What follows belongs to an exercise in optimizing a design on an open flow for small area, a short achievable clock period and few clock cycles; a production flow would make more cautious choices.
The RTL was checked by simulation tests, not by an equivalence proof against the original design.
Not every run is shown, and edits may drop behaviour that the tests do not exercise.

run_1/met3.png
The bar under the picture is 200 um long.
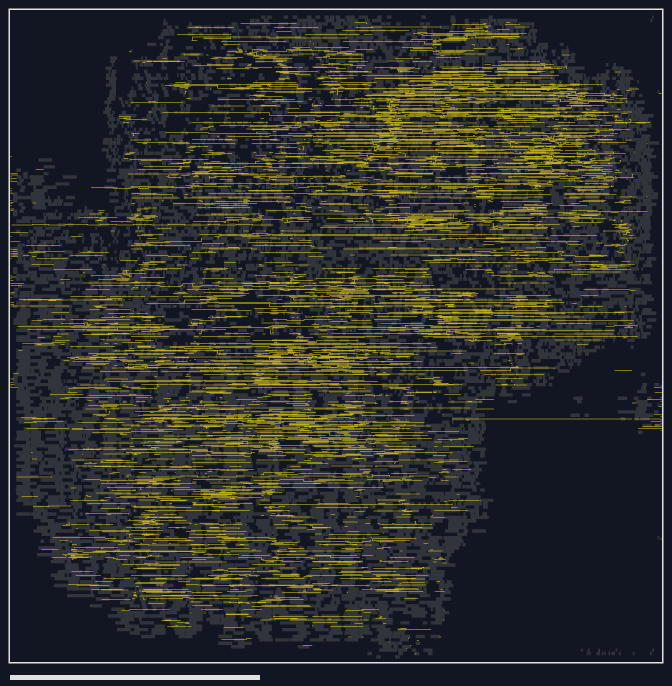
run_1/port_nets.png
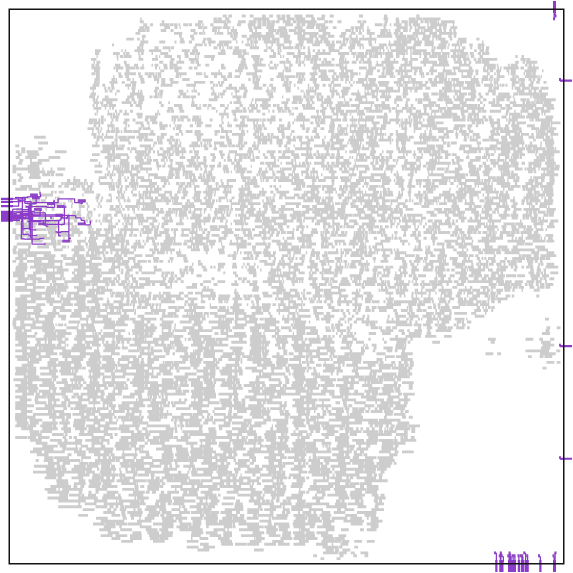
run_1/zoom.png
Region (118, 118) to (143, 143) um. Cells in grey, sequential cells in the stronger grey; small squares are vias.
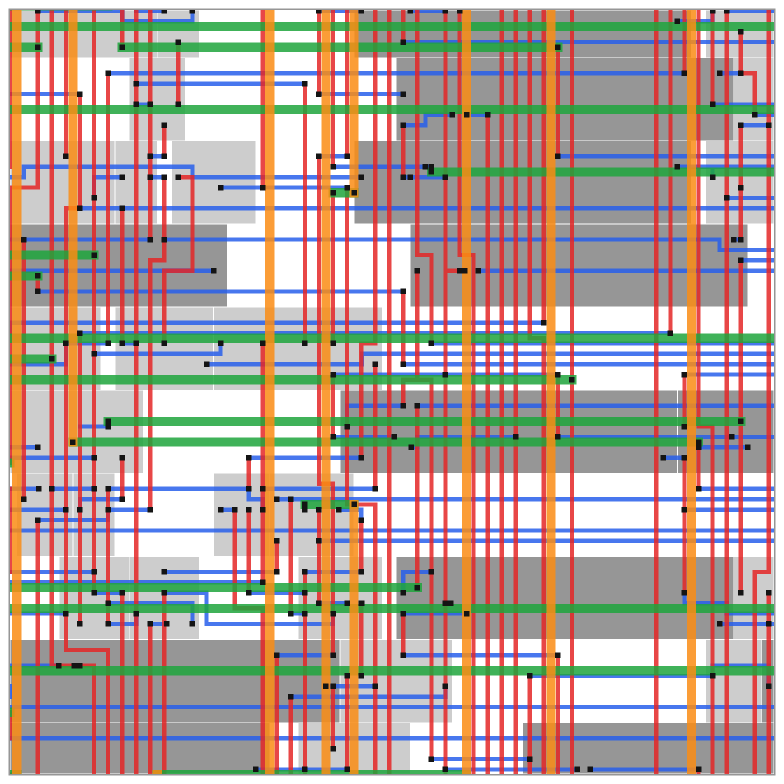
File: config.mk
export PLATFORM = sky130hd
export DESIGN_NAME = PIPELINED_CPU_TOP
export DESIGN_NICKNAME = PIPELINED_CPU_TOP
export VERILOG_FILES = /design/flow/design.v
export SDC_FILE = /design/flow/constraint.sdc
export NUM_CORES = 4
export LEC_CHECK = 0
export CAP_MARGIN = 35
export CORE_MARGIN = 2
export CORE_UTILIZATION = 40
export PLACE_DENSITY = 0.6
export SLEW_MARGIN = 35
File: constraint.sdc
create_clock -name core_clock -period 20.0 [get_ports {Clk}]
set_input_delay 4.0000 -clock core_clock [delete_from_list [all_inputs] [get_ports {Clk}]]
set_output_delay 4.0000 -clock core_clock [all_outputs]
set_load 0.01 [all_outputs]
File: design.v
`timescale 1ns / 1ps
module csa_lvl #(parameter N = 3, parameter W = 64) (x, y);
    localparam M = 2 * (N / 3) + N % 3;
    input  [N*W-1:0] x;
    output [M*W-1:0] y;
    genvar g;
    generate
        for (g = 0; g < N / 3; g = g + 1) begin : G
            wire [W-1:0] a = x[(3*g)*W +: W];
            wire [W-1:0] b = x[(3*g+1)*W +: W];
            wire [W-1:0] c = x[(3*g+2)*W +: W];
            wire [W-1:0] m = (a & b) | (a & c) | (b & c);
            assign y[(2*g)*W +: W]   = a ^ b ^ c;
            assign y[(2*g+1)*W +: W] = {m[W-2:0], 1'b0};
        end
        if (N % 3 >= 1) begin : R1
            assign y[(2*(N/3))*W +: W] = x[(3*(N/3))*W +: W];
        end
        if (N % 3 == 2) begin : R2
            assign y[(2*(N/3)+1)*W +: W] = x[(3*(N/3)+1)*W +: W];
        end
    endgenerate
endmodule
module PIPELINED_CPU_TOP(Clk, Rst, IMemAddr, IMemData, DMemAddr, DMemWData, DMemWMask, DMemRData);
    input Clk, Rst;
    output [31:0] IMemAddr;
    input  [31:0] IMemData;
    output [31:0] DMemAddr;
    output [31:0] DMemWData;
    output [3:0]  DMemWMask;
    input  [31:0] DMemRData;
    reg  [9:0]  pc;                  
    reg  [31:0] id_ins;              
    reg  [9:0]  id_pc;
    reg         id_v;
    reg  [31:0] ex_a, ex_b;          
    reg  [15:0] ex_imm;
    reg  [4:0]  ex_dst;
    reg         ex_we, ex_late;      
    reg         ex_alusrc, ex_zext, ex_sub, ex_uns;
    reg         ex_sadd, ex_sslt, ex_slog, ex_ssh, ex_sse, ex_spa, ex_slui;
    reg  [1:0]  ex_lop;
    reg         ex_left, ex_rot, ex_arith, ex_var;
    reg         ex_seb, ex_seh, ex_movn, ex_movz;
    reg         ex_mneg, ex_muns;
    reg         ex_mul, ex_mfhi, ex_mflo, ex_mthi, ex_mtlo, ex_mhilo, ex_macc;
    reg  [1:0]  ex_ld, ex_st;        
    reg         ex_fa_m, ex_fa_w, ex_fb_m, ex_fb_w;
    reg  [31:0] mm_res, mm_wd;       
    reg  [3:0]  mm_wm;
    reg  [4:0]  mm_dst;
    reg         mm_we, mm_late;
    reg  [1:0]  mm_ld;
    reg         mm_mul, mm_mfhi, mm_mflo, mm_mthi, mm_mtlo, mm_mhilo, mm_macc;
    reg  [63:0] mm_ps, mm_pc;        
    reg  [31:0] hi, lo;
    reg  [31:0] wb_res, wb_rd;       
    reg  [4:0]  wb_dst;
    reg         wb_we;
    reg  [1:0]  wb_ld;
    wire [1:0]  wb_ba = wb_res[1:0];
    reg  [31:0] wb_ldv;
    always @(*) begin
        wb_ldv = 32'd0;
        case (wb_ld)
            2'b11: if (wb_ba == 2'b00) wb_ldv = wb_rd;
            2'b10: begin
                if (wb_ba == 2'b00)      wb_ldv = {{16{wb_rd[15]}}, wb_rd[15:0]};
                else if (wb_ba == 2'b10) wb_ldv = {{16{wb_rd[15]}}, wb_rd[31:16]};
            end
            2'b01: begin
                case (wb_ba)
                    2'b00: wb_ldv = {{24{wb_rd[7]}},  wb_rd[7:0]};
                    2'b01: wb_ldv = {{24{wb_rd[15]}}, wb_rd[15:8]};
                    2'b10: wb_ldv = {{24{wb_rd[15]}}, wb_rd[23:16]};
                    default: wb_ldv = {{24{wb_rd[15]}}, wb_rd[31:24]};
                endcase
            end
            default: wb_ldv = 32'd0;
        endcase
    end
    wire [31:0] wbval = (wb_ld != 2'b00) ? wb_ldv : wb_res;
    wire [5:0] op = id_ins[31:26];
    wire [4:0] rs = id_ins[25:21];
    wire [4:0] rt = id_ins[20:16];
    wire [4:0] rd = id_ins[15:11];
    wire [4:0] sa = id_ins[10:6];
    wire [5:0] fn = id_ins[5:0];
    reg d_we, d_late, d_rdrt;        
    reg d_alusrc, d_zext, d_sub, d_uns;
    reg d_sadd, d_sslt, d_slog, d_ssh, d_sse, d_spa, d_slui;
    reg [1:0] d_lop;
    reg d_left, d_rot, d_arith, d_var;
    reg d_seb, d_seh, d_movn, d_movz;
    reg d_mneg, d_muns;
    reg d_mul, d_mfhi, d_mflo, d_mthi, d_mtlo, d_mhilo, d_macc;
    reg [1:0] d_ld, d_st;
    reg d_urs, d_urt;                
    reg d_br, d_j, d_jal, d_jr;      
    reg d_brt;                       
    always @(*) begin
        d_we = 0; d_late = 0; d_rdrt = 0;
        d_alusrc = 0; d_zext = 0; d_sub = 0; d_uns = 0;
        d_sadd = 0; d_sslt = 0; d_slog = 0; d_ssh = 0; d_sse = 0; d_spa = 0; d_slui = 0;
        d_lop = 2'b00;
        d_left = 0; d_rot = 0; d_arith = 0; d_var = 0;
        d_seb = 0; d_seh = 0; d_movn = 0; d_movz = 0;
        d_mneg = 0; d_muns = 0;
        d_mul = 0; d_mfhi = 0; d_mflo = 0; d_mthi = 0; d_mtlo = 0; d_mhilo = 0; d_macc = 0;
        d_ld = 2'b00; d_st = 2'b00;
        d_urs = 0; d_urt = 0;
        d_br = 0; d_j = 0; d_jal = 0; d_jr = 0; d_brt = 0;
        case (op)
            6'b000000: begin
                d_we = 1; d_urs = 1; d_urt = 1;
                case (fn)
                    6'b100010: begin d_sadd = 1; d_sub = 1; end                   
                    6'b100100: begin d_slog = 1; d_lop = 2'b00; end               
                    6'b100101: begin d_slog = 1; d_lop = 2'b01; end               
                    6'b100110: begin d_slog = 1; d_lop = 2'b10; end               
                    6'b100111: begin d_slog = 1; d_lop = 2'b11; end               
                    6'b101010: begin d_sslt = 1; d_sub = 1; end                   
                    6'b101011: begin d_sslt = 1; d_sub = 1; d_uns = 1; end        
                    6'b000000: begin d_ssh = 1; d_left = 1; d_urs = 0; end        
                    6'b000010: begin                                              
                        d_urs = 0;
                        if (rs == 5'd0)      d_ssh = 1;
                        else if (rs == 5'd1) begin d_ssh = 1; d_rot = 1; end
                    end
                    6'b000011: begin d_ssh = 1; d_arith = 1; d_urs = 0; end       
                    6'b000100: begin d_ssh = 1; d_left = 1; d_var = 1; end        
                    6'b000110: begin d_ssh = 1; d_var = 1; d_rot = (sa != 5'd0); end  
                    6'b000111: begin d_ssh = 1; d_arith = 1; d_var = 1; end       
                    6'b001011: begin d_spa = 1; d_movn = 1; end                   
                    6'b001010: begin d_spa = 1; d_movz = 1; end                   
                    6'b011000: begin d_we = 0; d_mhilo = 1; end                   
                    6'b011001: begin d_we = 0; d_mhilo = 1; d_muns = 1; end       
                    6'b010000: begin d_mfhi = 1; d_late = 1; d_urs = 0; d_urt = 0; end  
                    6'b010010: begin d_mflo = 1; d_late = 1; d_urs = 0; d_urt = 0; end  
                    6'b010001: begin d_we = 0; d_spa = 1; d_mthi = 1; d_urt = 0; end   
                    6'b010011: begin d_we = 0; d_spa = 1; d_mtlo = 1; d_urt = 0; end   
                    6'b001000: begin d_we = 0; d_jr = 1; d_urs = 0; d_urt = 0; end     
                    default:   begin d_sadd = 1; end                              
                endcase
            end
            6'b000001: begin d_br = 1; end                                        
            6'b000010, 6'b000011: begin                                           
                d_j = ~op[0]; d_jal = op[0];
                d_urs = 1; d_urt = 1;
                case (fn)
                    6'b011000: d_mhilo = 1;                                       
                    6'b011001: begin d_mhilo = 1; d_muns = 1; end                 
                    6'b010001: begin d_spa = 1; d_mthi = 1; end                   
                    6'b010011: begin d_spa = 1; d_mtlo = 1; end                   
                    default: ;
                endcase
            end
            6'b000100, 6'b000101: begin d_br = 1; d_brt = 1; end                  
            6'b000110, 6'b000111: begin d_br = 1; end                             
            6'b001000, 6'b001001: begin d_we = 1; d_rdrt = 1; d_urs = 1; d_alusrc = 1; d_sadd = 1; end
            6'b001010: begin d_we = 1; d_rdrt = 1; d_urs = 1; d_alusrc = 1; d_sslt = 1; d_sub = 1; end
            6'b001011: begin d_we = 1; d_rdrt = 1; d_urs = 1; d_alusrc = 1; d_sslt = 1; d_sub = 1; d_uns = 1; end
            6'b001100: begin d_we = 1; d_rdrt = 1; d_urs = 1; d_alusrc = 1; d_zext = 1; d_slog = 1; d_lop = 2'b00; end
            6'b001101: begin d_we = 1; d_rdrt = 1; d_urs = 1; d_alusrc = 1; d_zext = 1; d_slog = 1; d_lop = 2'b01; end
            6'b001110: begin d_we = 1; d_rdrt = 1; d_urs = 1; d_alusrc = 1; d_zext = 1; d_slog = 1; d_lop = 2'b10; end
            6'b001111: begin d_we = 1; d_rdrt = 1; d_slui = 1; end
            6'b011100: begin
                d_urs = 1; d_urt = 1;
                case (fn)
                    6'b000010: begin d_we = 1; d_mul = 1; d_late = 1; end         
                    6'b000000: begin d_mhilo = 1; d_macc = 1; end                 
                    6'b000100: begin d_mhilo = 1; d_macc = 1; d_mneg = 1; end     
                    default:   begin d_we = 1; d_sadd = 1; end
                endcase
            end
            6'b011111: begin                                                      
                d_we = 1; d_urt = 1; d_sse = 1;
                d_seh = (sa == 5'b11000);
                d_seb = (sa == 5'b10000);
            end
            6'b100000: begin d_we = 1; d_rdrt = 1; d_urs = 1; d_alusrc = 1; d_sadd = 1; d_late = 1; d_ld = 2'b01; end
            6'b100001: begin d_we = 1; d_rdrt = 1; d_urs = 1; d_alusrc = 1; d_sadd = 1; d_late = 1; d_ld = 2'b10; end
            6'b100011: begin d_we = 1; d_rdrt = 1; d_urs = 1; d_alusrc = 1; d_sadd = 1; d_late = 1; d_ld = 2'b11; end
            6'b101000: begin d_urs = 1; d_urt = 1; d_alusrc = 1; d_sadd = 1; d_st = 2'b01; end
            6'b101001: begin d_urs = 1; d_urt = 1; d_alusrc = 1; d_sadd = 1; d_st = 2'b10; end
            6'b101011: begin d_urs = 1; d_urt = 1; d_alusrc = 1; d_sadd = 1; d_st = 2'b11; end
            default: ;
        endcase
    end
    wire [4:0] d_dst = d_rdrt ? rt : rd;
    wire       d_wen = d_we & (d_dst != 5'd0);
    wire        jal_w = id_v & d_jal;
    wire [10:0] pc1   = {1'b0, id_pc} + 11'd1;
    wire [31:0] link  = {19'd0, pc1, 2'b00};
    wire [31:0] rf_wd = Rst ? 32'd0 : wbval;
    wire [32*32-1:0] rfw;
    assign rfw[31:0] = 32'd0;
    genvar gi;
    generate
        for (gi = 1; gi < 32; gi = gi + 1) begin : RF
            reg  [31:0] q;
            wire en;
            wire [31:0] d;
            if (gi == 31) begin : L
                assign en = Rst | jal_w | (wb_we & (wb_dst == gi));
                assign d  = (jal_w & ~Rst) ? link : rf_wd;
            end else begin : N
                assign en = Rst | (wb_we & (wb_dst == gi));
                assign d  = rf_wd;
            end
            always @(posedge Clk) if (en) q <= d;
            assign rfw[gi*32 +: 32] = q;
        end
    endgenerate
    wire [31:0] rf_a = rfw[rs*32 +: 32];
    wire [31:0] rf_b = rfw[rt*32 +: 32];
    wire [31:0] id_a = (wb_we && wb_dst == rs) ? wbval : rf_a;
    wire [31:0] id_b = (wb_we && wb_dst == rt) ? wbval : rf_b;
    wire ex_w_rs = ex_we & (ex_dst == rs);
    wire ex_w_rt = ex_we & (ex_dst == rt);
    wire mm_w_rs = mm_we & (mm_dst == rs);
    wire mm_w_rt = mm_we & (mm_dst == rt);
    wire d_ctl   = d_br | d_jr;
    wire haz_lu  = ex_late & ((d_urs & ex_w_rs) | (d_urt & ex_w_rt));
    wire haz_br  = d_ctl & (ex_w_rs | (mm_late & mm_w_rs)) |
                   (d_br & d_brt) & (ex_w_rt | (mm_late & mm_w_rt));
    wire stall   = id_v & (haz_lu | haz_br);
    wire [31:0] br_a = mm_w_rs ? mm_res : id_a;
    wire [31:0] br_b = mm_w_rt ? mm_res : id_b;
    reg br_cond;
    always @(*) begin
        br_cond = 1'b0;
        case (op[2:0])
            3'b001: br_cond = (rt == 5'd0) ? br_a[31] : ((rt == 5'd1) ? ~br_a[31] : 1'b0);
            3'b100: br_cond = (br_a == br_b);
            3'b101: br_cond = (br_a != br_b);
            3'b110: br_cond = br_a[31] | (br_a == 32'd0);
            3'b111: br_cond = ~br_a[31] & (br_a != 32'd0);
            default: br_cond = 1'b0;
        endcase
    end
    wire signed [17:0] bt = $signed({8'd0, id_pc}) + 18'sd1 + $signed({{2{id_ins[15]}}, id_ins[15:0]});
    wire        bt_ok = (bt >= 18'sd0) && (bt <= 18'sd512);
    wire [9:0]  bt_pc = bt_ok ? bt[9:0] : 10'd0;
    wire        jt_ok = (id_ins[25:0] <= 26'd512);
    wire [9:0]  jt_pc = jt_ok ? id_ins[9:0] : 10'd0;
    wire        rt_ok = (br_a <= 32'd2048);
    wire [9:0]  jr_pc = rt_ok ? br_a[11:2] : 10'd0;
    wire take_b = id_v & d_br & br_cond;
    wire take_j = id_v & (d_j | d_jal);
    wire take_r = id_v & d_jr;
    wire redirect = ~stall & (take_b | take_j | take_r);
    wire [9:0] seq_pc = (pc == 10'd512) ? 10'd0 : pc + 10'd1;
    wire [9:0] nxt_pc = take_b ? bt_pc : (take_j ? jt_pc : (take_r ? jr_pc : seq_pc));
    assign IMemAddr = {20'd0, pc, 2'b00};
    always @(posedge Clk) begin
        if (Rst) begin
            pc <= 10'd0;
            id_v <= 1'b0;
        end else if (!stall) begin
            pc <= redirect ? nxt_pc : seq_pc;
            id_v <= ~redirect;
            id_ins <= IMemData;
            id_pc <= pc;
        end
    end
    wire go = id_v & ~stall & ~Rst;
    always @(posedge Clk) begin
        ex_a <= id_a;
        ex_b <= id_b;
        ex_imm <= id_ins[15:0];
        ex_dst <= d_dst;
        ex_fa_m <= ex_w_rs;
        ex_fb_m <= ex_w_rt;
        ex_fa_w <= mm_w_rs;
        ex_fb_w <= mm_w_rt;
        ex_alusrc <= d_alusrc; ex_zext <= d_zext; ex_sub <= d_sub; ex_uns <= d_uns;
        ex_lop <= d_lop;
        ex_left <= d_left; ex_rot <= d_rot; ex_arith <= d_arith; ex_var <= d_var;
        ex_seb <= d_seb; ex_seh <= d_seh;
        ex_mneg <= d_mneg; ex_muns <= d_muns;
        ex_sadd <= d_sadd; ex_sslt <= d_sslt; ex_slog <= d_slog; ex_ssh <= d_ssh;
        ex_sse <= d_sse; ex_spa <= d_spa; ex_slui <= d_slui;
        if (!go) begin
            ex_we <= 0; ex_late <= 0;
            ex_movn <= 0; ex_movz <= 0;
            ex_mul <= 0; ex_mfhi <= 0; ex_mflo <= 0; ex_mthi <= 0; ex_mtlo <= 0; ex_mhilo <= 0; ex_macc <= 0;
            ex_ld <= 2'b00; ex_st <= 2'b00;
        end else begin
            ex_we <= d_wen; ex_late <= d_late;
            ex_movn <= d_movn; ex_movz <= d_movz;
            ex_mul <= d_mul; ex_mfhi <= d_mfhi; ex_mflo <= d_mflo; ex_mthi <= d_mthi; ex_mtlo <= d_mtlo;
            ex_mhilo <= d_mhilo; ex_macc <= d_macc;
            ex_ld <= d_ld; ex_st <= d_st;
        end
    end
    wire [31:0] A  = (ex_fa_m & mm_we) ? mm_res : (ex_fa_w ? wbval : ex_a);
    wire [31:0] Bf = (ex_fb_m & mm_we) ? mm_res : (ex_fb_w ? wbval : ex_b);
    wire [31:0] immx = {{16{ex_imm[15] & ~ex_zext}}, ex_imm};
    wire [31:0] B  = ex_alusrc ? immx : Bf;
    wire [31:0] Bx  = ex_sub ? ~B : B;
    wire [32:0] sum = {1'b0, A} + {1'b0, Bx} + {32'd0, ex_sub};
    wire lt_s = (A[31] ^ B[31]) ? A[31] : sum[31];
    wire lt_u = ~sum[32];
    wire lt   = ex_uns ? lt_u : lt_s;
    reg [31:0] lg;
    always @(*) begin
        case (ex_lop)
            2'b00: lg = A & B;
            2'b01: lg = A | B;
            2'b10: lg = A ^ B;
            default: lg = ~(A | B);
        endcase
    end
    wire [4:0]  amt   = ex_var ? A[4:0] : ex_imm[10:6];
    wire        big   = ex_var & (ex_rot ? ((A[31:6] != 26'd0) | (A[5] & (A[4:0] != 5'd0)))
                                         : (A[31:5] != 27'd0));
    wire [4:0]  ramt  = ex_left ? (5'd0 - amt) : amt;
    wire [31:0] sin   = {Bf[31] & ~ex_arith, Bf[30:0]};
    wire [31:0] r1 = ramt[0] ? {sin[0],    sin[31:1]}  : sin;
    wire [31:0] r2 = ramt[1] ? {r1[1:0],   r1[31:2]}   : r1;
    wire [31:0] r3 = ramt[2] ? {r2[3:0],   r2[31:4]}   : r2;
    wire [31:0] r4 = ramt[3] ? {r3[7:0],   r3[31:8]}   : r3;
    wire [31:0] r5 = ramt[4] ? {r4[15:0],  r4[31:16]}  : r4;
    wire [31:0] thl;                  
    wire [31:0] thr;                  
    genvar gs;
    generate
        for (gs = 0; gs < 32; gs = gs + 1) begin : TH
            assign thl[gs] = (gs >= amt);
            assign thr[gs] = thl[31 - gs];
        end
    endgenerate
    wire [31:0] shmask = ex_rot ? 32'hFFFF_FFFF : (ex_left ? thl : thr);
    wire [31:0] shres  = big ? {ex_arith & Bf[31], 31'd0}
                             : ((r5 & shmask) | {ex_arith & Bf[31], 31'd0});
    wire [31:0] sev = ex_seh ? {{16{Bf[15]}}, Bf[15:0]} : (ex_seb ? {{24{Bf[7]}}, Bf[7:0]} : 32'd0);
    wire [31:0] res = ({32{ex_sadd}} & sum[31:0]) |
                      ({32{ex_sslt}} & {31'd0, lt}) |
                      ({32{ex_slog}} & lg) |
                      ({32{ex_ssh}}  & shres) |
                      ({32{ex_sse}}  & sev) |
                      ({32{ex_spa}}  & A) |
                      ({32{ex_slui}} & {ex_imm, 16'd0});
    wire bz = (Bf == 32'd0);
    wire x_we = ex_we & ~(ex_movn & bz) & ~(ex_movz & ~bz);
    wire [1:0] ea = sum[1:0];
    reg  [3:0]  x_wm;
    reg  [31:0] x_wd;
    always @(*) begin
        x_wm = 4'b0000;
        x_wd = Bf;
        case (ex_st)
            2'b11: if (ea == 2'b00) x_wm = 4'b1111;
            2'b10: begin
                x_wd = {2{Bf[15:0]}};
                if (ea == 2'b00) x_wm = 4'b0011;
                else if (ea == 2'b10) x_wm = 4'b1100;
            end
            2'b01: begin
                x_wd = {4{Bf[7:0]}};
                case (ea)
                    2'b00: x_wm = 4'b0001;
                    2'b01: x_wm = 4'b0010;
                    2'b10: x_wm = 4'b0100;
                    default: x_wm = 4'b1000;
                endcase
            end
            default: ;
        endcase
    end
    wire [32:0] ma = {A[31] & ~ex_muns, A};
    wire [33:0] mb = {{2{Bf[31] & ~ex_muns}}, Bf};        
    wire [34:0] a1 = {{2{ma[32]}}, ma};
    wire [34:0] a2 = {ma[32], ma, 1'b0};
    wire [19*64-1:0] rows;
    genvar gb;
    generate
        for (gb = 0; gb < 17; gb = gb + 1) begin : BO
            wire b0 = (gb == 0) ? 1'b0 : mb[2*gb-1];
            wire b1 = mb[2*gb];
            wire b2 = mb[2*gb+1];
            wire one = b1 ^ b0;
            wire two = (b2 & ~b1 & ~b0) | (~b2 & b1 & b0);
            wire neg = b2 ^ ex_mneg;
            wire [34:0] mag = one ? a1 : (two ? a2 : 35'd0);
            wire [34:0] p = mag ^ {35{neg}};
            wire [34:0] u = {~p[34], p[33:0]};
            wire [63:0] row = {29'd0, u} << (2 * gb);
            assign rows[gb*64 +: 64] = row;
            assign rows[17*64 + 2*gb] = neg;
            if (gb < 16) begin : Z
                assign rows[17*64 + 2*gb + 1] = 1'b0;
            end
        end
    endgenerate
    assign rows[17*64 + 63:17*64 + 33] = 31'd0;
    assign rows[18*64 +: 64] = 64'hAAAA_AAAC_0000_0000;
    wire [13*64-1:0] l1;
    wire [9*64-1:0]  l2;
    wire [6*64-1:0]  l3;
    wire [4*64-1:0]  l4;
    wire [3*64-1:0]  l5;
    wire [2*64-1:0]  l6;
    csa_lvl #(.N(19)) C1 (.x(rows), .y(l1));
    csa_lvl #(.N(13)) C2 (.x(l1), .y(l2));
    csa_lvl #(.N(9))  C3 (.x(l2), .y(l3));
    csa_lvl #(.N(6))  C4 (.x(l3), .y(l4));
    csa_lvl #(.N(4))  C5 (.x(l4), .y(l5));
    csa_lvl #(.N(3))  C6 (.x(l5), .y(l6));
    always @(posedge Clk) begin
        mm_res <= res;
        mm_wd  <= x_wd;
        mm_dst <= ex_dst;
        mm_ps  <= l6[63:0];
        mm_pc  <= l6[127:64];
        if (Rst) begin
            mm_wm <= 4'b0000; mm_we <= 0; mm_late <= 0; mm_ld <= 2'b00;
            mm_mul <= 0; mm_mfhi <= 0; mm_mflo <= 0; mm_mthi <= 0; mm_mtlo <= 0; mm_mhilo <= 0; mm_macc <= 0;
        end else begin
            mm_wm <= x_wm; mm_we <= x_we; mm_late <= ex_late; mm_ld <= ex_ld;
            mm_mul <= ex_mul; mm_mfhi <= ex_mfhi; mm_mflo <= ex_mflo; mm_mthi <= ex_mthi; mm_mtlo <= ex_mtlo;
            mm_mhilo <= ex_mhilo; mm_macc <= ex_macc;
        end
    end
    assign DMemAddr  = mm_res;
    assign DMemWData = mm_wd;
    assign DMemWMask = mm_wm;
    wire [63:0] acc = mm_macc ? {hi, lo} : 64'd0;
    wire [63:0] s3  = mm_ps ^ mm_pc ^ acc;
    wire [63:0] c3m = (mm_ps & mm_pc) | (mm_ps & acc) | (mm_pc & acc);
    wire [63:0] prod = s3 + {c3m[62:0], 1'b0};
    always @(posedge Clk) begin
        if (Rst) begin
            hi <= 32'd0;
            lo <= 32'd0;
        end else begin
            if (mm_mhilo | mm_mthi) hi <= mm_mthi ? mm_res : prod[63:32];
            if (mm_mhilo | mm_mtlo) lo <= mm_mtlo ? mm_res : prod[31:0];
        end
    end
    wire [31:0] m_res = mm_mul ? prod[31:0] : (mm_mfhi ? hi : (mm_mflo ? lo : mm_res));
    always @(posedge Clk) begin
        wb_res <= m_res;
        wb_rd  <= DMemRData;
        wb_dst <= mm_dst;
        wb_ld  <= mm_ld;
        if (Rst) wb_we <= 0;
        else     wb_we <= mm_we;
    end
endmodule
File: run.sh
#!/bin/bash
# synth_recipe.tcl (not shown) runs the flow's synth.tcl, then flattens the netlist and writes it again
# the make line also repeats each setting of config.mk as NAME=value (left out here)
make -C /OpenROAD-flow-scripts/flow DESIGN_CONFIG=/design/flow/config.mk WORK_HOME=/design/flow/orfs CLKGATE_MAP_FILE= SYNTH_SCRIPT=/design/flow/synth_recipe.tcl finish
==> flow_metrics.env, run 1 <==
export IMPL_largest_register_ffs=992
export IMPL_clock_root_buffer="clkbuf_16"
export IMPL_grt_max_degree=114
export IMPL_ys_seq_area_share_pct=38.0
export IMPL_grt_overflow=0
export IMPL_placementRows=189
export IMPL_period_needed_ns=8.26
export IMPL_synth_top_area_share_pct=29.0
export IMPL_cts_tree="yes"
export IMPL_ant_nets=0
export IMPL_hold_class="reg -> reg"
export IMPL_reg2reg_depth=19
export IMPL_relSlewSlack_pct=28.3
export IMPL_largest_register="RF.q"
export IMPL_reg2reg_to="mm_ps[31]"
export IMPL_layoutNonFillerInstCount=13516
export IMPL_ys_async_sr_fraction_pct=0
export IMPL_drive_gt1_share_pct=12.2
export IMPL_wl_per_cell_um=33.6
export IMPL_htree_num_levels=4
export IMPL_grt_pass1_wl_um=638000
export IMPL_synth_area_mux_share_pct=12.8
export IMPL_finalMaxSlewViolations=0
export IMPL_dp_hpwl_um=309000
export IMPL_hold_depth=0
export IMPL_holdPathEnd="wb_ld[1]"
export IMPL_clk_latency_ns=0.93
export IMPL_final_core_util_pct=44.9
export IMPL_ctsResizeCount=0
export IMPL_worstHoldStart="mm_ld[1]"
export IMPL_rr_startpoint="wb_res[1]"
export IMPL_period_share_pct=41.3
export IMPL_drt_pre_antenna_iters=6
export IMPL_cts_buffer_depth=4
export IMPL_synth_simple_area_share_pct=7.37
export IMPL_setup_slack_ns=11.74
export IMPL_holdWs_ns=0.341
export IMPL_worst_pin_slew_ns=1.05
export IMPL_n_fill_cell=24429
export IMPL_worstPathMaxFanout=38
export IMPL_reg_largest_list="RF.q: 992 flops, mm_ps: 64 flops, mm_pc: 59 flops"
export IMPL_finalInstanceArea_um2=119000
export IMPL_cp_data_arrival_time_ns=8.97
export IMPL_finalSetupTns_ns=0
export IMPL_yosysUniqueCellTypes=114
export IMPL_fmax_ghz=0.121
export IMPL_core_area_um2=266000
export IMPL_worstSetupStartpointType="register"
export IMPL_synth_xor_area_share_pct=6.77
export IMPL_syn_area_um2=107000
export IMPL_post_dp_cell_area_um2=113000
export IMPL_synth_top_family_by_area="adder cells"
export IMPL_die_area_um2=272000
export IMPL_rsz0062_at_grt="no"
export IMPL_ys_flop_type="edfxtp_1"
export IMPL_fp_dieW_um=521
export IMPL_syn_inst=9906
export IMPL_hold_violations=0
export IMPL_gp_congestion=0.984
export IMPL_worstSetupPathType="reg -> reg"
export IMPL_status="complete, no violations"
export IMPL_antenna_found_initial=33
export IMPL_drc=0
export IMPL_die_h_um=521
export IMPL_start_util_pct=40.3
export IMPL_final_nets=10801
export IMPL_drt_iter0_drc=12744
export IMPL_clock_skew_ns=0.130
export IMPL_synthMostInstantiatedCell="edfxtp_1"
export IMPL_finalSetupViolCount=0
export IMPL_pre_cts_ws_ns=11.65
export IMPL_via_per_inst=6.44
export IMPL_synth_edf_count=1034
export IMPL_endpoint_kind="register"
export IMPL_holdBufCountCts=0
export IMPL_yosys_area_top_type="edfxtp_1"
export IMPL_synth_adder_area_share_pct=14.4
export IMPL_r2r_slack_ns=11.74
export IMPL_ys_seq_elements=1513
export IMPL_first_global_vias=84881
export IMPL_clk_pin_slew_ns=0.06
export IMPL_grtUsageTotal_pct=32.6
export IMPL_maxCapViolCount=0
export IMPL_synthTopCellsByCount="edfxtp_1 (1034), inv_1 (740), mux2i_1 (712)"
export IMPL_post_place_cells=13170
export IMPL_cts_sinks=1513
export IMPL_syn_to_final_growth_pct=11.4
export IMPL_required_ns=20.71
export IMPL_cts_buffers=183
export IMPL_syn_area_per_cell_um2=10.8
export IMPL_synth_area_leaders="edfxtp_1 (29%), fa_1 (10%), dfxtp_1 (9.0%)"
export IMPL_synth_compound_area_share_pct=14.3
export IMPL_post_cts_buffers=0
export IMPL_yosys_warnings=1
Testbench counts for the RTL of run 1, summed over its fixed seeds: cycles 30,774.
-- met3.png (at the start) --
1188 nets have wire on it. The layer carries 57.2 mm of wire. The layer holds 13% of the routed length. The wires run mostly horizontal. The longest straight run is 228 um.
vias: 87110
GR Layer Usage met3: 9.95%
routed wire length: 454000 um

-- port_nets.png (at the start) --
Key: IMemAddr = purple [bits 32, direction output, edge 17 bottom, 10 left, 3 right, 2 top, end cells 32, buffers 10, wire 1150 um]
# port buffers: 143
IO Count: 166

-- zoom.png (at the start) --
Key: met3 = green; met1 = blue; met4 = orange; met2 = red
Most frequent: edfxtp_1 (10), mux2i_1 (4), nand2_1 (3). 31 logic cells have their middle in the window. Netlist names of flops here include RF.q (10). Sequential cells in the window: 10.

run 1: worst max-delay path by stage:
stage                          from          to  slack, ns  depth (start not counted)
final                     wb_res[1]   mm_ps[31]      11.74                         19
after global routing      wb_res[1]  mm_res[28]      11.49                         25
after CTS                 wb_res[1]   mm_ps[35]      11.63                         21
after detailed placement  wb_res[1]   mm_ps[35]      11.65                         21
after global placement    wb_res[1]  mm_res[28]      11.43                         25
after floorplan            wb_ld[0]   mm_ps[44]      13.31                         23
run 1: layer usage:
layer	track usage, %	wire, um	vias up	share of wire, %
met1	43.6	177000	43893	39
met2	46.6	189000	6084	42
met3	9.95	57200	1329	13
li1	-	-	35792	-
met4	19.0	31900	12	7.0
met5	0	116	-	0.026
run 1: placed cells by master, fill, tap and decap left out, drive strengths merged, types with 79 or more instances in the layout:
cell type and instances:
a221oi 79, and2 96, clkinv 79, a211oi 95, xor2 326, nand2 504
nand3 82, nor2 622, o21ai 329, mux2i 713, clkbuf 231, buf 361
fa 535, edfxtp 1034, xnor2 501, a22oi 142, o22ai 576, a21oi 593
dfxtp 479, inv 770, a21o 100, nor3 81, clkdlybuf4s50 142, mux4 265
ha 374
run 1: layout make-up:
cell class	count	area [um2]	share of cell area [%]
inverter	773	2900	2.44
sequential	1513	40700	34.1
multi-input combinational	6852	60900	51.1
tap	3533	4420	3.71
timing repair buffer	503	4290	3.60
clock inverter	99	986	0.827
antenna	12	30.0	0.0252
clock buffer	231	5000	4.20
run 1: worst max-delay path, stage by stage, from the launching register on:
cell	delay (ns)
dfxtp_2	0.79
mux4_2	0.58
and3_1	0.20
a211oi_2	0.23
buf_4	0.31
a21oi_1	0.23
mux2i_1	0.70
clkinv_1	0.51
nor2_1	0.43
nand2b_4	0.58
o22ai_1	0.17
xor2_1	0.19
fa_1	0.55
inv_1	0.06
fa_1	0.58
fa_1	0.46
fa_1	0.50
inv_1	0.05
fa_1	0.52
fa_1	0.42
## Run 2: files that changed since run 1, shown whole
==> design.v <==
`timescale 1ns / 1ps
module csa_lvl #(parameter N = 3, parameter W = 64) (x, y);
    localparam M = 2 * (N / 3) + N % 3;
    input  [N*W-1:0] x;
    output [M*W-1:0] y;
    genvar g;
    generate
        for (g = 0; g < N / 3; g = g + 1) begin : G
            wire [W-1:0] a = x[(3*g)*W +: W];
            wire [W-1:0] b = x[(3*g+1)*W +: W];
            wire [W-1:0] c = x[(3*g+2)*W +: W];
            wire [W-1:0] m = (a & b) | (a & c) | (b & c);
            assign y[(2*g)*W +: W]   = a ^ b ^ c;
            assign y[(2*g+1)*W +: W] = {m[W-2:0], 1'b0};
        end
        if (N % 3 >= 1) begin : R1
            assign y[(2*(N/3))*W +: W] = x[(3*(N/3))*W +: W];
        end
        if (N % 3 == 2) begin : R2
            assign y[(2*(N/3)+1)*W +: W] = x[(3*(N/3)+1)*W +: W];
        end
    endgenerate
endmodule
module PIPELINED_CPU_TOP(Clk, Rst, IMemAddr, IMemData, DMemAddr, DMemWData, DMemWMask, DMemRData);
    input Clk, Rst;
    output [31:0] IMemAddr;
    input  [31:0] IMemData;
    output [31:0] DMemAddr;
    output [31:0] DMemWData;
    output [3:0]  DMemWMask;
    input  [31:0] DMemRData;
    reg  [9:0]  pc;                  
    reg  [31:0] id_ins;              
    reg  [9:0]  id_pc;
    reg         id_v;
    reg  [31:0] ex_a, ex_b;          
    reg  [15:0] ex_imm;
    reg  [4:0]  ex_dst;
    reg         ex_we, ex_late;      
    reg         ex_alusrc, ex_zext, ex_sub, ex_uns;
    reg         ex_sadd, ex_sslt, ex_slog, ex_ssh, ex_sse, ex_spa, ex_slui;
    reg  [1:0]  ex_lop;
    reg         ex_left, ex_rot, ex_arith, ex_var;
    reg         ex_seb, ex_seh, ex_movn, ex_movz;
    reg         ex_mul, ex_mfhi, ex_mflo, ex_mthi, ex_mtlo, ex_mhilo, ex_macc, ex_mop;
    reg  [1:0]  ex_ld, ex_st;        
    reg         ex_fa_m, ex_fa_w, ex_fb_m, ex_fb_w;
    reg  [31:0] mm_res, mm_wd;       
    reg  [3:0]  mm_wm;
    reg  [4:0]  mm_dst;
    reg         mm_we;
    reg  [1:0]  mm_ld;
    reg  [31:0] hi, lo;
    reg         rst_q;               
    reg  [31:0] wb_res;              
    reg  [4:0]  wb_dst;
    reg         wb_we;
    wire [31:0] wbval = wb_res;
    wire [5:0] op = id_ins[31:26];
    wire [4:0] rs = id_ins[25:21];
    wire [4:0] rt = id_ins[20:16];
    wire [4:0] rd = id_ins[15:11];
    wire [4:0] sa = id_ins[10:6];
    wire [5:0] fn = id_ins[5:0];
    reg d_we, d_late, d_rdrt;        
    reg d_alusrc, d_zext, d_sub, d_uns;
    reg d_sadd, d_sslt, d_slog, d_ssh, d_sse, d_spa, d_slui;
    reg [1:0] d_lop;
    reg d_left, d_rot, d_arith, d_var;
    reg d_seb, d_seh, d_movn, d_movz;
    reg d_mneg, d_muns;
    reg d_mul, d_mfhi, d_mflo, d_mthi, d_mtlo, d_mhilo, d_macc;
    reg d_hlop;                      
    reg [1:0] d_ld, d_st;
    reg d_urs, d_urt;                
    reg d_br, d_j, d_jal, d_jr;      
    reg d_brt;                       
    always @(*) begin
        d_we = 0; d_late = 0; d_rdrt = 0;
        d_alusrc = 0; d_zext = 0; d_sub = 0; d_uns = 0;
        d_sadd = 0; d_sslt = 0; d_slog = 0; d_ssh = 0; d_sse = 0; d_spa = 0; d_slui = 0;
        d_lop = 2'b00;
        d_left = 0; d_rot = 0; d_arith = 0; d_var = 0;
        d_seb = 0; d_seh = 0; d_movn = 0; d_movz = 0;
        d_mneg = 0; d_muns = 0;
        d_mul = 0; d_mfhi = 0; d_mflo = 0; d_mthi = 0; d_mtlo = 0; d_mhilo = 0; d_macc = 0;
        d_hlop = 0;
        d_ld = 2'b00; d_st = 2'b00;
        d_urs = 0; d_urt = 0;
        d_br = 0; d_j = 0; d_jal = 0; d_jr = 0; d_brt = 0;
        case (op)
            6'b000000: begin
                d_we = 1; d_urs = 1; d_urt = 1;
                case (fn)
                    6'b100010: begin d_sadd = 1; d_sub = 1; end                   
                    6'b100100: begin d_slog = 1; d_lop = 2'b00; end               
                    6'b100101: begin d_slog = 1; d_lop = 2'b01; end               
                    6'b100110: begin d_slog = 1; d_lop = 2'b10; end               
                    6'b100111: begin d_slog = 1; d_lop = 2'b11; end               
                    6'b101010: begin d_sslt = 1; d_sub = 1; end                   
                    6'b101011: begin d_sslt = 1; d_sub = 1; d_uns = 1; end        
                    6'b000000: begin d_ssh = 1; d_left = 1; d_urs = 0; end        
                    6'b000010: begin                                              
                        d_urs = 0;
                        if (rs == 5'd0)      d_ssh = 1;
                        else if (rs == 5'd1) begin d_ssh = 1; d_rot = 1; end
                    end
                    6'b000011: begin d_ssh = 1; d_arith = 1; d_urs = 0; end       
                    6'b000100: begin d_ssh = 1; d_left = 1; d_var = 1; end        
                    6'b000110: begin d_ssh = 1; d_var = 1; d_rot = (sa != 5'd0); end  
                    6'b000111: begin d_ssh = 1; d_arith = 1; d_var = 1; end       
                    6'b001011: begin d_spa = 1; d_movn = 1; end                   
                    6'b001010: begin d_spa = 1; d_movz = 1; end                   
                    6'b011000: begin d_we = 0; d_mhilo = 1; d_hlop = 1; end       
                    6'b011001: begin d_we = 0; d_mhilo = 1; d_muns = 1; d_hlop = 1; end  
                    6'b010000: begin d_mfhi = 1; d_hlop = 1; d_urs = 0; d_urt = 0; end  
                    6'b010010: begin d_mflo = 1; d_hlop = 1; d_urs = 0; d_urt = 0; end  
                    6'b010001: begin d_we = 0; d_mthi = 1; d_hlop = 1; d_urt = 0; end   
                    6'b010011: begin d_we = 0; d_mtlo = 1; d_hlop = 1; d_urt = 0; end   
                    6'b001000: begin d_we = 0; d_jr = 1; d_urs = 0; d_urt = 0; end     
                    default:   begin d_sadd = 1; end                              
                endcase
            end
            6'b000001: begin d_br = 1; end                                        
            6'b000010, 6'b000011: begin                                           
                d_j = ~op[0]; d_jal = op[0];
                d_urs = 1; d_urt = 1;
                case (fn)
                    6'b011000: begin d_mhilo = 1; d_hlop = 1; end                 
                    6'b011001: begin d_mhilo = 1; d_muns = 1; d_hlop = 1; end     
                    6'b010001: begin d_mthi = 1; d_hlop = 1; end                  
                    6'b010011: begin d_mtlo = 1; d_hlop = 1; end                  
                    default: ;
                endcase
            end
            6'b000100, 6'b000101: begin d_br = 1; d_brt = 1; end                  
            6'b000110, 6'b000111: begin d_br = 1; end                             
            6'b001000, 6'b001001: begin d_we = 1; d_rdrt = 1; d_urs = 1; d_alusrc = 1; d_sadd = 1; end
            6'b001010: begin d_we = 1; d_rdrt = 1; d_urs = 1; d_alusrc = 1; d_sslt = 1; d_sub = 1; end
            6'b001011: begin d_we = 1; d_rdrt = 1; d_urs = 1; d_alusrc = 1; d_sslt = 1; d_sub = 1; d_uns = 1; end
            6'b001100: begin d_we = 1; d_rdrt = 1; d_urs = 1; d_alusrc = 1; d_zext = 1; d_slog = 1; d_lop = 2'b00; end
            6'b001101: begin d_we = 1; d_rdrt = 1; d_urs = 1; d_alusrc = 1; d_zext = 1; d_slog = 1; d_lop = 2'b01; end
            6'b001110: begin d_we = 1; d_rdrt = 1; d_urs = 1; d_alusrc = 1; d_zext = 1; d_slog = 1; d_lop = 2'b10; end
            6'b001111: begin d_we = 1; d_rdrt = 1; d_slui = 1; end
            6'b011100: begin
                d_urs = 1; d_urt = 1;
                case (fn)
                    6'b000010: begin d_we = 1; d_mul = 1; d_hlop = 1; d_late = 1; end  
                    6'b000000: begin d_mhilo = 1; d_macc = 1; d_hlop = 1; end     
                    6'b000100: begin d_mhilo = 1; d_macc = 1; d_mneg = 1; d_hlop = 1; end  
                    default:   begin d_we = 1; d_sadd = 1; end
                endcase
            end
            6'b011111: begin                                                      
                d_we = 1; d_urt = 1; d_sse = 1;
                d_seh = (sa == 5'b11000);
                d_seb = (sa == 5'b10000);
            end
            6'b100000: begin d_we = 1; d_rdrt = 1; d_urs = 1; d_alusrc = 1; d_sadd = 1; d_late = 1; d_ld = 2'b01; end
            6'b100001: begin d_we = 1; d_rdrt = 1; d_urs = 1; d_alusrc = 1; d_sadd = 1; d_late = 1; d_ld = 2'b10; end
            6'b100011: begin d_we = 1; d_rdrt = 1; d_urs = 1; d_alusrc = 1; d_sadd = 1; d_late = 1; d_ld = 2'b11; end
            6'b101000: begin d_urs = 1; d_urt = 1; d_alusrc = 1; d_sadd = 1; d_st = 2'b01; end
            6'b101001: begin d_urs = 1; d_urt = 1; d_alusrc = 1; d_sadd = 1; d_st = 2'b10; end
            6'b101011: begin d_urs = 1; d_urt = 1; d_alusrc = 1; d_sadd = 1; d_st = 2'b11; end
            default: ;
        endcase
    end
    wire [4:0] d_dst = d_rdrt ? rt : rd;
    wire       d_wen = d_we & (d_dst != 5'd0);
    wire        jal_w = id_v & d_jal;
    wire [10:0] pc1   = {1'b0, id_pc} + 11'd1;
    wire [31:0] link  = {19'd0, pc1, 2'b00};
    wire [31:0] rf_wd = rst_q ? 32'd0 : wbval;
    wire [32*32-1:0] rfw;
    assign rfw[31:0] = 32'd0;
    genvar gi;
    generate
        for (gi = 1; gi < 32; gi = gi + 1) begin : RF
            reg  [31:0] q;
            wire en;
            wire [31:0] d;
            if (gi == 31) begin : L
                assign en = rst_q | jal_w | (wb_we & (wb_dst == gi));
                assign d  = (jal_w & ~rst_q) ? link : rf_wd;
            end else begin : N
                assign en = rst_q | (wb_we & (wb_dst == gi));
                assign d  = rf_wd;
            end
            always @(posedge Clk) if (en) q <= d;
            assign rfw[gi*32 +: 32] = q;
        end
    endgenerate
    wire [31:0] id_a = (wb_we && wb_dst == rs) ? wbval : rfw[rs*32 +: 32];
    wire [31:0] id_b = (wb_we && wb_dst == rt) ? wbval : rfw[rt*32 +: 32];
    wire ex_w_rs = ex_we & (ex_dst == rs);
    wire ex_w_rt = ex_we & (ex_dst == rt);
    wire mm_w_rs = mm_we & (mm_dst == rs);
    wire mm_w_rt = mm_we & (mm_dst == rt);
    wire d_ctl   = d_br | d_jr;
    wire d_mop   = d_mul | d_mhilo;
    reg  mm_mul;
    wire mm_late = (mm_ld != 2'b00) | mm_mul;
    wire haz_lu  = ex_late & ((d_urs & ex_w_rs) | (d_urt & ex_w_rt));
    wire haz_br  = d_ctl & (ex_w_rs | (mm_late & mm_w_rs)) |
                   (d_br & d_brt) & (ex_w_rt | (mm_late & mm_w_rt));
    wire haz_mo  = d_mop & ((d_urs & (ex_w_rs | (mm_late & mm_w_rs))) |
                            (d_urt & (ex_w_rt | (mm_late & mm_w_rt))));
    reg  [1:0]  ph;                  
    reg         mu_hl;               
    wire haz_hl  = d_hlop & (((ph == 2'd0) & ex_mop) | (ph == 2'd1) | ((ph == 2'd2) & mu_hl));
    wire stall_ex = ex_mul & (ph == 2'd0);
    wire stall   = stall_ex | (id_v & (haz_lu | haz_br | haz_mo | haz_hl));
    wire [31:0] br_a = mm_w_rs ? mm_res : id_a;
    wire [31:0] br_b = mm_w_rt ? mm_res : id_b;
    reg br_cond;
    always @(*) begin
        br_cond = 1'b0;
        case (op[2:0])
            3'b001: br_cond = (rt == 5'd0) ? br_a[31] : ((rt == 5'd1) ? ~br_a[31] : 1'b0);
            3'b100: br_cond = (br_a == br_b);
            3'b101: br_cond = (br_a != br_b);
            3'b110: br_cond = br_a[31] | (br_a == 32'd0);
            3'b111: br_cond = ~br_a[31] & (br_a != 32'd0);
            default: br_cond = 1'b0;
        endcase
    end
    wire signed [17:0] bt = $signed({8'd0, id_pc}) + 18'sd1 + $signed({{2{id_ins[15]}}, id_ins[15:0]});
    wire        bt_ok = (bt >= 18'sd0) && (bt <= 18'sd512);
    wire [9:0]  bt_pc = bt_ok ? bt[9:0] : 10'd0;
    wire        jt_ok = (id_ins[25:0] <= 26'd512);
    wire [9:0]  jt_pc = jt_ok ? id_ins[9:0] : 10'd0;
    wire        rt_ok = (br_a <= 32'd2048);
    wire [9:0]  jr_pc = rt_ok ? br_a[11:2] : 10'd0;
    wire take_b = d_br & br_cond;
    wire take_j = d_j | d_jal;
    wire [9:0] id_seq = (id_pc == 10'd512) ? 10'd0 : id_pc + 10'd1;
    wire ok_b = (pc == bt_pc);
    wire ok_j = (pc == jt_pc);
    wire ok_r = rt_ok ? (pc == br_a[11:2]) : (pc == 10'd0);
    wire ok_s = (pc == id_seq);
    wire good = take_b ? ok_b : (take_j ? ok_j : (d_jr ? ok_r : ok_s));
    wire redirect = id_v & ~stall & ~good;
    wire [9:0] nxt_pc = take_b ? bt_pc : (take_j ? jt_pc : (d_jr ? jr_pc : id_seq));
    reg  [9:0] ras;                  
    wire [5:0] f_op = IMemData[31:26];
    wire f_j  = (f_op[5:1] == 5'b00001);
    wire f_jr = (f_op == 6'd0) & (IMemData[5:0] == 6'b001000);
    wire f_bb = ((f_op[5:2] == 4'b0001) | (f_op == 6'b000001)) & (IMemData[15:6] == 10'h3FF);
    wire [9:0] pc_1  = pc + 10'd1;
    wire [3:0] pc_1m = pc_1[9:6] - 4'd1;
    wire [6:0] f_lo  = {1'b0, pc_1[5:0]} + {1'b0, IMemData[5:0]};
    wire [9:0] f_bt  = {f_lo[6] ? pc_1[9:6] : pc_1m, f_lo[5:0]};
    wire [9:0] seq_pc = (pc == 10'd512) ? 10'd0 : pc_1;
    wire [9:0] f_nxt = f_j ? IMemData[9:0] : (f_jr ? ras : (f_bb ? f_bt : seq_pc));
    assign IMemAddr = {20'd0, pc, 2'b00};
    always @(posedge Clk) begin
        if (rst_q) begin
            pc <= 10'd0;
            id_v <= 1'b0;
        end else if (!stall) begin
            pc <= redirect ? nxt_pc : f_nxt;
            id_v <= ~redirect;
            id_ins <= IMemData;
            id_pc <= pc;
        end
        if (rst_q) ras <= 10'd0;
        else if (jal_w) ras <= pc1[9:0];
    end
    wire go = id_v & ~stall & ~rst_q;
    always @(posedge Clk) begin
        ex_a <= br_a;
        ex_b <= br_b;
        ex_imm <= id_ins[15:0];
        ex_fa_m <= ex_w_rs;
        ex_fb_m <= ex_w_rt;
        ex_fa_w <= mm_w_rs;
        ex_fb_w <= mm_w_rt;
        if (rst_q | ~stall_ex) begin
            ex_dst <= d_dst;
            ex_alusrc <= d_alusrc; ex_zext <= d_zext; ex_sub <= d_sub; ex_uns <= d_uns;
            ex_lop <= d_lop;
            ex_left <= d_left; ex_rot <= d_rot; ex_arith <= d_arith; ex_var <= d_var;
            ex_seb <= d_seb; ex_seh <= d_seh;
            ex_sadd <= d_sadd; ex_sslt <= d_sslt; ex_slog <= d_slog; ex_ssh <= d_ssh;
            ex_sse <= d_sse; ex_spa <= d_spa; ex_slui <= d_slui;
            if (!go) begin
                ex_we <= 0; ex_late <= 0;
                ex_movn <= 0; ex_movz <= 0;
                ex_mul <= 0; ex_mfhi <= 0; ex_mflo <= 0; ex_mthi <= 0; ex_mtlo <= 0; ex_mhilo <= 0; ex_macc <= 0;
                ex_mop <= 0;
                ex_ld <= 2'b00; ex_st <= 2'b00;
            end else begin
                ex_we <= d_wen; ex_late <= d_late;
                ex_movn <= d_movn; ex_movz <= d_movz;
                ex_mul <= d_mul; ex_mfhi <= d_mfhi; ex_mflo <= d_mflo; ex_mthi <= d_mthi; ex_mtlo <= d_mtlo;
                ex_mhilo <= d_mhilo; ex_macc <= d_macc;
                ex_mop <= d_mop;
                ex_ld <= d_ld; ex_st <= d_st;
            end
        end
    end
    wire [31:0] A  = (ex_fa_m & mm_we) ? mm_res : (ex_fa_w ? wbval : ex_a);
    wire [31:0] Bf = (ex_fb_m & mm_we) ? mm_res : (ex_fb_w ? wbval : ex_b);
    wire [31:0] immx = {{16{ex_imm[15] & ~ex_zext}}, ex_imm};
    wire [31:0] B  = ex_alusrc ? immx : Bf;
    reg  [32:0] mu_a;                
    reg  [36:0] mu_b;                
    reg         mu_neg, mu_acc;
    reg  [34:0] mu_s, mu_c;          
    reg         mu_cy;
    reg  [35:0] mu_lo;               
    wire [32:0] ma  = mu_a;
    wire [12:0] mw  = mu_b[12:0];
    wire        mng = mu_neg;
    wire [34:0] a1  = {{2{ma[32]}}, ma};
    wire [34:0] a2  = {ma[32], ma, 1'b0};
    wire [9*47-1:0] mrows;
    genvar gb;
    generate
        for (gb = 0; gb < 6; gb = gb + 1) begin : BO
            wire b0 = mw[2*gb];
            wire b1 = mw[2*gb+1];
            wire b2 = mw[2*gb+2];
            wire one = b1 ^ b0;
            wire two = (b2 & ~b1 & ~b0) | (~b2 & b1 & b0);
            wire neg = b2 ^ mng;
            wire [34:0] mag = one ? a1 : (two ? a2 : 35'd0);
            wire [34:0] p = mag ^ {35{neg}};
            wire [34:0] u = {~p[34], p[33:0]};
            assign mrows[gb*47 +: 47] = {12'd0, u} << (2 * gb);
            assign mrows[6*47 + 2*gb] = neg;
            assign mrows[6*47 + 2*gb + 1] = 1'b0;
        end
    endgenerate
    assign mrows[6*47 + 46:6*47 + 12] = 35'd0;
    assign mrows[7*47 +: 47] = {12'd0, mu_s};
    assign mrows[8*47 +: 47] = {12'd0, mu_c};
    wire [6*47-1:0] n1;
    wire [4*47-1:0] n2;
    wire [3*47-1:0] n3;
    wire [2*47-1:0] n4;
    csa_lvl #(.N(9), .W(47)) M1 (.x(mrows), .y(n1));
    csa_lvl #(.N(6), .W(47)) M2 (.x(n1), .y(n2));
    csa_lvl #(.N(4), .W(47)) M3 (.x(n2), .y(n3));
    csa_lvl #(.N(3), .W(47)) M4 (.x(n3), .y(n4));
    wire [12:0] ret = {1'b0, n4[11:0]} + {1'b0, n4[47+11:47]} + {12'd0, mu_cy};
    wire [31:0] mu_res = {ret[7:0], mu_lo[35:24], mu_lo[23:12]};
    reg  [1:0] ph_n;
    always @(*) begin
        case (ph)
            2'd0: ph_n = ex_mop ? 2'd1 : 2'd0;
            2'd1: ph_n = 2'd2;
            2'd2: ph_n = mu_hl ? 2'd3 : 2'd0;
            default: ph_n = 2'd0;
        endcase
        if (rst_q) ph_n = 2'd0;
    end
    wire mu_keep = ~rst_q & (((ph == 2'd0) & ex_mop) | (ph == 2'd1) | ((ph == 2'd2) & mu_hl));
    always @(posedge Clk) begin
        ph  <= ph_n;
        if (go & d_mop) begin
            mu_a <= {br_a[31] & ~d_muns, br_a};
            mu_b <= {{4{br_b[31] & ~d_muns}}, br_b, 1'b0};
            mu_neg <= d_mneg;
        end else
            mu_b <= {12'd0, mu_b[36:12]};
        if (ph == 2'd0) begin
            mu_acc <= ex_macc;
            mu_hl <= ex_mhilo;
        end
        mu_s  <= n4[46:12] & {35{mu_keep}};
        mu_c  <= n4[47+46:47+12] & {35{mu_keep}};
        mu_cy <= ret[12] & mu_keep;
        if (ph != 2'd3) mu_lo <= {ret[11:0], mu_lo[35:12]};
    end
    wire [63:0] mu_fin = (mu_acc ? {hi, lo} : 64'd0) + {mu_s[27:0], 36'd0} + {mu_c[27:0], 36'd0} +
                         {27'd0, mu_cy, 36'd0} + {28'd0, mu_lo} + 64'hAAAA_AAAC_0000_0000;
    wire        mu_w  = (ph == 2'd3);
    wire        hi_en = rst_q | mu_w | ex_mthi;
    wire        lo_en = rst_q | mu_w | ex_mtlo;
    wire [31:0] hi_d  = rst_q ? 32'd0 : (mu_w ? mu_fin[63:32] : A);
    wire [31:0] lo_d  = rst_q ? 32'd0 : (mu_w ? mu_fin[31:0] : A);
    always @(posedge Clk) begin
        if (hi_en) hi <= hi_d;
        if (lo_en) lo <= lo_d;
    end
    wire [31:0] Bx  = ex_sub ? ~B : B;
    wire [32:0] sum = {1'b0, A} + {1'b0, Bx} + {32'd0, ex_sub};
    wire lt_s = (A[31] ^ B[31]) ? A[31] : sum[31];
    wire lt_u = ~sum[32];
    wire lt   = ex_uns ? lt_u : lt_s;
    reg [31:0] lg;
    always @(*) begin
        case (ex_lop)
            2'b00: lg = A & B;
            2'b01: lg = A | B;
            2'b10: lg = A ^ B;
            default: lg = ~(A | B);
        endcase
    end
    wire [4:0]  amt   = ex_var ? A[4:0] : ex_imm[10:6];
    wire        big   = ex_var & (ex_rot ? ((A[31:6] != 26'd0) | (A[5] & (A[4:0] != 5'd0)))
                                         : (A[31:5] != 27'd0));
    wire [4:0]  ramt  = ex_left ? (5'd0 - amt) : amt;
    wire [31:0] sin   = {Bf[31] & ~ex_arith, Bf[30:0]};
    wire [31:0] r1 = ramt[0] ? {sin[0],    sin[31:1]}  : sin;
    wire [31:0] r2 = ramt[1] ? {r1[1:0],   r1[31:2]}   : r1;
    wire [31:0] r3 = ramt[2] ? {r2[3:0],   r2[31:4]}   : r2;
    wire [31:0] r4 = ramt[3] ? {r3[7:0],   r3[31:8]}   : r3;
    wire [31:0] r5 = ramt[4] ? {r4[15:0],  r4[31:16]}  : r4;
    wire [31:0] thl;                  
    wire [31:0] thr;                  
    genvar gs;
    generate
        for (gs = 0; gs < 32; gs = gs + 1) begin : TH
            assign thl[gs] = (gs >= amt);
            assign thr[gs] = thl[31 - gs];
        end
    endgenerate
    wire [31:0] shmask = ex_rot ? 32'hFFFF_FFFF : (ex_left ? thl : thr);
    wire [31:0] shres  = big ? {ex_arith & Bf[31], 31'd0}
                             : ((r5 & shmask) | {ex_arith & Bf[31], 31'd0});
    wire [31:0] sev = ex_seh ? {{16{Bf[15]}}, Bf[15:0]} : (ex_seb ? {{24{Bf[7]}}, Bf[7:0]} : 32'd0);
    wire [31:0] res = ({32{ex_sadd}} & sum[31:0]) |
                      ({32{ex_sslt}} & {31'd0, lt}) |
                      ({32{ex_slog}} & lg) |
                      ({32{ex_ssh}}  & shres) |
                      ({32{ex_sse}}  & sev) |
                      ({32{ex_spa}}  & A) |
                      ({32{ex_slui}} & {ex_imm, 16'd0}) |
                      ({32{ex_mfhi}} & hi) |
                      ({32{ex_mflo}} & lo);
    wire bz = (Bf == 32'd0);
    wire x_we = ex_we & ~(ex_movn & bz) & ~(ex_movz & ~bz);
    wire [1:0] ea = sum[1:0];
    reg  [3:0]  x_wm;
    reg  [31:0] x_wd;
    always @(*) begin
        x_wm = 4'b0000;
        x_wd = Bf;
        case (ex_st)
            2'b11: if (ea == 2'b00) x_wm = 4'b1111;
            2'b10: begin
                x_wd = {2{Bf[15:0]}};
                if (ea == 2'b00) x_wm = 4'b0011;
                else if (ea == 2'b10) x_wm = 4'b1100;
            end
            2'b01: begin
                x_wd = {4{Bf[7:0]}};
                case (ea)
                    2'b00: x_wm = 4'b0001;
                    2'b01: x_wm = 4'b0010;
                    2'b10: x_wm = 4'b0100;
                    default: x_wm = 4'b1000;
                endcase
            end
            default: ;
        endcase
    end
    always @(posedge Clk) begin
        mm_res <= res;
        mm_wd  <= x_wd;
        mm_dst <= ex_dst;
        if (rst_q | stall_ex) begin
            mm_wm <= 4'b0000; mm_we <= 0; mm_ld <= 2'b00; mm_mul <= 0;
        end else begin
            mm_wm <= x_wm; mm_we <= x_we; mm_ld <= ex_ld; mm_mul <= ex_mul;
        end
    end
    assign DMemAddr  = mm_res;
    assign DMemWData = mm_wd;
    assign DMemWMask = mm_wm;
    always @(posedge Clk) rst_q <= Rst;
    wire [31:0] m_res = mm_mul ? mu_res : mm_res;
    wire [1:0]  ba = mm_res[1:0];
    wire [31:0] rdw = DMemRData;
    reg  [31:0] ldv;
    always @(*) begin
        ldv = 32'd0;
        case (mm_ld)
            2'b11: if (ba == 2'b00) ldv = rdw;
            2'b10: begin
                if (ba == 2'b00)      ldv = {{16{rdw[15]}}, rdw[15:0]};
                else if (ba == 2'b10) ldv = {{16{rdw[15]}}, rdw[31:16]};
            end
            2'b01: begin
                case (ba)
                    2'b00: ldv = {{24{rdw[7]}},  rdw[7:0]};
                    2'b01: ldv = {{24{rdw[15]}}, rdw[15:8]};
                    2'b10: ldv = {{24{rdw[15]}}, rdw[23:16]};
                    default: ldv = {{24{rdw[15]}}, rdw[31:24]};
                endcase
            end
            default: ldv = 32'd0;
        endcase
    end
    always @(posedge Clk) begin
        wb_res <= (mm_ld != 2'b00) ? ldv : m_res;
        wb_dst <= mm_dst;
        if (rst_q) wb_we <= 0;
        else     wb_we <= mm_we;
    end
endmodule
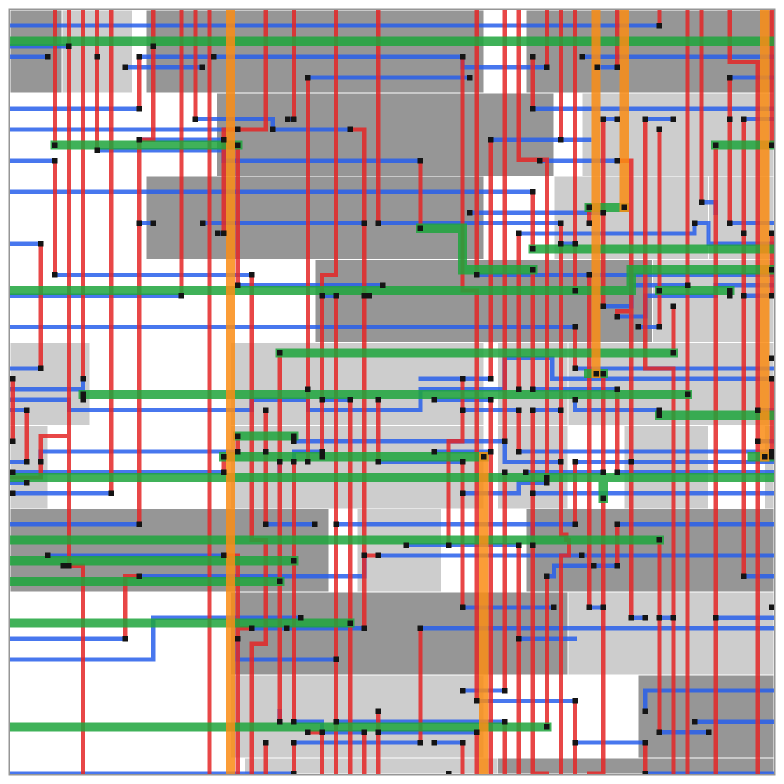
run_2/zoom.png
Region (111, 111) to (136, 136) um. Cells in grey, sequential cells in the stronger grey; small squares are vias.
Key: met3 = green; met2 = red; met1 = blue; met4 = orange
Most frequent: edfxtp_1 (8), mux4_2 (5). Sequential cells in the window: 8. Netlist names of flops here include RF.q (8). 22 logic cells have their middle in the window.

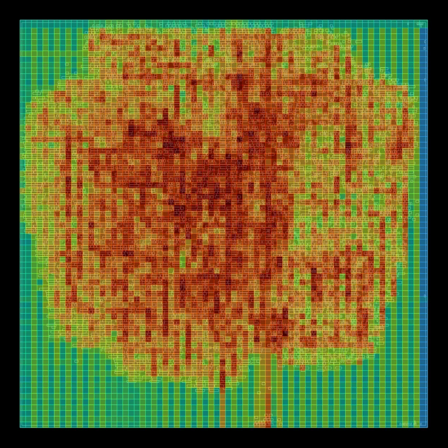
run_2/final_congestion.png
GRT Max-Usage Layer: met2
met2 usage: 46.7%

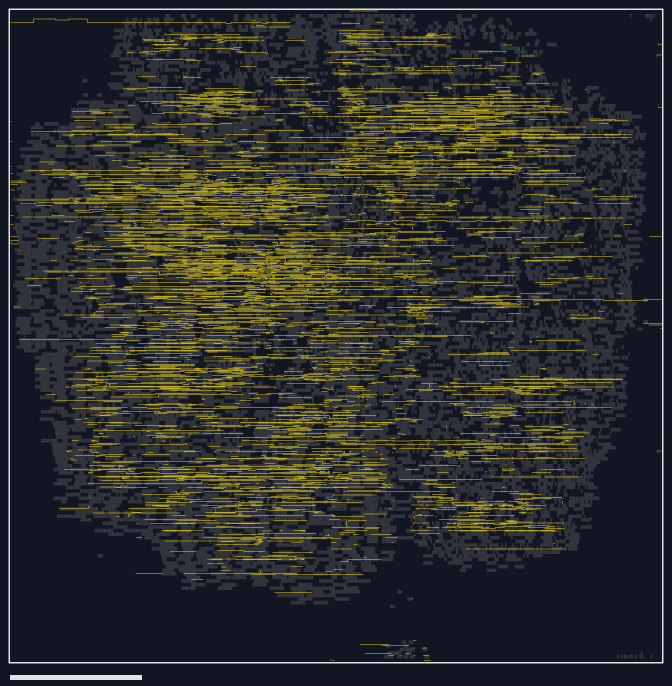
run_2/met3.png
The bar under the picture is 100 um long.
The longest straight run is 179 um. The layer holds 12% of the routed length. 1094 nets have wire on it. The layer carries 48.0 mm of wire. The wires run mostly horizontal.
vias: 74592
GR Layer Usage met3: 9.33%
routed wire length: 389000 um

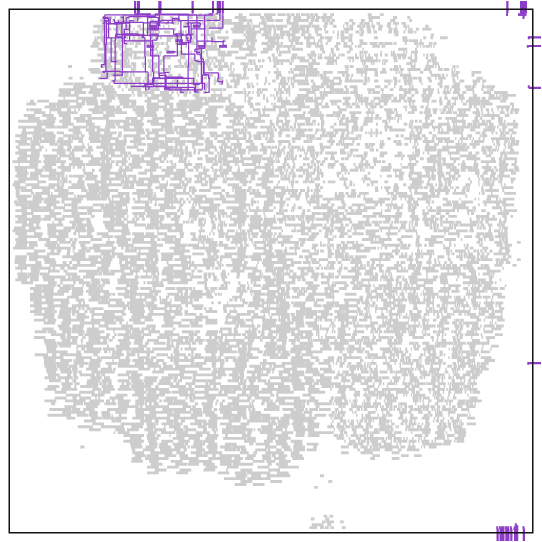
run_2/port_nets.png
Key: IMemAddr = purple [bits 32, direction output, edge 17 top, 11 bottom, 4 right, end cells 32, buffers 13, wire 2420 um]

==> run 2 against run 1 <==
Effect of this change: final cell count shrank 13%; routed wire length decreased by 14%; clock-buffer cell count shrank 8; critical path depth grew 2; synthesized cell count is 15% lower; clock skew fell by 0.057 ns; sequential share of layout area is 5.8 points higher; global-route usage is 1.3 points lower; non-clock buffer count fell by 82; final area down 9.9%; register-to-register slack worse by 0.11 ns; worst setup slack got worse by 0.11 ns; critical endpoint is now pc[4]; largest cell class unchanged.
==> flow_metrics.env, run 2 <==
export IMPL_wl_per_cell_um=33.2
export IMPL_yosys_area_top_type="edfxtp_1"
export IMPL_relSlewSlack_pct=28.0
export IMPL_drt_pre_antenna_iters=10
export IMPL_clock_root_buffer="clkbuf_16"
export IMPL_setup_slack_ns=11.63
export IMPL_endpoint_kind="register"
export IMPL_period_needed_ns=8.37
export IMPL_path_cells="buf_4 -> buf_4 -> buf_4 -> buf_4 -> buf_4 -> mux4_2 -> mux2_2 -> nand2_1 -> o21ai_1 -> a222oi_1 -> xor2_1 -> nand4_1 -> or4_1 -> nor4_1 -> a22oi_1 -> xnor2_2 -> a31oi_4 -> mux2i_1 -> buf_4 -> nor4_1 -> a311o_1"
export IMPL_drc=0
export IMPL_synth_edf_count=1210
export IMPL_htree_num_levels=4
export IMPL_largest_register_ffs=992
export IMPL_port_buffer_count=143
export IMPL_ys_flop_type="edfxtp_1"
export IMPL_synth_adder_area_share_pct=9.48
export IMPL_rsz0062_at_grt="no"
export IMPL_cts_buffers=169
export IMPL_synth_top_area_share_pct=38.0
export IMPL_cts_buffer_depth=3
export IMPL_antenna_found_initial=29
export IMPL_final_core_util_pct=45.2
export IMPL_clk_latency_ns=0.87
export IMPL_synth_area_leaders="edfxtp_1 (38%), mux4_2 (9.6%), dfxtp_1 (6.8%)"
export IMPL_core_area_um2=238000
export IMPL_final_common_cell="edfxtp_1"
export IMPL_synth_top_family_by_area="multiplexers"
export IMPL_syn_area_um2=95500
export IMPL_syn_inst=8387
export IMPL_drive_gt1_share_pct=14.6
export IMPL_grt_overflow=0
export IMPL_worstPathMaxFanout=37
export IMPL_slowest_delay_ns=0.72
export IMPL_fmax_ghz=0.119
export IMPL_finalMaxSlewViolations=0
export IMPL_finalSetupTns_ns=0
export IMPL_largest_register="RF.q"
export IMPL_ant_nets=0
export IMPL_synth_area_mux_share_pct=15.4
export IMPL_critPathBufInv=6
export IMPL_synth_simple_area_share_pct=9.69
export IMPL_ys_seq_area_share_pct=44.9
export IMPL_finalInstanceArea_um2=107000
export IMPL_final_cell_mix="edfxtp_1 (1210), nand2_1 (867), inv_1 (577)"
export IMPL_cts_tree="yes"
export IMPL_status="complete, no violations"
export IMPL_die_area_um2=243000
export IMPL_yosys_warnings=1
export IMPL_worstSetupPathType="reg -> reg"
export IMPL_post_dp_cell_area_um2=101000
export IMPL_period_share_pct=41.9
export IMPL_syn_area_per_cell_um2=11.4
export IMPL_grt_max_degree=101
export IMPL_drt_iter0_drc=10698
export IMPL_final_nets=9045
export IMPL_reg_largest_list="RF.q: 992 flops, mu_lo: 36 flops"
export IMPL_hold_violations=0
export IMPL_dp_hpwl_um=265000
export IMPL_yosysUniqueCellTypes=93
export IMPL_fp_dieW_um=493
export IMPL_clock_skew_ns=0.0726
export IMPL_die_h_um=493
export IMPL_maxCapViolCount=0
export IMPL_pre_cts_ws_ns=11.59
export IMPL_grt_pass1_wl_um=546000
export IMPL_synthTopCellsByCount="edfxtp_1 (1210), nand2_1 (878), inv_1 (582)"
export IMPL_synth_compound_area_share_pct=11.3
export IMPL_finalSetupViolCount=0
export IMPL_syn_to_final_growth_pct=12.4
export IMPL_synth_xor_area_share_pct=4.19
export IMPL_io_pins=166
export IMPL_cts_sinks=1535
export IMPL_start_util_pct=40.2
export IMPL_clk_pin_slew_ns=0.07
export IMPL_grtUsageTotal_pct=31.4
export IMPL_ctsResizeCount=0
export IMPL_cp_top_family="buffers and inverters"
export IMPL_holdBufCountCts=0
export IMPL_cp_common_cell="buf_4"
export IMPL_required_ns=20.76
export IMPL_placementRows=179
export IMPL_crit_slowest_cell="a222oi_1"
export IMPL_first_global_vias=72090
Testbench counts for the RTL of run 2, summed over its fixed seeds: cycles 29,908.
run 2: cell types whose count changed in the layout (fill, tap and decap cells not counted), sizes merged, moves of 176 or more:
| cell | delta |
|---|---|
| o22ai | -479 |
| nand2 | +374 |
| mux2i | -326 |
| fa | -309 |
| xor2 | -211 |
| inv | -182 |
| nor2 | -177 |
| edfxtp | +176 |
run 2: logic make-up (layout without fill, tap and decap cells):
family | Yosys count | after routing
AO/OA/AOI/OAI | 1646 | 1646
adder cells (fa/ha/maj) | 588 | 588
other | 1 | 38
buffers and inverters | 1193 | 1319
XOR/XNOR | 456 | 456
AND/OR/NAND/NOR | 2028 | 2028
flip-flops | 1535 | 1535
multiplexers | 940 | 940
run 2: through the flow:
step,instances,hold slack [ns]
detailed placement,11387,0.391
floorplan,8408,0.372
finish,11717,0.399
global route,11708,0.410
CTS,11700,0.386
global placement,11378,0.395
run 2: path summary, 6_finish.rpt:
kind              start   endpoint  slack, ns  cells past startpoint
max          id_ins[21]      pc[4]      11.63                     21
min           mm_dst[4]  wb_dst[4]       0.40                      0
max reg2reg  id_ins[21]      pc[4]      11.63                     21
min reg2reg   mm_dst[4]  wb_dst[4]       0.40                      0
run 2: worst register-to-register path: cells and delay by family (launching register included):
family	cells	cell delay [ns]
and+or+nand+nor	5	1.31
DFF	1	0.33
AOI/OAI and AO/OA	5	2.06
buffers and inverters	6	2.93
muxes	3	1.14
xor gates and xnor gates	2	0.52
run 2: layout make-up:
class,count,area [um2]
Antenna cell,16,40.0
Clock buffer,223,4650
Clock inverter,90,1110
Fill cell,21589,130000
Inverter,585,2200
Multi-Input combinational cell,5680,48800
Sequential cell,1535,42900
Tap cell,3167,3960
Timing Repair Buffer,421,3670
run 2: per-layer routing:
| layer | part of all wire, % | GRT usage, % |
|---|---|---|
| met1 | 37 | 40.0 |
| met5 | 0.053 | 0 |
| met2 | 43 | 46.7 |
| met4 | 7.5 | 19.7 |
| met3 | 12 | 9.33 |
==> run 3: changes to the inputs <==
==> flow/run.sh (new file) <==
#!/bin/bash
# The standard layout (standard.sh: the standard synthesis, floorplan,
# placement, CTS, routing) with two changes in how the layout is made:
#  - ORFS's repair_timing steps (floorplan, CTS, global route) are asked to
#    leave extra setup slack, so that timing repair works on this design's
#    real critical paths (the SDC and the clock period stay the design's);
#  - the port buffers that ORFS puts on every input and output are buf_4
#    cells instead of the delay-buffer cell it picks by default.
# make's full output goes to flow_make.log; each ORFS step also keeps its own
# log under orfs/logs.
set -euo pipefail
export SETUP_SLACK_MARGIN=14.6
export BUFFER_PORTS_ARGS="-buffer_cell sky130_fd_sc_hd__buf_4"
bash standard.sh > flow_make.log 2>&1
==> standard.sh (new file) <==
#!/bin/bash
# synth_recipe.tcl (not shown) runs the flow's synth.tcl, then flattens the netlist and writes it again
# the make line also repeats each setting of config.mk as NAME=value (left out here)
make -C /OpenROAD-flow-scripts/flow DESIGN_CONFIG=/design/flow/config.mk WORK_HOME=/design/flow/orfs CLKGATE_MAP_FILE= SYNTH_SCRIPT=/design/flow/synth_recipe.tcl "${@:-finish}"
removed: run.sh
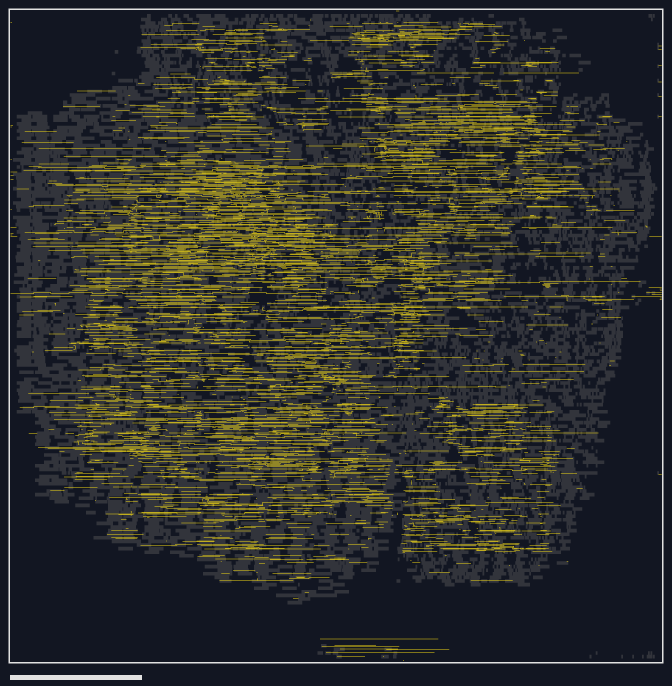
run_3/met3.png
The bar under the picture is 100 um long.
The longest straight run is 160 um. The layer holds 13% of the routed length.

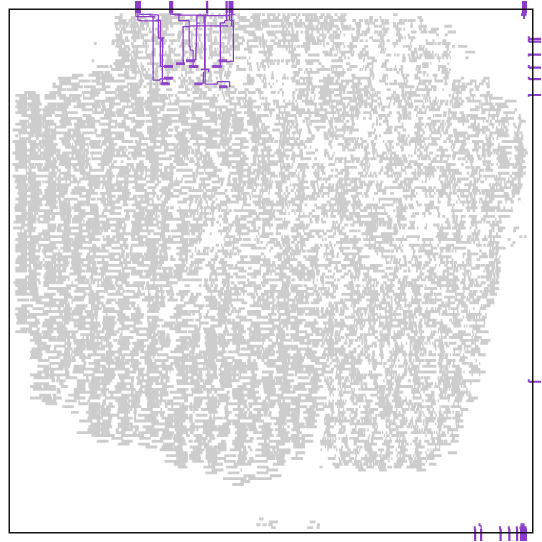
run_3/port_nets.png
Key: IMemAddr = purple [bits 32, direction output, edge 14 top, 11 bottom, 7 right, end cells 32, buffers 12, wire 972 um]

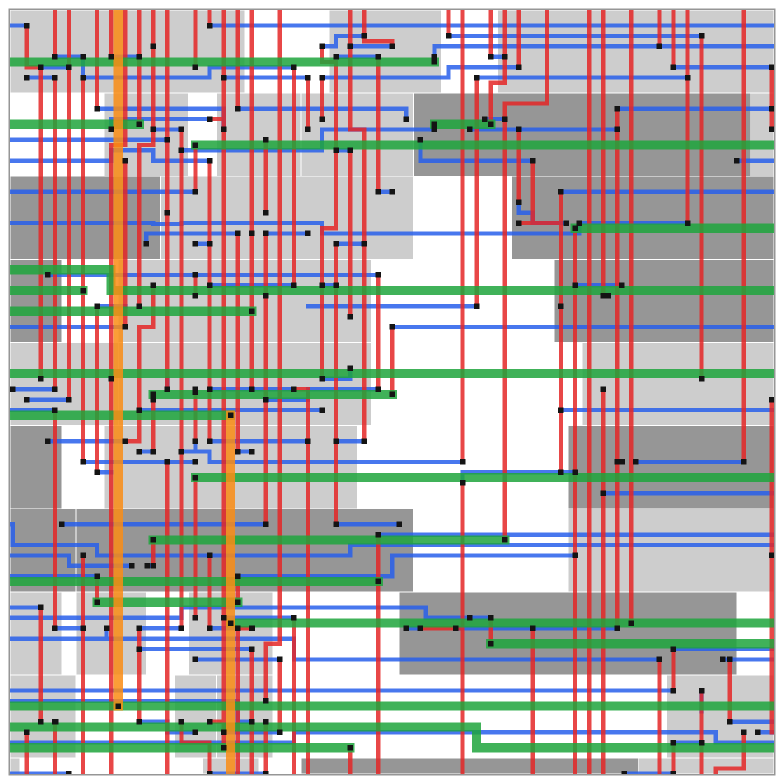
run_3/zoom.png
Region (111, 111) to (136, 136) um. Cells in grey, sequential cells in the stronger grey; small squares are vias.
Key: met2 = red; met4 = orange; met3 = green; met1 = blue
Most frequent: edfxtp_1 (6), mux4_2 (5), mux2i_1 (3). Netlist names of flops here include RF.q (6). 24 logic cells have their middle in the window. Sequential cells in the window: 6.

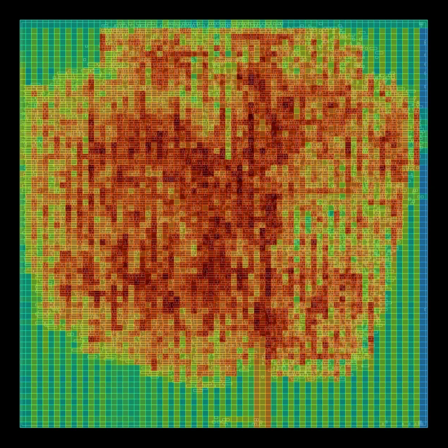
run_3/final_congestion.png
grt met1 use: 42.0%
GR Layer Usage met3: 9.07%
Final Util: 47.2%
Tot GR Track Use: 32.8%

==> run 3 against run 2 <==
Effect of this change: non-clock buffer count increased by 243; final area increased by 4.4%; sequential share of layout area decreased by 1.6 points; still clean on timing, DRC and antenna; synthesized cell count unchanged; largest cell class unchanged; maximum frequency increased by 44%.
==> flow_metrics.env, run 3 <==
export IMPL_final_nets=9289
export IMPL_status="complete, no violations"
export IMPL_drt_pre_antenna_iters=10
export IMPL_cp_num_cells=16
export IMPL_placementRows=179
export IMPL_clk_pin_slew_ns=0.07
export IMPL_antenna_found_initial=36
export IMPL_largest_register="RF.q"
export IMPL_worstSetupPathType="in -> reg"
export IMPL_cts_buffer_depth=3
export IMPL_synthTopCellsByCount="edfxtp_1 (1210), nand2_1 (878), inv_1 (582)"
export IMPL_crit_path_end="pc[9]"
export IMPL_reg_largest_list="RF.q: 992 flops, mu_lo: 36 flops"
export IMPL_wirelength_um=410000
export IMPL_holdBufCountCts=0
export IMPL_hold_class="reg -> reg"
export IMPL_syn_area_um2=95500
export IMPL_rr_startpoint="id_ins[21]"
export IMPL_ant_nets=0
export IMPL_ys_async_sr_fraction_pct=0
export IMPL_slowest_delay_ns=0.37
export IMPL_synth_top_area_share_pct=38.0
export IMPL_finalMaxSlewViolations=0
export IMPL_cp_top_family="compound AO/OA/AOI/OAI gates"
export IMPL_cts_buffers=169
export IMPL_r2r_slack_ns=14.26
export IMPL_fp_dieW_um=493
export IMPL_htree_num_levels=4
export IMPL_clock_root_buffer="clkbuf_16"
export IMPL_synth_edf_count=1210
export IMPL_dp_hpwl_um=267000
export IMPL_clk_latency_ns=0.88
export IMPL_ys_seq_elements=1535
export IMPL_via_per_inst=6.45
export IMPL_synth_area_leaders="edfxtp_1 (38%), mux4_2 (9.6%), dfxtp_1 (6.8%)"
export IMPL_yosys_warnings=1
export IMPL_cp_data_arrival_time_ns=6.57
export IMPL_worstPathMaxFanout=3
export IMPL_cts_sinks=1535
export IMPL_hold_violations=0
export IMPL_worst_pin_slew_ns=1.03
export IMPL_required_ns=20.75
export IMPL_finalSetupTns_ns=0
export IMPL_cp_common_cell="o211ai_1"
export IMPL_finalSetupViolCount=0
export IMPL_fmax_ghz=0.172
export IMPL_ys_seq_area_share_pct=44.9
export IMPL_wl_per_cell_um=34.3
export IMPL_worstSetupStartpointType="input pin"
export IMPL_maxCapViolCount=0
export IMPL_worstSetupStartpoint="IMemData[0]"
export IMPL_core_area_um2=238000
export IMPL_critPathBufInv=1
export IMPL_syn_area_per_cell_um2=11.4
export IMPL_grt_overflow=0
export IMPL_period_needed_ns=5.82
export IMPL_drt_iter0_drc=11752
export IMPL_start_util_pct=40.2
export IMPL_io_pins=166
export IMPL_vias=77215
export IMPL_period_share_pct=29.1
export IMPL_largest_register_ffs=992
export IMPL_ys_flop_type="edfxtp_1"
export IMPL_cts_tree="yes"
export IMPL_drc=0
export IMPL_reg2reg_depth=21
export IMPL_final_cell_mix="edfxtp_1 (1210), nand2_1 (859), inv_1 (578)"
export IMPL_die_h_um=493
export IMPL_clock_skew_ns=0.0610
[run 3: cell counts after synthesis]
No cell type changed its count.
[run 3: through the flow]
stage                     cells  instance area (um2)  worst slack (ns)  hold WS [ns]
after floorplan            8408                95700             13.75         0.372
after global placement    11373               101000             11.08         0.390
after detailed placement  11387               101000             11.45         0.387
after CTS                 11850               110000             14.31         0.394
after global routing      11953               112000             14.12         0.401
final                     11965               112000             14.18         0.392
[run 3: layout make-up]
| type | count | area [um2] | area share [%] |
|---|---|---|---|
| antenna | 25 | 62.6 | 0.0558 |
| clock buffer | 216 | 4540 | 4.05 |
| clock inverter | 92 | 1130 | 1.01 |
| inverter | 585 | 2210 | 1.97 |
| multi-input combinational | 5681 | 50000 | 44.6 |
| sequential | 1535 | 43000 | 38.4 |
| tap | 3167 | 3960 | 3.53 |
| timing repair buffer | 664 | 7190 | 6.41 |
[run 3: cell families (layout without fill, tap and decap cells)]
kind of cell	count (synthesis)	count (layout)	synth area share, %
adder cells (fa/ha/maj)	588	588	9.48
flip-flops	1535	1535	44.9
buffers and inverters	1193	1557	5.13
XOR/XNOR	456	456	4.19
multiplexers	940	940	15.4
other	1	47	0.00393
AO/OA/AOI/OAI	1646	1647	11.3
AND/OR/NAND/NOR	2028	2028	9.69
[run 3: worst min path at each step]
| stage | start | endpoint | slack [ns] | depth (start not counted) |
|---|---|---|---|---|
| finish | mm_dst[1] | wb_dst[1] | 0.39 | 0 |
| global route | mm_dst[1] | wb_dst[1] | 0.40 | 0 |
| CTS | mm_dst[1] | wb_dst[1] | 0.39 | 0 |
| detailed placement | mm_dst[1] | wb_dst[1] | 0.39 | 0 |
| global placement | mm_dst[1] | wb_dst[1] | 0.39 | 0 |
| floorplan | id_ins[0] | ex_imm[0] | 0.37 | 0 |
[run 3: repair_timing]
item | in CTS | in global routing
setup endpoints to repair | 111 | 60
gates resized for setup | 437 | 146
pin swaps | 50 | 46
gates cloned | 29 | 8
buffers inserted | 126 | 82
[run 3: layer usage]
metal  vias up  routed length, um  GRT usage [%]
li1      31402                  -              -
met1     38566             149000           42.0
met2      5840             175000           48.1
met3      1397              52100           9.07
met4        10              33900           23.0
met5         -                 72              0
==> run 4: changes to the inputs <==
--- a/config.mk
+++ b/config.mk
@@ -10,2 +10,4 @@
 export CORE_UTILIZATION = 40
+export CTS_CLUSTER_DIAMETER = 70
+export CTS_CLUSTER_SIZE = 22
 export PLACE_DENSITY = 0.6
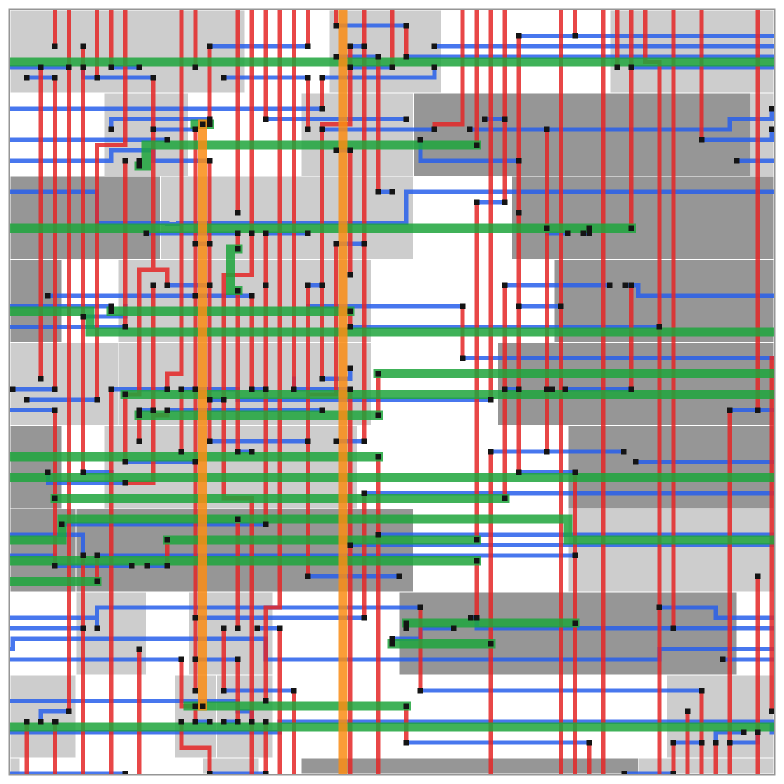
run_4/zoom.png
Region (111, 111) to (136, 136) um. Cells in grey, sequential cells in the stronger grey; small squares are vias.
Key: met1 = blue; met2 = red; met4 = orange; met3 = green
Sequential cells in the window: 7. Most frequent: edfxtp_1 (7), mux4_2 (5), mux2i_1 (3). 23 logic cells have their middle in the window. Netlist names of flops here include RF.q (7).

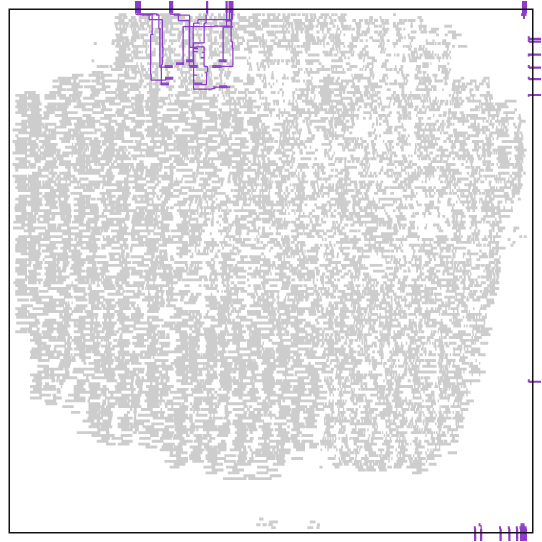
run_4/port_nets.png
Key: IMemAddr = purple [bits 32, direction output, edge 14 top, 11 bottom, 7 right, end cells 32, buffers 12, wire 1030 um]

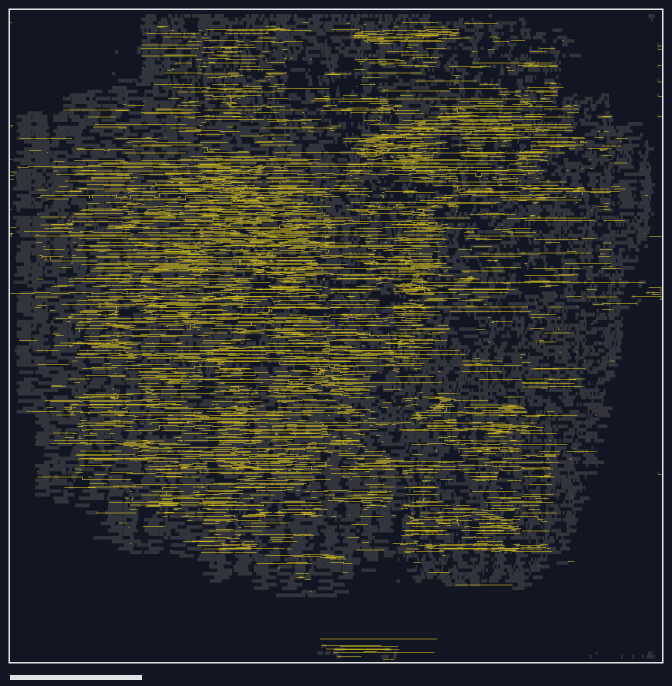
run_4/met3.png
The bar under the picture is 100 um long.
The layer holds 12% of the routed length. The longest straight run is 194 um. The wires run mostly horizontal. 1274 nets have wire on it. The layer carries 50.5 mm of wire.
GR Layer Usage met3: 8.60%
routed wire length: 408000 um
vias: 76761

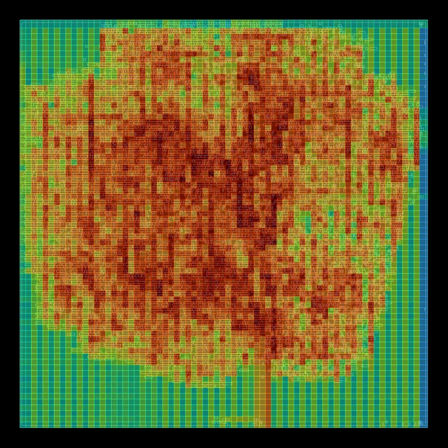
run_4/final_congestion.png
grt met1 use: 41.9%
met2 usage: 48.2%
Tot GR Track Use: 32.6%
WL/cell: 34.3 um

==> run 4 against run 3 <==
Effect of this change: worst hold slack improved by 0.0075 ns; global-route usage fell by 0.22 points; first-iteration DRC count down 6.1%; core utilization down 0.55 points; still clean; worst setup slack lost 0.013 ns; critical endpoint is now pc[7]; die area did not move; register-to-register slack worse by 0.09 ns; flip-flop and latch count did not move; clock skew grew 0.019 ns; final area down 1.2%.
==> flow_metrics.env, run 4 <==
export IMPL_path_cells="buf_8 -> xnor2_1 -> nand4_1 -> or2_1 -> buf_4 -> nand2_1 -> buf_4 -> nor3_1 -> a221o_1 -> xor2_1 -> nand4_1 -> nor4_4 -> a22oi_2 -> xnor2_2 -> a31oi_4 -> buf_6 -> mux2_2 -> and3_1 -> a311o_1"
export IMPL_post_place_cells=11387
export IMPL_endpoint_kind="register"
export IMPL_synthMostInstantiatedCell="edfxtp_1"
export IMPL_die_area_um2=243000
export IMPL_syn_to_final_growth_pct=16.0
export IMPL_drive_gt1_share_pct=20.6
export IMPL_grt_max_degree=65
export IMPL_finalMaxSlewViolations=0
export IMPL_placementRows=179
export IMPL_cp_data_arrival_time_ns=6.58
export IMPL_io_pins=166
export IMPL_largest_register="RF.q"
export IMPL_worstSetupStartpointType="register"
export IMPL_syn_area_per_cell_um2=11.4
export IMPL_clk_latency_ns=0.87
export IMPL_yosysUniqueCellTypes=93
export IMPL_setup_slack_ns=14.17
export IMPL_cts_tree="yes"
export IMPL_synthTopCellsByCount="edfxtp_1 (1210), nand2_1 (878), inv_1 (582)"
export IMPL_drc=0
export IMPL_worstPathMaxFanout=30
export IMPL_first_global_vias=73335
export IMPL_dp_hpwl_um=267000
export IMPL_ys_seq_area_share_pct=44.9
export IMPL_clk_pin_slew_ns=0.09
export IMPL_cts_buffers=115
export IMPL_ys_async_sr_fraction_pct=0
export IMPL_status="complete, no violations"
export IMPL_slowest_delay_ns=0.48
export IMPL_worst_pin_slew_ns=1.07
export IMPL_fmax_ghz=0.171
export IMPL_rsz0062_at_grt="yes"
export IMPL_start_util_pct=40.2
export IMPL_yosys_warnings=1
export IMPL_period_share_pct=29.2
export IMPL_holdWs_ns=0.400
export IMPL_final_nets=9259
export IMPL_cts_sinks=1535
export IMPL_holdBufCountCts=0
export IMPL_required_ns=20.75
export IMPL_fp_dieW_um=493
export IMPL_cts_buffer_depth=3
export IMPL_port_buffer_count=143
export IMPL_cp_top_family="simple AND/OR/NAND/NOR gates"
export IMPL_reg_largest_list="RF.q: 992 flops, mu_lo: 36 flops"
export IMPL_htree_num_levels=3
export IMPL_syn_area_um2=95500
export IMPL_maxCapViolCount=0
export IMPL_pre_cts_ws_ns=11.45
export IMPL_synth_top_area_share_pct=38.0
export IMPL_grt_pass1_wl_um=565000
export IMPL_clock_skew_ns=0.0801
export IMPL_ant_nets=0
export IMPL_die_h_um=493
export IMPL_ys_flop_type="edfxtp_1"
export IMPL_ys_seq_elements=1535
export IMPL_drt_iter0_drc=11036
export IMPL_finalSetupViolCount=0
export IMPL_worstSetupPathType="reg -> reg"
export IMPL_antenna_found_initial=36
export IMPL_relSlewSlack_pct=28.4
export IMPL_synth_edf_count=1210
export IMPL_synth_area_leaders="edfxtp_1 (38%), mux4_2 (9.6%), dfxtp_1 (6.8%)"
export IMPL_period_needed_ns=5.83
export IMPL_crit_slowest_cell="a221o_1"
export IMPL_clock_root_buffer="clkbuf_16"
export IMPL_syn_inst=8387
export IMPL_drt_pre_antenna_iters=10
export IMPL_layoutNonFillerInstCount=11887
export IMPL_final_cell_mix="edfxtp_1 (1210), nand2_1 (859), inv_1 (578)"
export IMPL_critPathBufInv=4
export IMPL_core_area_um2=238000
export IMPL_largest_register_ffs=992
export IMPL_gp_congestion=0.965
export IMPL_final_common_cell="edfxtp_1"
export IMPL_yosys_area_top_type="edfxtp_1"
export IMPL_hold_class="reg -> reg"
export IMPL_finalSetupTns_ns=0
export IMPL_hold_violations=0
export IMPL_grt_overflow=0
export IMPL_via_per_inst=6.46
export IMPL_n_fill_cell=21257
==> run 4: cells by family (layout without fill, tap and decap cells) <==
logic type	Yosys count	count (layout)	synth area share [%]
compound gates	1646	1647	11.3
xor+xnor	456	456	4.19
fa+ha+maj	588	588	9.48
buf+inv	1193	1478	5.13
flops	1535	1535	44.9
mux	940	940	15.4
other cells	1	48	0.00393
simple gates	2028	2028	9.69
==> run 4: area by class of cell <==
cell class,count,area (um2),share of cell area [%]
clock inverters,77,1050,0.951
well taps,3167,3960,3.58
flip-flops and latches,1535,43000,38.8
diodes,26,65.1,0.0587
repair buffers,688,7450,6.72
multi-input cells,5681,50100,45.2
clock buffers,128,3020,2.73
inverters,585,2210,1.99
==> run 4: metal layers <==
metal,vias to the layer above,part of all wire (%),GRT usage (%)
met5,-,0.020,0
met4,8,8.4,22.2
met3,1368,12,8.60
met2,5648,43,48.2
met1,38403,36,41.9
li1,31334,-,-
==> run 4: path summary, 6_finish.rpt <==
kind | endpoint | depth (start not counted) | startpoint | slack, ns
max | pc[7] | 19 | id_ins[24] | 14.17
max reg2reg | pc[7] | 19 | id_ins[24] | 14.17
min reg2reg | wb_dst[1] | 0 | mm_dst[1] | 0.40
min | wb_dst[1] | 0 | mm_dst[1] | 0.40
==> run 4: worst register-to-register path, stage by stage (launching register included) <==
cell	delay, ns
edfxtp_1	0.37
buf_8	0.33
xnor2_1	0.19
nand4_1	0.12
or2_1	0.18
buf_4	0.44
nand2_1	0.29
buf_4	0.31
nor3_1	0.47
a221o_1	0.48
xor2_1	0.22
nand4_1	0.21
nor4_4	0.33
a22oi_2	0.23
xnor2_2	0.23
a31oi_4	0.38
buf_6	0.16
mux2_2	0.31
and3_1	0.18
a311o_1	0.31
==> run 4: per-stage QoR <==
step	cell area, um2	utilization (%)
global route	111000	46.6
CTS	109000	45.9
global placement	101000	42.4
finish	111000	46.6
floorplan	95700	-
detailed placement	101000	42.5
==> run 4: timing repair <==
action                                  4_1_cts  5_1_grt
buffers inserted                            138       89
endpoints found under the setup margin      114       53
cloned                                       32        9
endpoints found under the hold margin         0        0
pin swaps                                    58       43
resized for setup                           448      140
==> run 5: changes to the inputs <==
--- a/config.mk
+++ b/config.mk
@@ -10,5 +10,4 @@
 export CORE_UTILIZATION = 40
-export CTS_CLUSTER_DIAMETER = 70
-export CTS_CLUSTER_SIZE = 22
 export PLACE_DENSITY = 0.6
 export SLEW_MARGIN = 35
+export TNS_END_PERCENT = 30
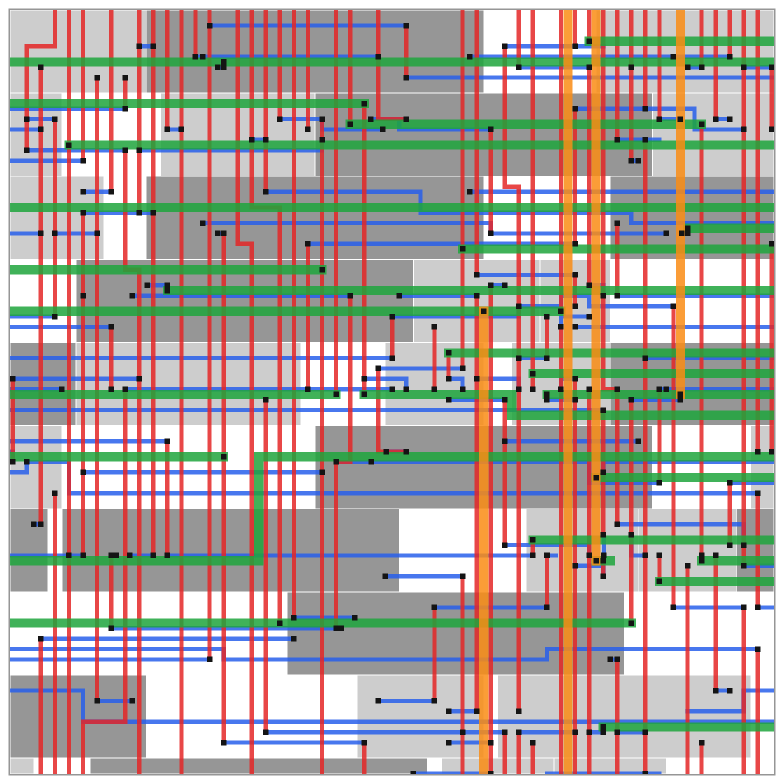
run_5/zoom.png
Region (111, 111) to (136, 136) um. Cells in grey, sequential cells in the stronger grey; small squares are vias.
Key: met4 = orange; met1 = blue; met2 = red; met3 = green
Most frequent: edfxtp_1 (7), a221oi_1 (3), mux4_2 (3). Netlist names of flops here include RF.q (7). Sequential cells in the window: 7. 20 logic cells have their middle in the window.

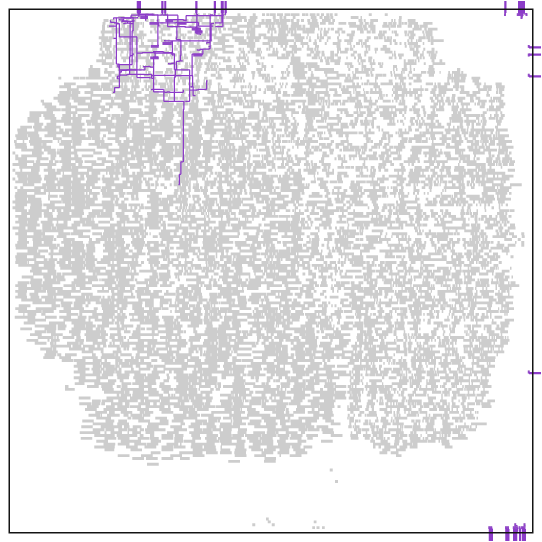
run_5/port_nets.png
Key: IMemAddr = purple [bits 32, direction output, edge 17 top, 11 bottom, 4 right, end cells 32, buffers 10, wire 1630 um]

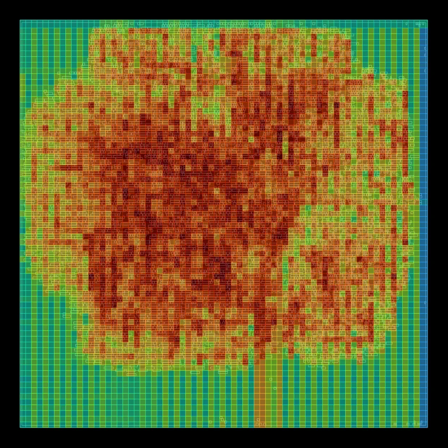
run_5/final_congestion.png
Final Util: 47.0%
GR Layer Usage met3: 11.0%
WL/cell: 34.5 um
Tot GR Track Use: 32.9%

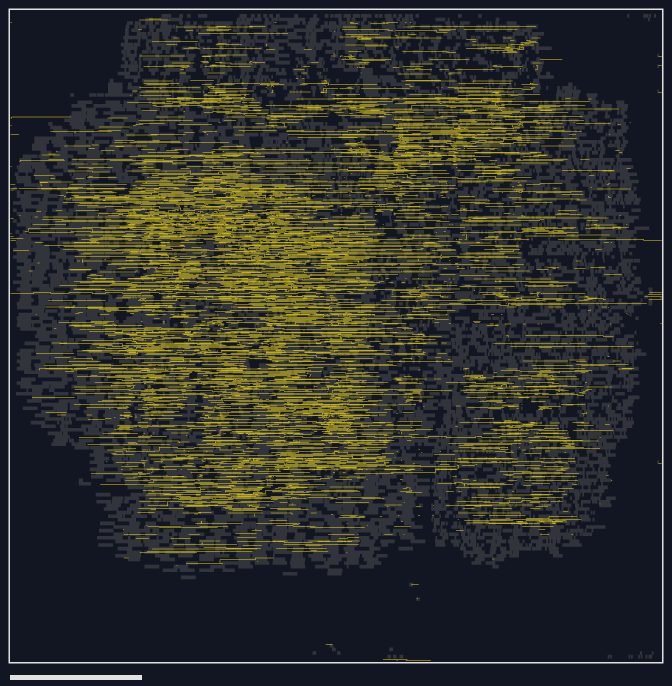
run_5/met3.png
The bar under the picture is 100 um long.
1369 nets have wire on it. The wires run mostly horizontal. The layer carries 58.9 mm of wire.
routed wire length: 412000 um
vias: 77821

==> run 5 against run 4 <==
Effect of this change: synthesized cell count did not move; maximum frequency is 1.9% lower; via count rose by 1.4%; worst hold slack worse by 0.015 ns; clock-buffer cell count rose by 86; critical endpoint is now pc[1]; highest routed layer unchanged.
==> flow_metrics.env, run 5 <==
export IMPL_relSlewSlack_pct=23.7
export IMPL_rr_startpoint="id_ins[19]"
export IMPL_dp_hpwl_um=267000
export IMPL_finalSetupViolCount=0
export IMPL_cts_tree="yes"
export IMPL_port_buffer_count=143
export IMPL_gp_congestion=0.991
export IMPL_clk_latency_ns=0.89
export IMPL_worstPathMaxFanout=31
export IMPL_ant_nets=0
export IMPL_synth_xor_area_share_pct=4.19
export IMPL_yosys_warnings=1
export IMPL_yosysUniqueCellTypes=93
export IMPL_synth_area_mux_share_pct=15.4
export IMPL_syn_to_final_growth_pct=17.0
export IMPL_syn_area_um2=95500
export IMPL_period_share_pct=29.7
export IMPL_ys_seq_area_share_pct=44.9
export IMPL_grtUsageMet1_pct=41.8
export IMPL_cp_data_arrival_time_ns=6.68
export IMPL_multi_input_area_um2=49800
export IMPL_clock_skew_ns=0.100
export IMPL_setup_slack_ns=14.06
export IMPL_clock_root_buffer="clkbuf_16"
export IMPL_first_global_vias=73749
export IMPL_endpoint_kind="register"
export IMPL_largest_register_ffs=992
export IMPL_drive_gt1_share_pct=20.3
export IMPL_cts_buffers=167
export IMPL_ys_flop_type="edfxtp_1"
export IMPL_grt_pass1_wl_um=568000
export IMPL_drt_iter0_drc=12800
export IMPL_worstSetupPathType="reg -> reg"
export IMPL_ys_async_sr_fraction_pct=0
export IMPL_placementRows=179
export IMPL_ys_seq_elements=1535
export IMPL_synth_top_family_by_area="multiplexers"
export IMPL_cts_buffer_depth=3
export IMPL_reg_largest_list="RF.q: 992 flops, mu_lo: 36 flops"
export IMPL_syn_area_per_cell_um2=11.4
export IMPL_grt_max_degree=69
export IMPL_yosys_area_top_type="edfxtp_1"
export IMPL_io_pins=166
export IMPL_fmax_ghz=0.168
export IMPL_fp_dieW_um=493
export IMPL_grtUsageMet2_pct=47.4
export IMPL_hold_depth=0
export IMPL_synth_simple_area_share_pct=9.69
export IMPL_final_cell_mix="edfxtp_1 (1210), nand2_1 (859), inv_1 (576)"
export IMPL_r2r_slack_ns=14.06
export IMPL_rsz0062_at_grt="yes"
export IMPL_worstHoldStart="mm_dst[0]"
export IMPL_worstSetupStartpointType="register"
export IMPL_finalInstanceArea_um2=112000
export IMPL_holdBufCountCts=0
export IMPL_maxCapViolCount=0
export IMPL_holdPathEnd="wb_dst[0]"
export IMPL_core_area_um2=238000
export IMPL_status="complete, no violations"
export IMPL_syn_inst=8387
export IMPL_finalSetupTns_ns=0
export IMPL_clk_pin_slew_ns=0.06
export IMPL_n_fill_cell=21084
export IMPL_hold_class="reg -> reg"
export IMPL_final_common_cell="edfxtp_1"
export IMPL_synth_top_area_share_pct=38.0
export IMPL_synth_adder_area_share_pct=9.48
export IMPL_antenna_found_initial=41
export IMPL_drt_pre_antenna_iters=14
export IMPL_top_usage_layer="met2"
export IMPL_die_area_um2=243000
export IMPL_post_place_cells=11385
export IMPL_synth_compound_area_share_pct=11.3
export IMPL_worst_pin_slew_ns=1.14
export IMPL_synthTopCellsByCount="edfxtp_1 (1210), nand2_1 (878), inv_1 (582)"
export IMPL_synthMostInstantiatedCell="edfxtp_1"
export IMPL_hold_violations=0
export IMPL_holdWs_ns=0.385
export IMPL_cts_sinks=1535
export IMPL_reg2reg_to="pc[1]"
export IMPL_finalMaxSlewViolations=0
export IMPL_post_dp_cell_area_um2=101000
export IMPL_largest_register="RF.q"
export IMPL_drc=0
export IMPL_required_ns=20.74
export IMPL_synth_edf_count=1210
export IMPL_reg2reg_depth=19
export IMPL_htree_num_levels=4
export IMPL_via_per_inst=6.51
export IMPL_final_nets=9263
export IMPL_die_h_um=493
export IMPL_pre_cts_ws_ns=11.62
export IMPL_synth_area_leaders="edfxtp_1 (38%), mux4_2 (9.6%), dfxtp_1 (6.8%)"
export IMPL_start_util_pct=40.2
export IMPL_grt_overflow=0
export IMPL_layoutNonFillerInstCount=11950
export IMPL_final_seq_area_um2=42900
export IMPL_period_needed_ns=5.94
==> run 5: cell types whose count changed in the layout (fill, tap and decap cells not counted), moves of 10 or more <==
cell,previous run,this run
clkinv_8,12,1
dfxtp_1,271,287
buf_4,499,481
clkinv_1,4,23
clkinv_2,11,31
buf_12,51,31
inv_8,11,1
clkbuf_1,8,32
clkbuf_16,128,180
buf_6,53,33
clkbuf_8,2,12
==> run 5: how the worst max path moves through the flow <==
stage | start | slack (ns) | to
final | id_ins[19] | 14.06 | pc[1]
after global placement | id_ins[16] | 11.54 | pc[2]
after detailed placement | id_ins[16] | 11.62 | pc[0]
after CTS | mm_res[18] | 14.35 | DMemAddr[18]
after global routing | id_ins[16] | 14.15 | pc[1]
after floorplan | IMemData[0] | 13.75 | pc[9]
==> run 5: cells by family after synthesis <==
family          count (synthesis)
compound gates               1646
xor+xnor                      456
fa+ha+maj                     588
buf+inv                      1193
flops                        1535
mux                           940
other cells                     1
simple gates                 2028
==> run 5: timing repair <==
item / 4_1_cts / 5_1_grt
setup endpoints to repair: 97 / 76
pin swaps: 59 / 53
gates cloned: 41 / 8
gates resized for setup: 338 / 139
setup buffers: 122 / 46
==> run 5: critical path, cell delays in order (launching register included) <==
cell and delay (ns):
edfxtp_1 0.34, buf_6 0.30, buf_12 0.30, nor3b_2 0.09, buf_4 0.30, a221o_1 0.38
a221o_1 0.27, a222oi_1 0.45, xor2_1 0.37, o21ai_1 0.13, or4_4 0.54, nor4_4 0.36
a22oi_2 0.28, xnor2_2 0.23, a31oi_4 0.38, buf_4 0.19, buf_6 0.09, mux2_4 0.28
and3_1 0.17, a311o_1 0.26
==> run 5: layout make-up <==
type / instances / area share [%]
diodes: 29 / 0.0649
clock buffers: 214 / 4.08
clock inverters: 99 / 1.05
inverters: 585 / 1.98
multi-input cells: 5681 / 44.6
flip-flops and latches: 1535 / 38.4
well taps: 3167 / 3.54
repair buffers: 640 / 6.28
==> run 5: layer usage <==
metal  wire length [um]  vias to the layer above
li1                   -                    31403
met1             146000                    38482
met2             173000                     6272
met4              34000                       22
met5                286                        -
met3              58900                     1642
==> run 6: changes to the inputs <==
--- a/flow/run.sh
+++ b/flow/run.sh
@@ -11,3 +11,3 @@
 set -euo pipefail
-export SETUP_SLACK_MARGIN=14.6
+export SETUP_SLACK_MARGIN=14.8
 export BUFFER_PORTS_ARGS="-buffer_cell sky130_fd_sc_hd__buf_4"
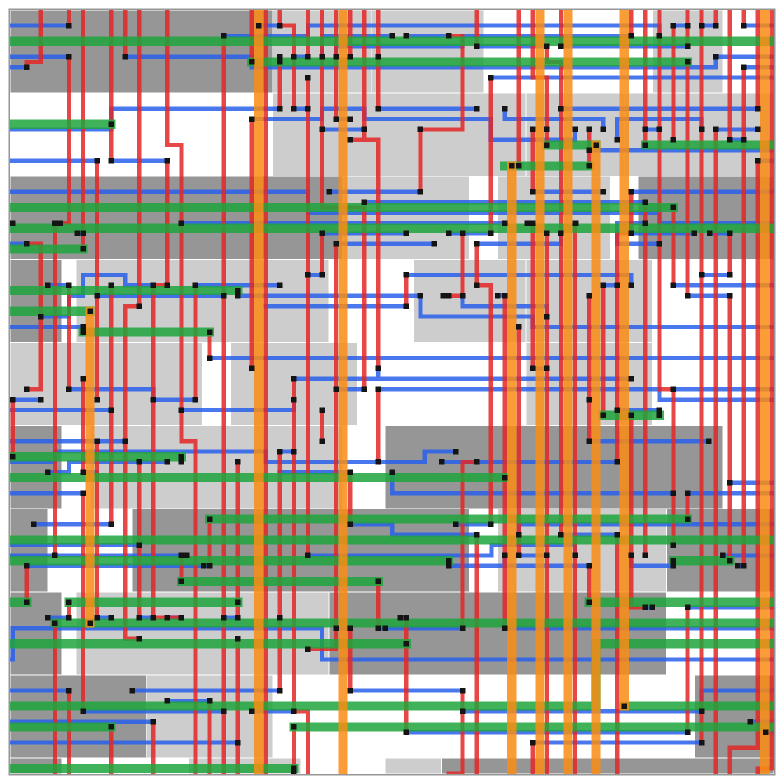
run_6/zoom.png
Region (111, 111) to (136, 136) um. Cells in grey, sequential cells in the stronger grey; small squares are vias.
Key: met2 = red; met1 = blue; met4 = orange; met3 = green
Sequential cells in the window: 5. Most frequent: edfxtp_1 (5), mux4_2 (5), mux2_2 (5). Netlist names of flops here include RF.q (5). 23 logic cells have their middle in the window.

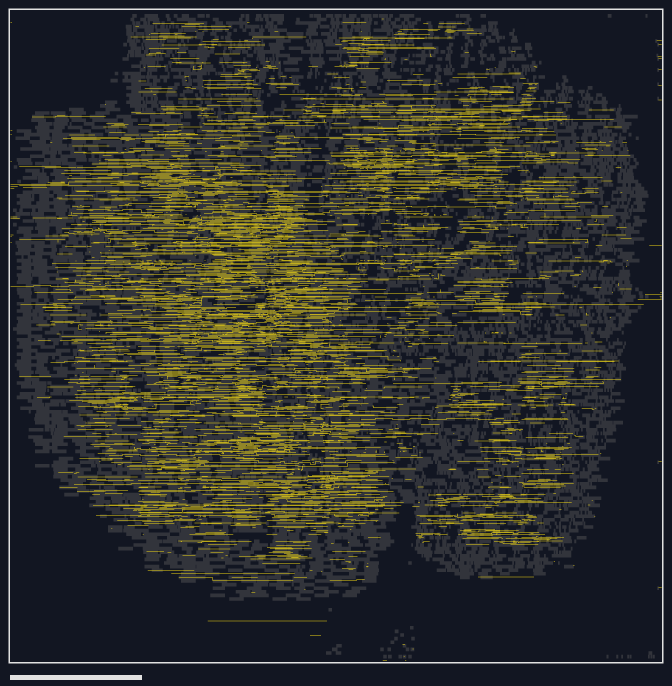
run_6/met3.png
The bar under the picture is 100 um long.
The wires run mostly horizontal. The layer carries 53.8 mm of wire. The longest straight run is 170 um. The layer holds 13% of the routed length.
routed wire length: 417000 um
vias: 77897

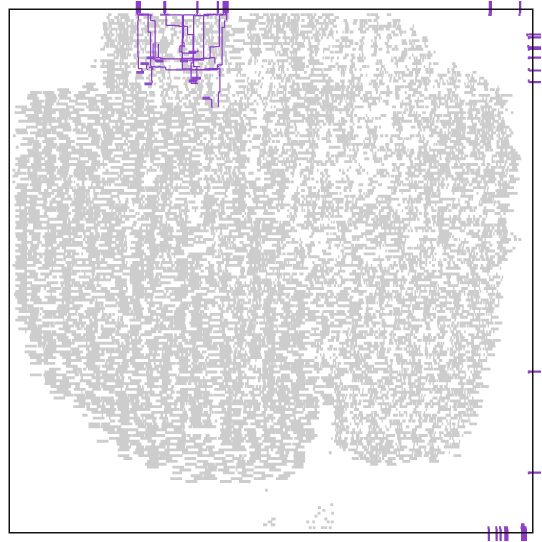
run_6/port_nets.png
Key: IMemAddr = purple [bits 32, direction output, edge 13 top, 10 bottom, 9 right, end cells 32, buffers 14, wire 1130 um]

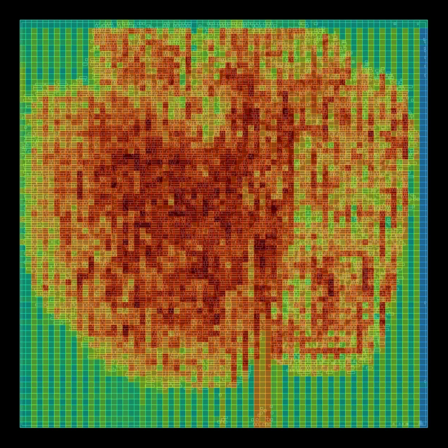
run_6/final_congestion.png
grt met1 use: 41.9%
Tot GR Track Use: 33.4%
GR Layer Usage met3: 9.89%
Final Util: 47.8%

==> run 6 against run 5 <==
Effect of this change: still clean on timing, DRC and antenna; non-clock buffer count rose by 78; sequential share of layout area fell by 0.58 points; critical path depth did not move; via count barely moved; largest cell class unchanged.
==> flow_metrics.env, run 6 <==
export IMPL_status="complete, no violations"
export IMPL_setup_slack_ns=14.10
export IMPL_drc=0
export IMPL_period_needed_ns=5.90
export IMPL_cp_top_family="simple AND/OR/NAND/NOR gates"
export IMPL_period_share_pct=29.5
export IMPL_rsz0062_at_grt="yes"
export IMPL_endpoint_kind="register"
export IMPL_cp_data_arrival_time_ns=6.68
export IMPL_ys_async_sr_fraction_pct=0
export IMPL_clk_latency_ns=0.89
export IMPL_syn_inst=8387
export IMPL_antenna_found_initial=41
export IMPL_yosysUniqueCellTypes=93
export IMPL_finalSetupViolCount=0
export IMPL_cts_sinks=1535
export IMPL_fmax_ghz=0.169
export IMPL_relSlewSlack_pct=24.3
export IMPL_ys_seq_area_share_pct=44.9
export IMPL_placementRows=179
export IMPL_reg2reg_to="pc[4]"
export IMPL_die_h_um=493
export IMPL_worstSetupPathType="reg -> reg"
export IMPL_hold_class="reg -> reg"
export IMPL_fp_dieW_um=493
export IMPL_htree_num_levels=4
export IMPL_synth_edf_count=1210
export IMPL_rr_startpoint="id_ins[19]"
export IMPL_yosys_warnings=1
export IMPL_ant_nets=0
export IMPL_wl_met2_um=181000
export IMPL_maxCapViolCount=0
export IMPL_path_cells="buf_12 -> buf_16 -> nand3b_1 -> buf_4 -> o22ai_1 -> nor4_1 -> a221o_1 -> xor2_1 -> nor4_1 -> nand4_1 -> nor4_4 -> a22oi_2 -> xnor2_2 -> a31oi_4 -> buf_6 -> buf_8 -> mux2_2 -> and3_1 -> a311o_1"
export IMPL_pre_cts_ws_ns=10.87
export IMPL_cts_buffers=171
export IMPL_highest_layer="met5"
export IMPL_dp_hpwl_um=266000
export IMPL_syn_area_per_cell_um2=11.4
export IMPL_yosys_area_top_type="edfxtp_1"
export IMPL_crit_slowest_cell="nor4_1"
export IMPL_syn_to_final_growth_pct=18.9
export IMPL_largest_register_ffs=992
export IMPL_final_cell_mix="edfxtp_1 (1210), nand2_1 (858), inv_1 (578)"
export IMPL_wl_per_cell_um=34.7
export IMPL_holdPathEnd="wb_dst[0]"
export IMPL_finalSetupTns_ns=0
export IMPL_layoutNonFillerInstCount=12030
export IMPL_cp_common_cell="nor4_1"
export IMPL_die_area_um2=243000
export IMPL_ys_seq_elements=1535
export IMPL_worstHoldStart="mm_dst[0]"
export IMPL_slowest_delay_ns=0.93
export IMPL_cts_tree="yes"
export IMPL_cts_buffer_depth=3
export IMPL_syn_area_um2=95500
export IMPL_synth_top_area_share_pct=38.0
export IMPL_gp_congestion=0.985
export IMPL_clk_pin_slew_ns=0.07
export IMPL_core_area_um2=238000
export IMPL_hold_violations=0
export IMPL_drt_iter0_drc=12484
export IMPL_worst_pin_slew_ns=1.13
export IMPL_required_ns=20.78
export IMPL_finalMaxSlewViolations=0
export IMPL_drive_gt1_share_pct=21.9
export IMPL_r2r_slack_ns=14.10
export IMPL_worstSetupStartpointType="register"
export IMPL_final_common_cell="edfxtp_1"
export IMPL_synth_area_leaders="edfxtp_1 (38%), mux4_2 (9.6%), dfxtp_1 (6.8%)"
export IMPL_worstPathMaxFanout=24
export IMPL_synthTopCellsByCount="edfxtp_1 (1210), nand2_1 (878), inv_1 (582)"
export IMPL_final_nets=9344
export IMPL_reg_largest_list="RF.q: 992 flops, mu_lo: 36 flops"
export IMPL_grt_pass1_wl_um=577000
export IMPL_grt_max_degree=71
export IMPL_clock_root_buffer="clkbuf_16"
export IMPL_largest_register="RF.q"
export IMPL_n_fill_cell=21014
export IMPL_dr_wl_met3_um=53800
export IMPL_drt_met1_wl_um=148000
export IMPL_drt_pre_antenna_iters=9
export IMPL_first_global_vias=74939
export IMPL_post_place_cells=11388
export IMPL_via_per_inst=6.48
export IMPL_synthMostInstantiatedCell="edfxtp_1"
export IMPL_critPathBufInv=5
export IMPL_port_buffer_count=143
export IMPL_reg2reg_depth=19
export IMPL_hold_depth=0
export IMPL_start_util_pct=40.2
export IMPL_io_pins=166
export IMPL_grt_overflow=0
export IMPL_ys_flop_type="edfxtp_1"
export IMPL_clock_skew_ns=0.0748
==> run 6: cell counts after synthesis <==
Identical to the previous run, type by type.
==> run 6: worst max-delay path by stage <==
stage | startpoint | end | slack, ns | cells after the start
after floorplan | IMemData[0] | pc[9] | 13.75 | 15
after global placement | id_ins[16] | pc[7] | 10.62 | 20
after detailed placement | id_ins[16] | pc[4] | 10.87 | 20
after CTS | mm_res[19] | DMemAddr[19] | 14.25 | 2
after global routing | IMemData[0] | pc[9] | 14.10 | 16
final | id_ins[19] | pc[4] | 14.10 | 19
==> run 6: layer usage <==
layer  GRT usage, %  vias up
met2           49.7     5868
met1           41.9    38905
li1               -    31555
met4           22.5       22
met5              0        -
met3           9.89     1547
==> run 6: worst reg2reg max path, delay by kind of cell, from the launching register on <==
family | cells | cell delay, ns
compound gates | 5 | 1.54
xor+xnor | 2 | 0.35
buf+inv | 5 | 1.12
flops | 1 | 0.45
mux | 1 | 0.34
simple gates | 6 | 2.02
==> run 6: layout make-up <==
type                            count  area (um2)  area share (%)
Multi-Input combinational cell   5680       50300            44.3
Tap cell                         3167        3960            3.49
Clock inverter                    103        1400            1.23
Sequential cell                  1535       43000            37.8
Antenna cell                       26        65.1          0.0573
Inverter                          585        2210            1.94
Clock buffer                      216        4580            4.04
Timing Repair Buffer              718        8070            7.11
==> run 6: metrics by stage <==
stage | cell area [um2] | hold WS (ns)
after floorplan | 95600 | 0.372
after global placement | 101000 | 0.386
after detailed placement | 101000 | 0.390
after CTS | 112000 | 0.398
after global routing | 114000 | 0.408
final | 114000 | 0.404
==> run 6: timing repair <==
action | 4_1_cts | 5_1_grt
hold buffers | 0 | 0
gates cloned | 50 | 4
gates resized for setup | 439 | 192
pin swaps | 88 | 57
setup endpoints to repair | 187 | 119
setup buffers | 174 | 67
==> run 6: logic make-up (layout without fill, tap and decap cells) <==
kind of cell,Yosys count,after routing,share of synthesized area [%]
compound gates,1646,1646,11.3
xor+xnor,456,456,4.19
fa+ha+maj,588,588,9.48
mux,940,940,15.4
simple gates,2028,2028,9.69
other cells,1,48,0.00393
flops,1535,1535,44.9
buf+inv,1193,1622,5.13

static timing again, ports no longer ideal:
The flow's constraints put no driver on any port. The routed layouts listed below were extracted and timed again, unchanged, in two steps.
Step 1: set_driving_cell puts a clkbuf_16 on Clk and a buf_2 on each other input, an assumption about the parent block.
Step 2 moves the port delays by t, midway between the first and last clock arrival at a register: inputs arrive t later, outputs are due t later. That takes back most of the time a late clock gives input paths.
a / b / c = no drivers / after step 1 / after step 2; a / b = the first two.
run | t (ns) | slack for setup (ns) | worst setup path at the end | clock arrival spread, ns | worst data-port slew with drivers (ns)
run 1 | 0.957 | 11.738 / 11.738 / 11.738 | register to register | 0.131 / 0.131 | 0.06
run 2 | 0.935 | 11.628 / 11.628 / 11.628 | register to register | 0.080 / 0.080 | 0.23
run 3 | 0.948 | 14.182 / 14.235 / 13.288 | input to register | 0.063 / 0.063 | 0.25
run 4 | 0.923 | 14.169 / 14.169 / 13.338 | input to register | 0.082 / 0.082 | 0.25
run 5 | 0.931 | 14.056 / 14.056 / 13.396 | input to register | 0.104 / 0.105 | 0.27
run 6 | 0.946 | 14.097 / 14.097 / 13.259 | input to register | 0.079 / 0.078 | 0.24
After both steps every run listed still meets setup and hold. For run 3, which loses most, drivers alone change the setup slack by +0.053 ns; drivers and shift together by -0.894 ns.
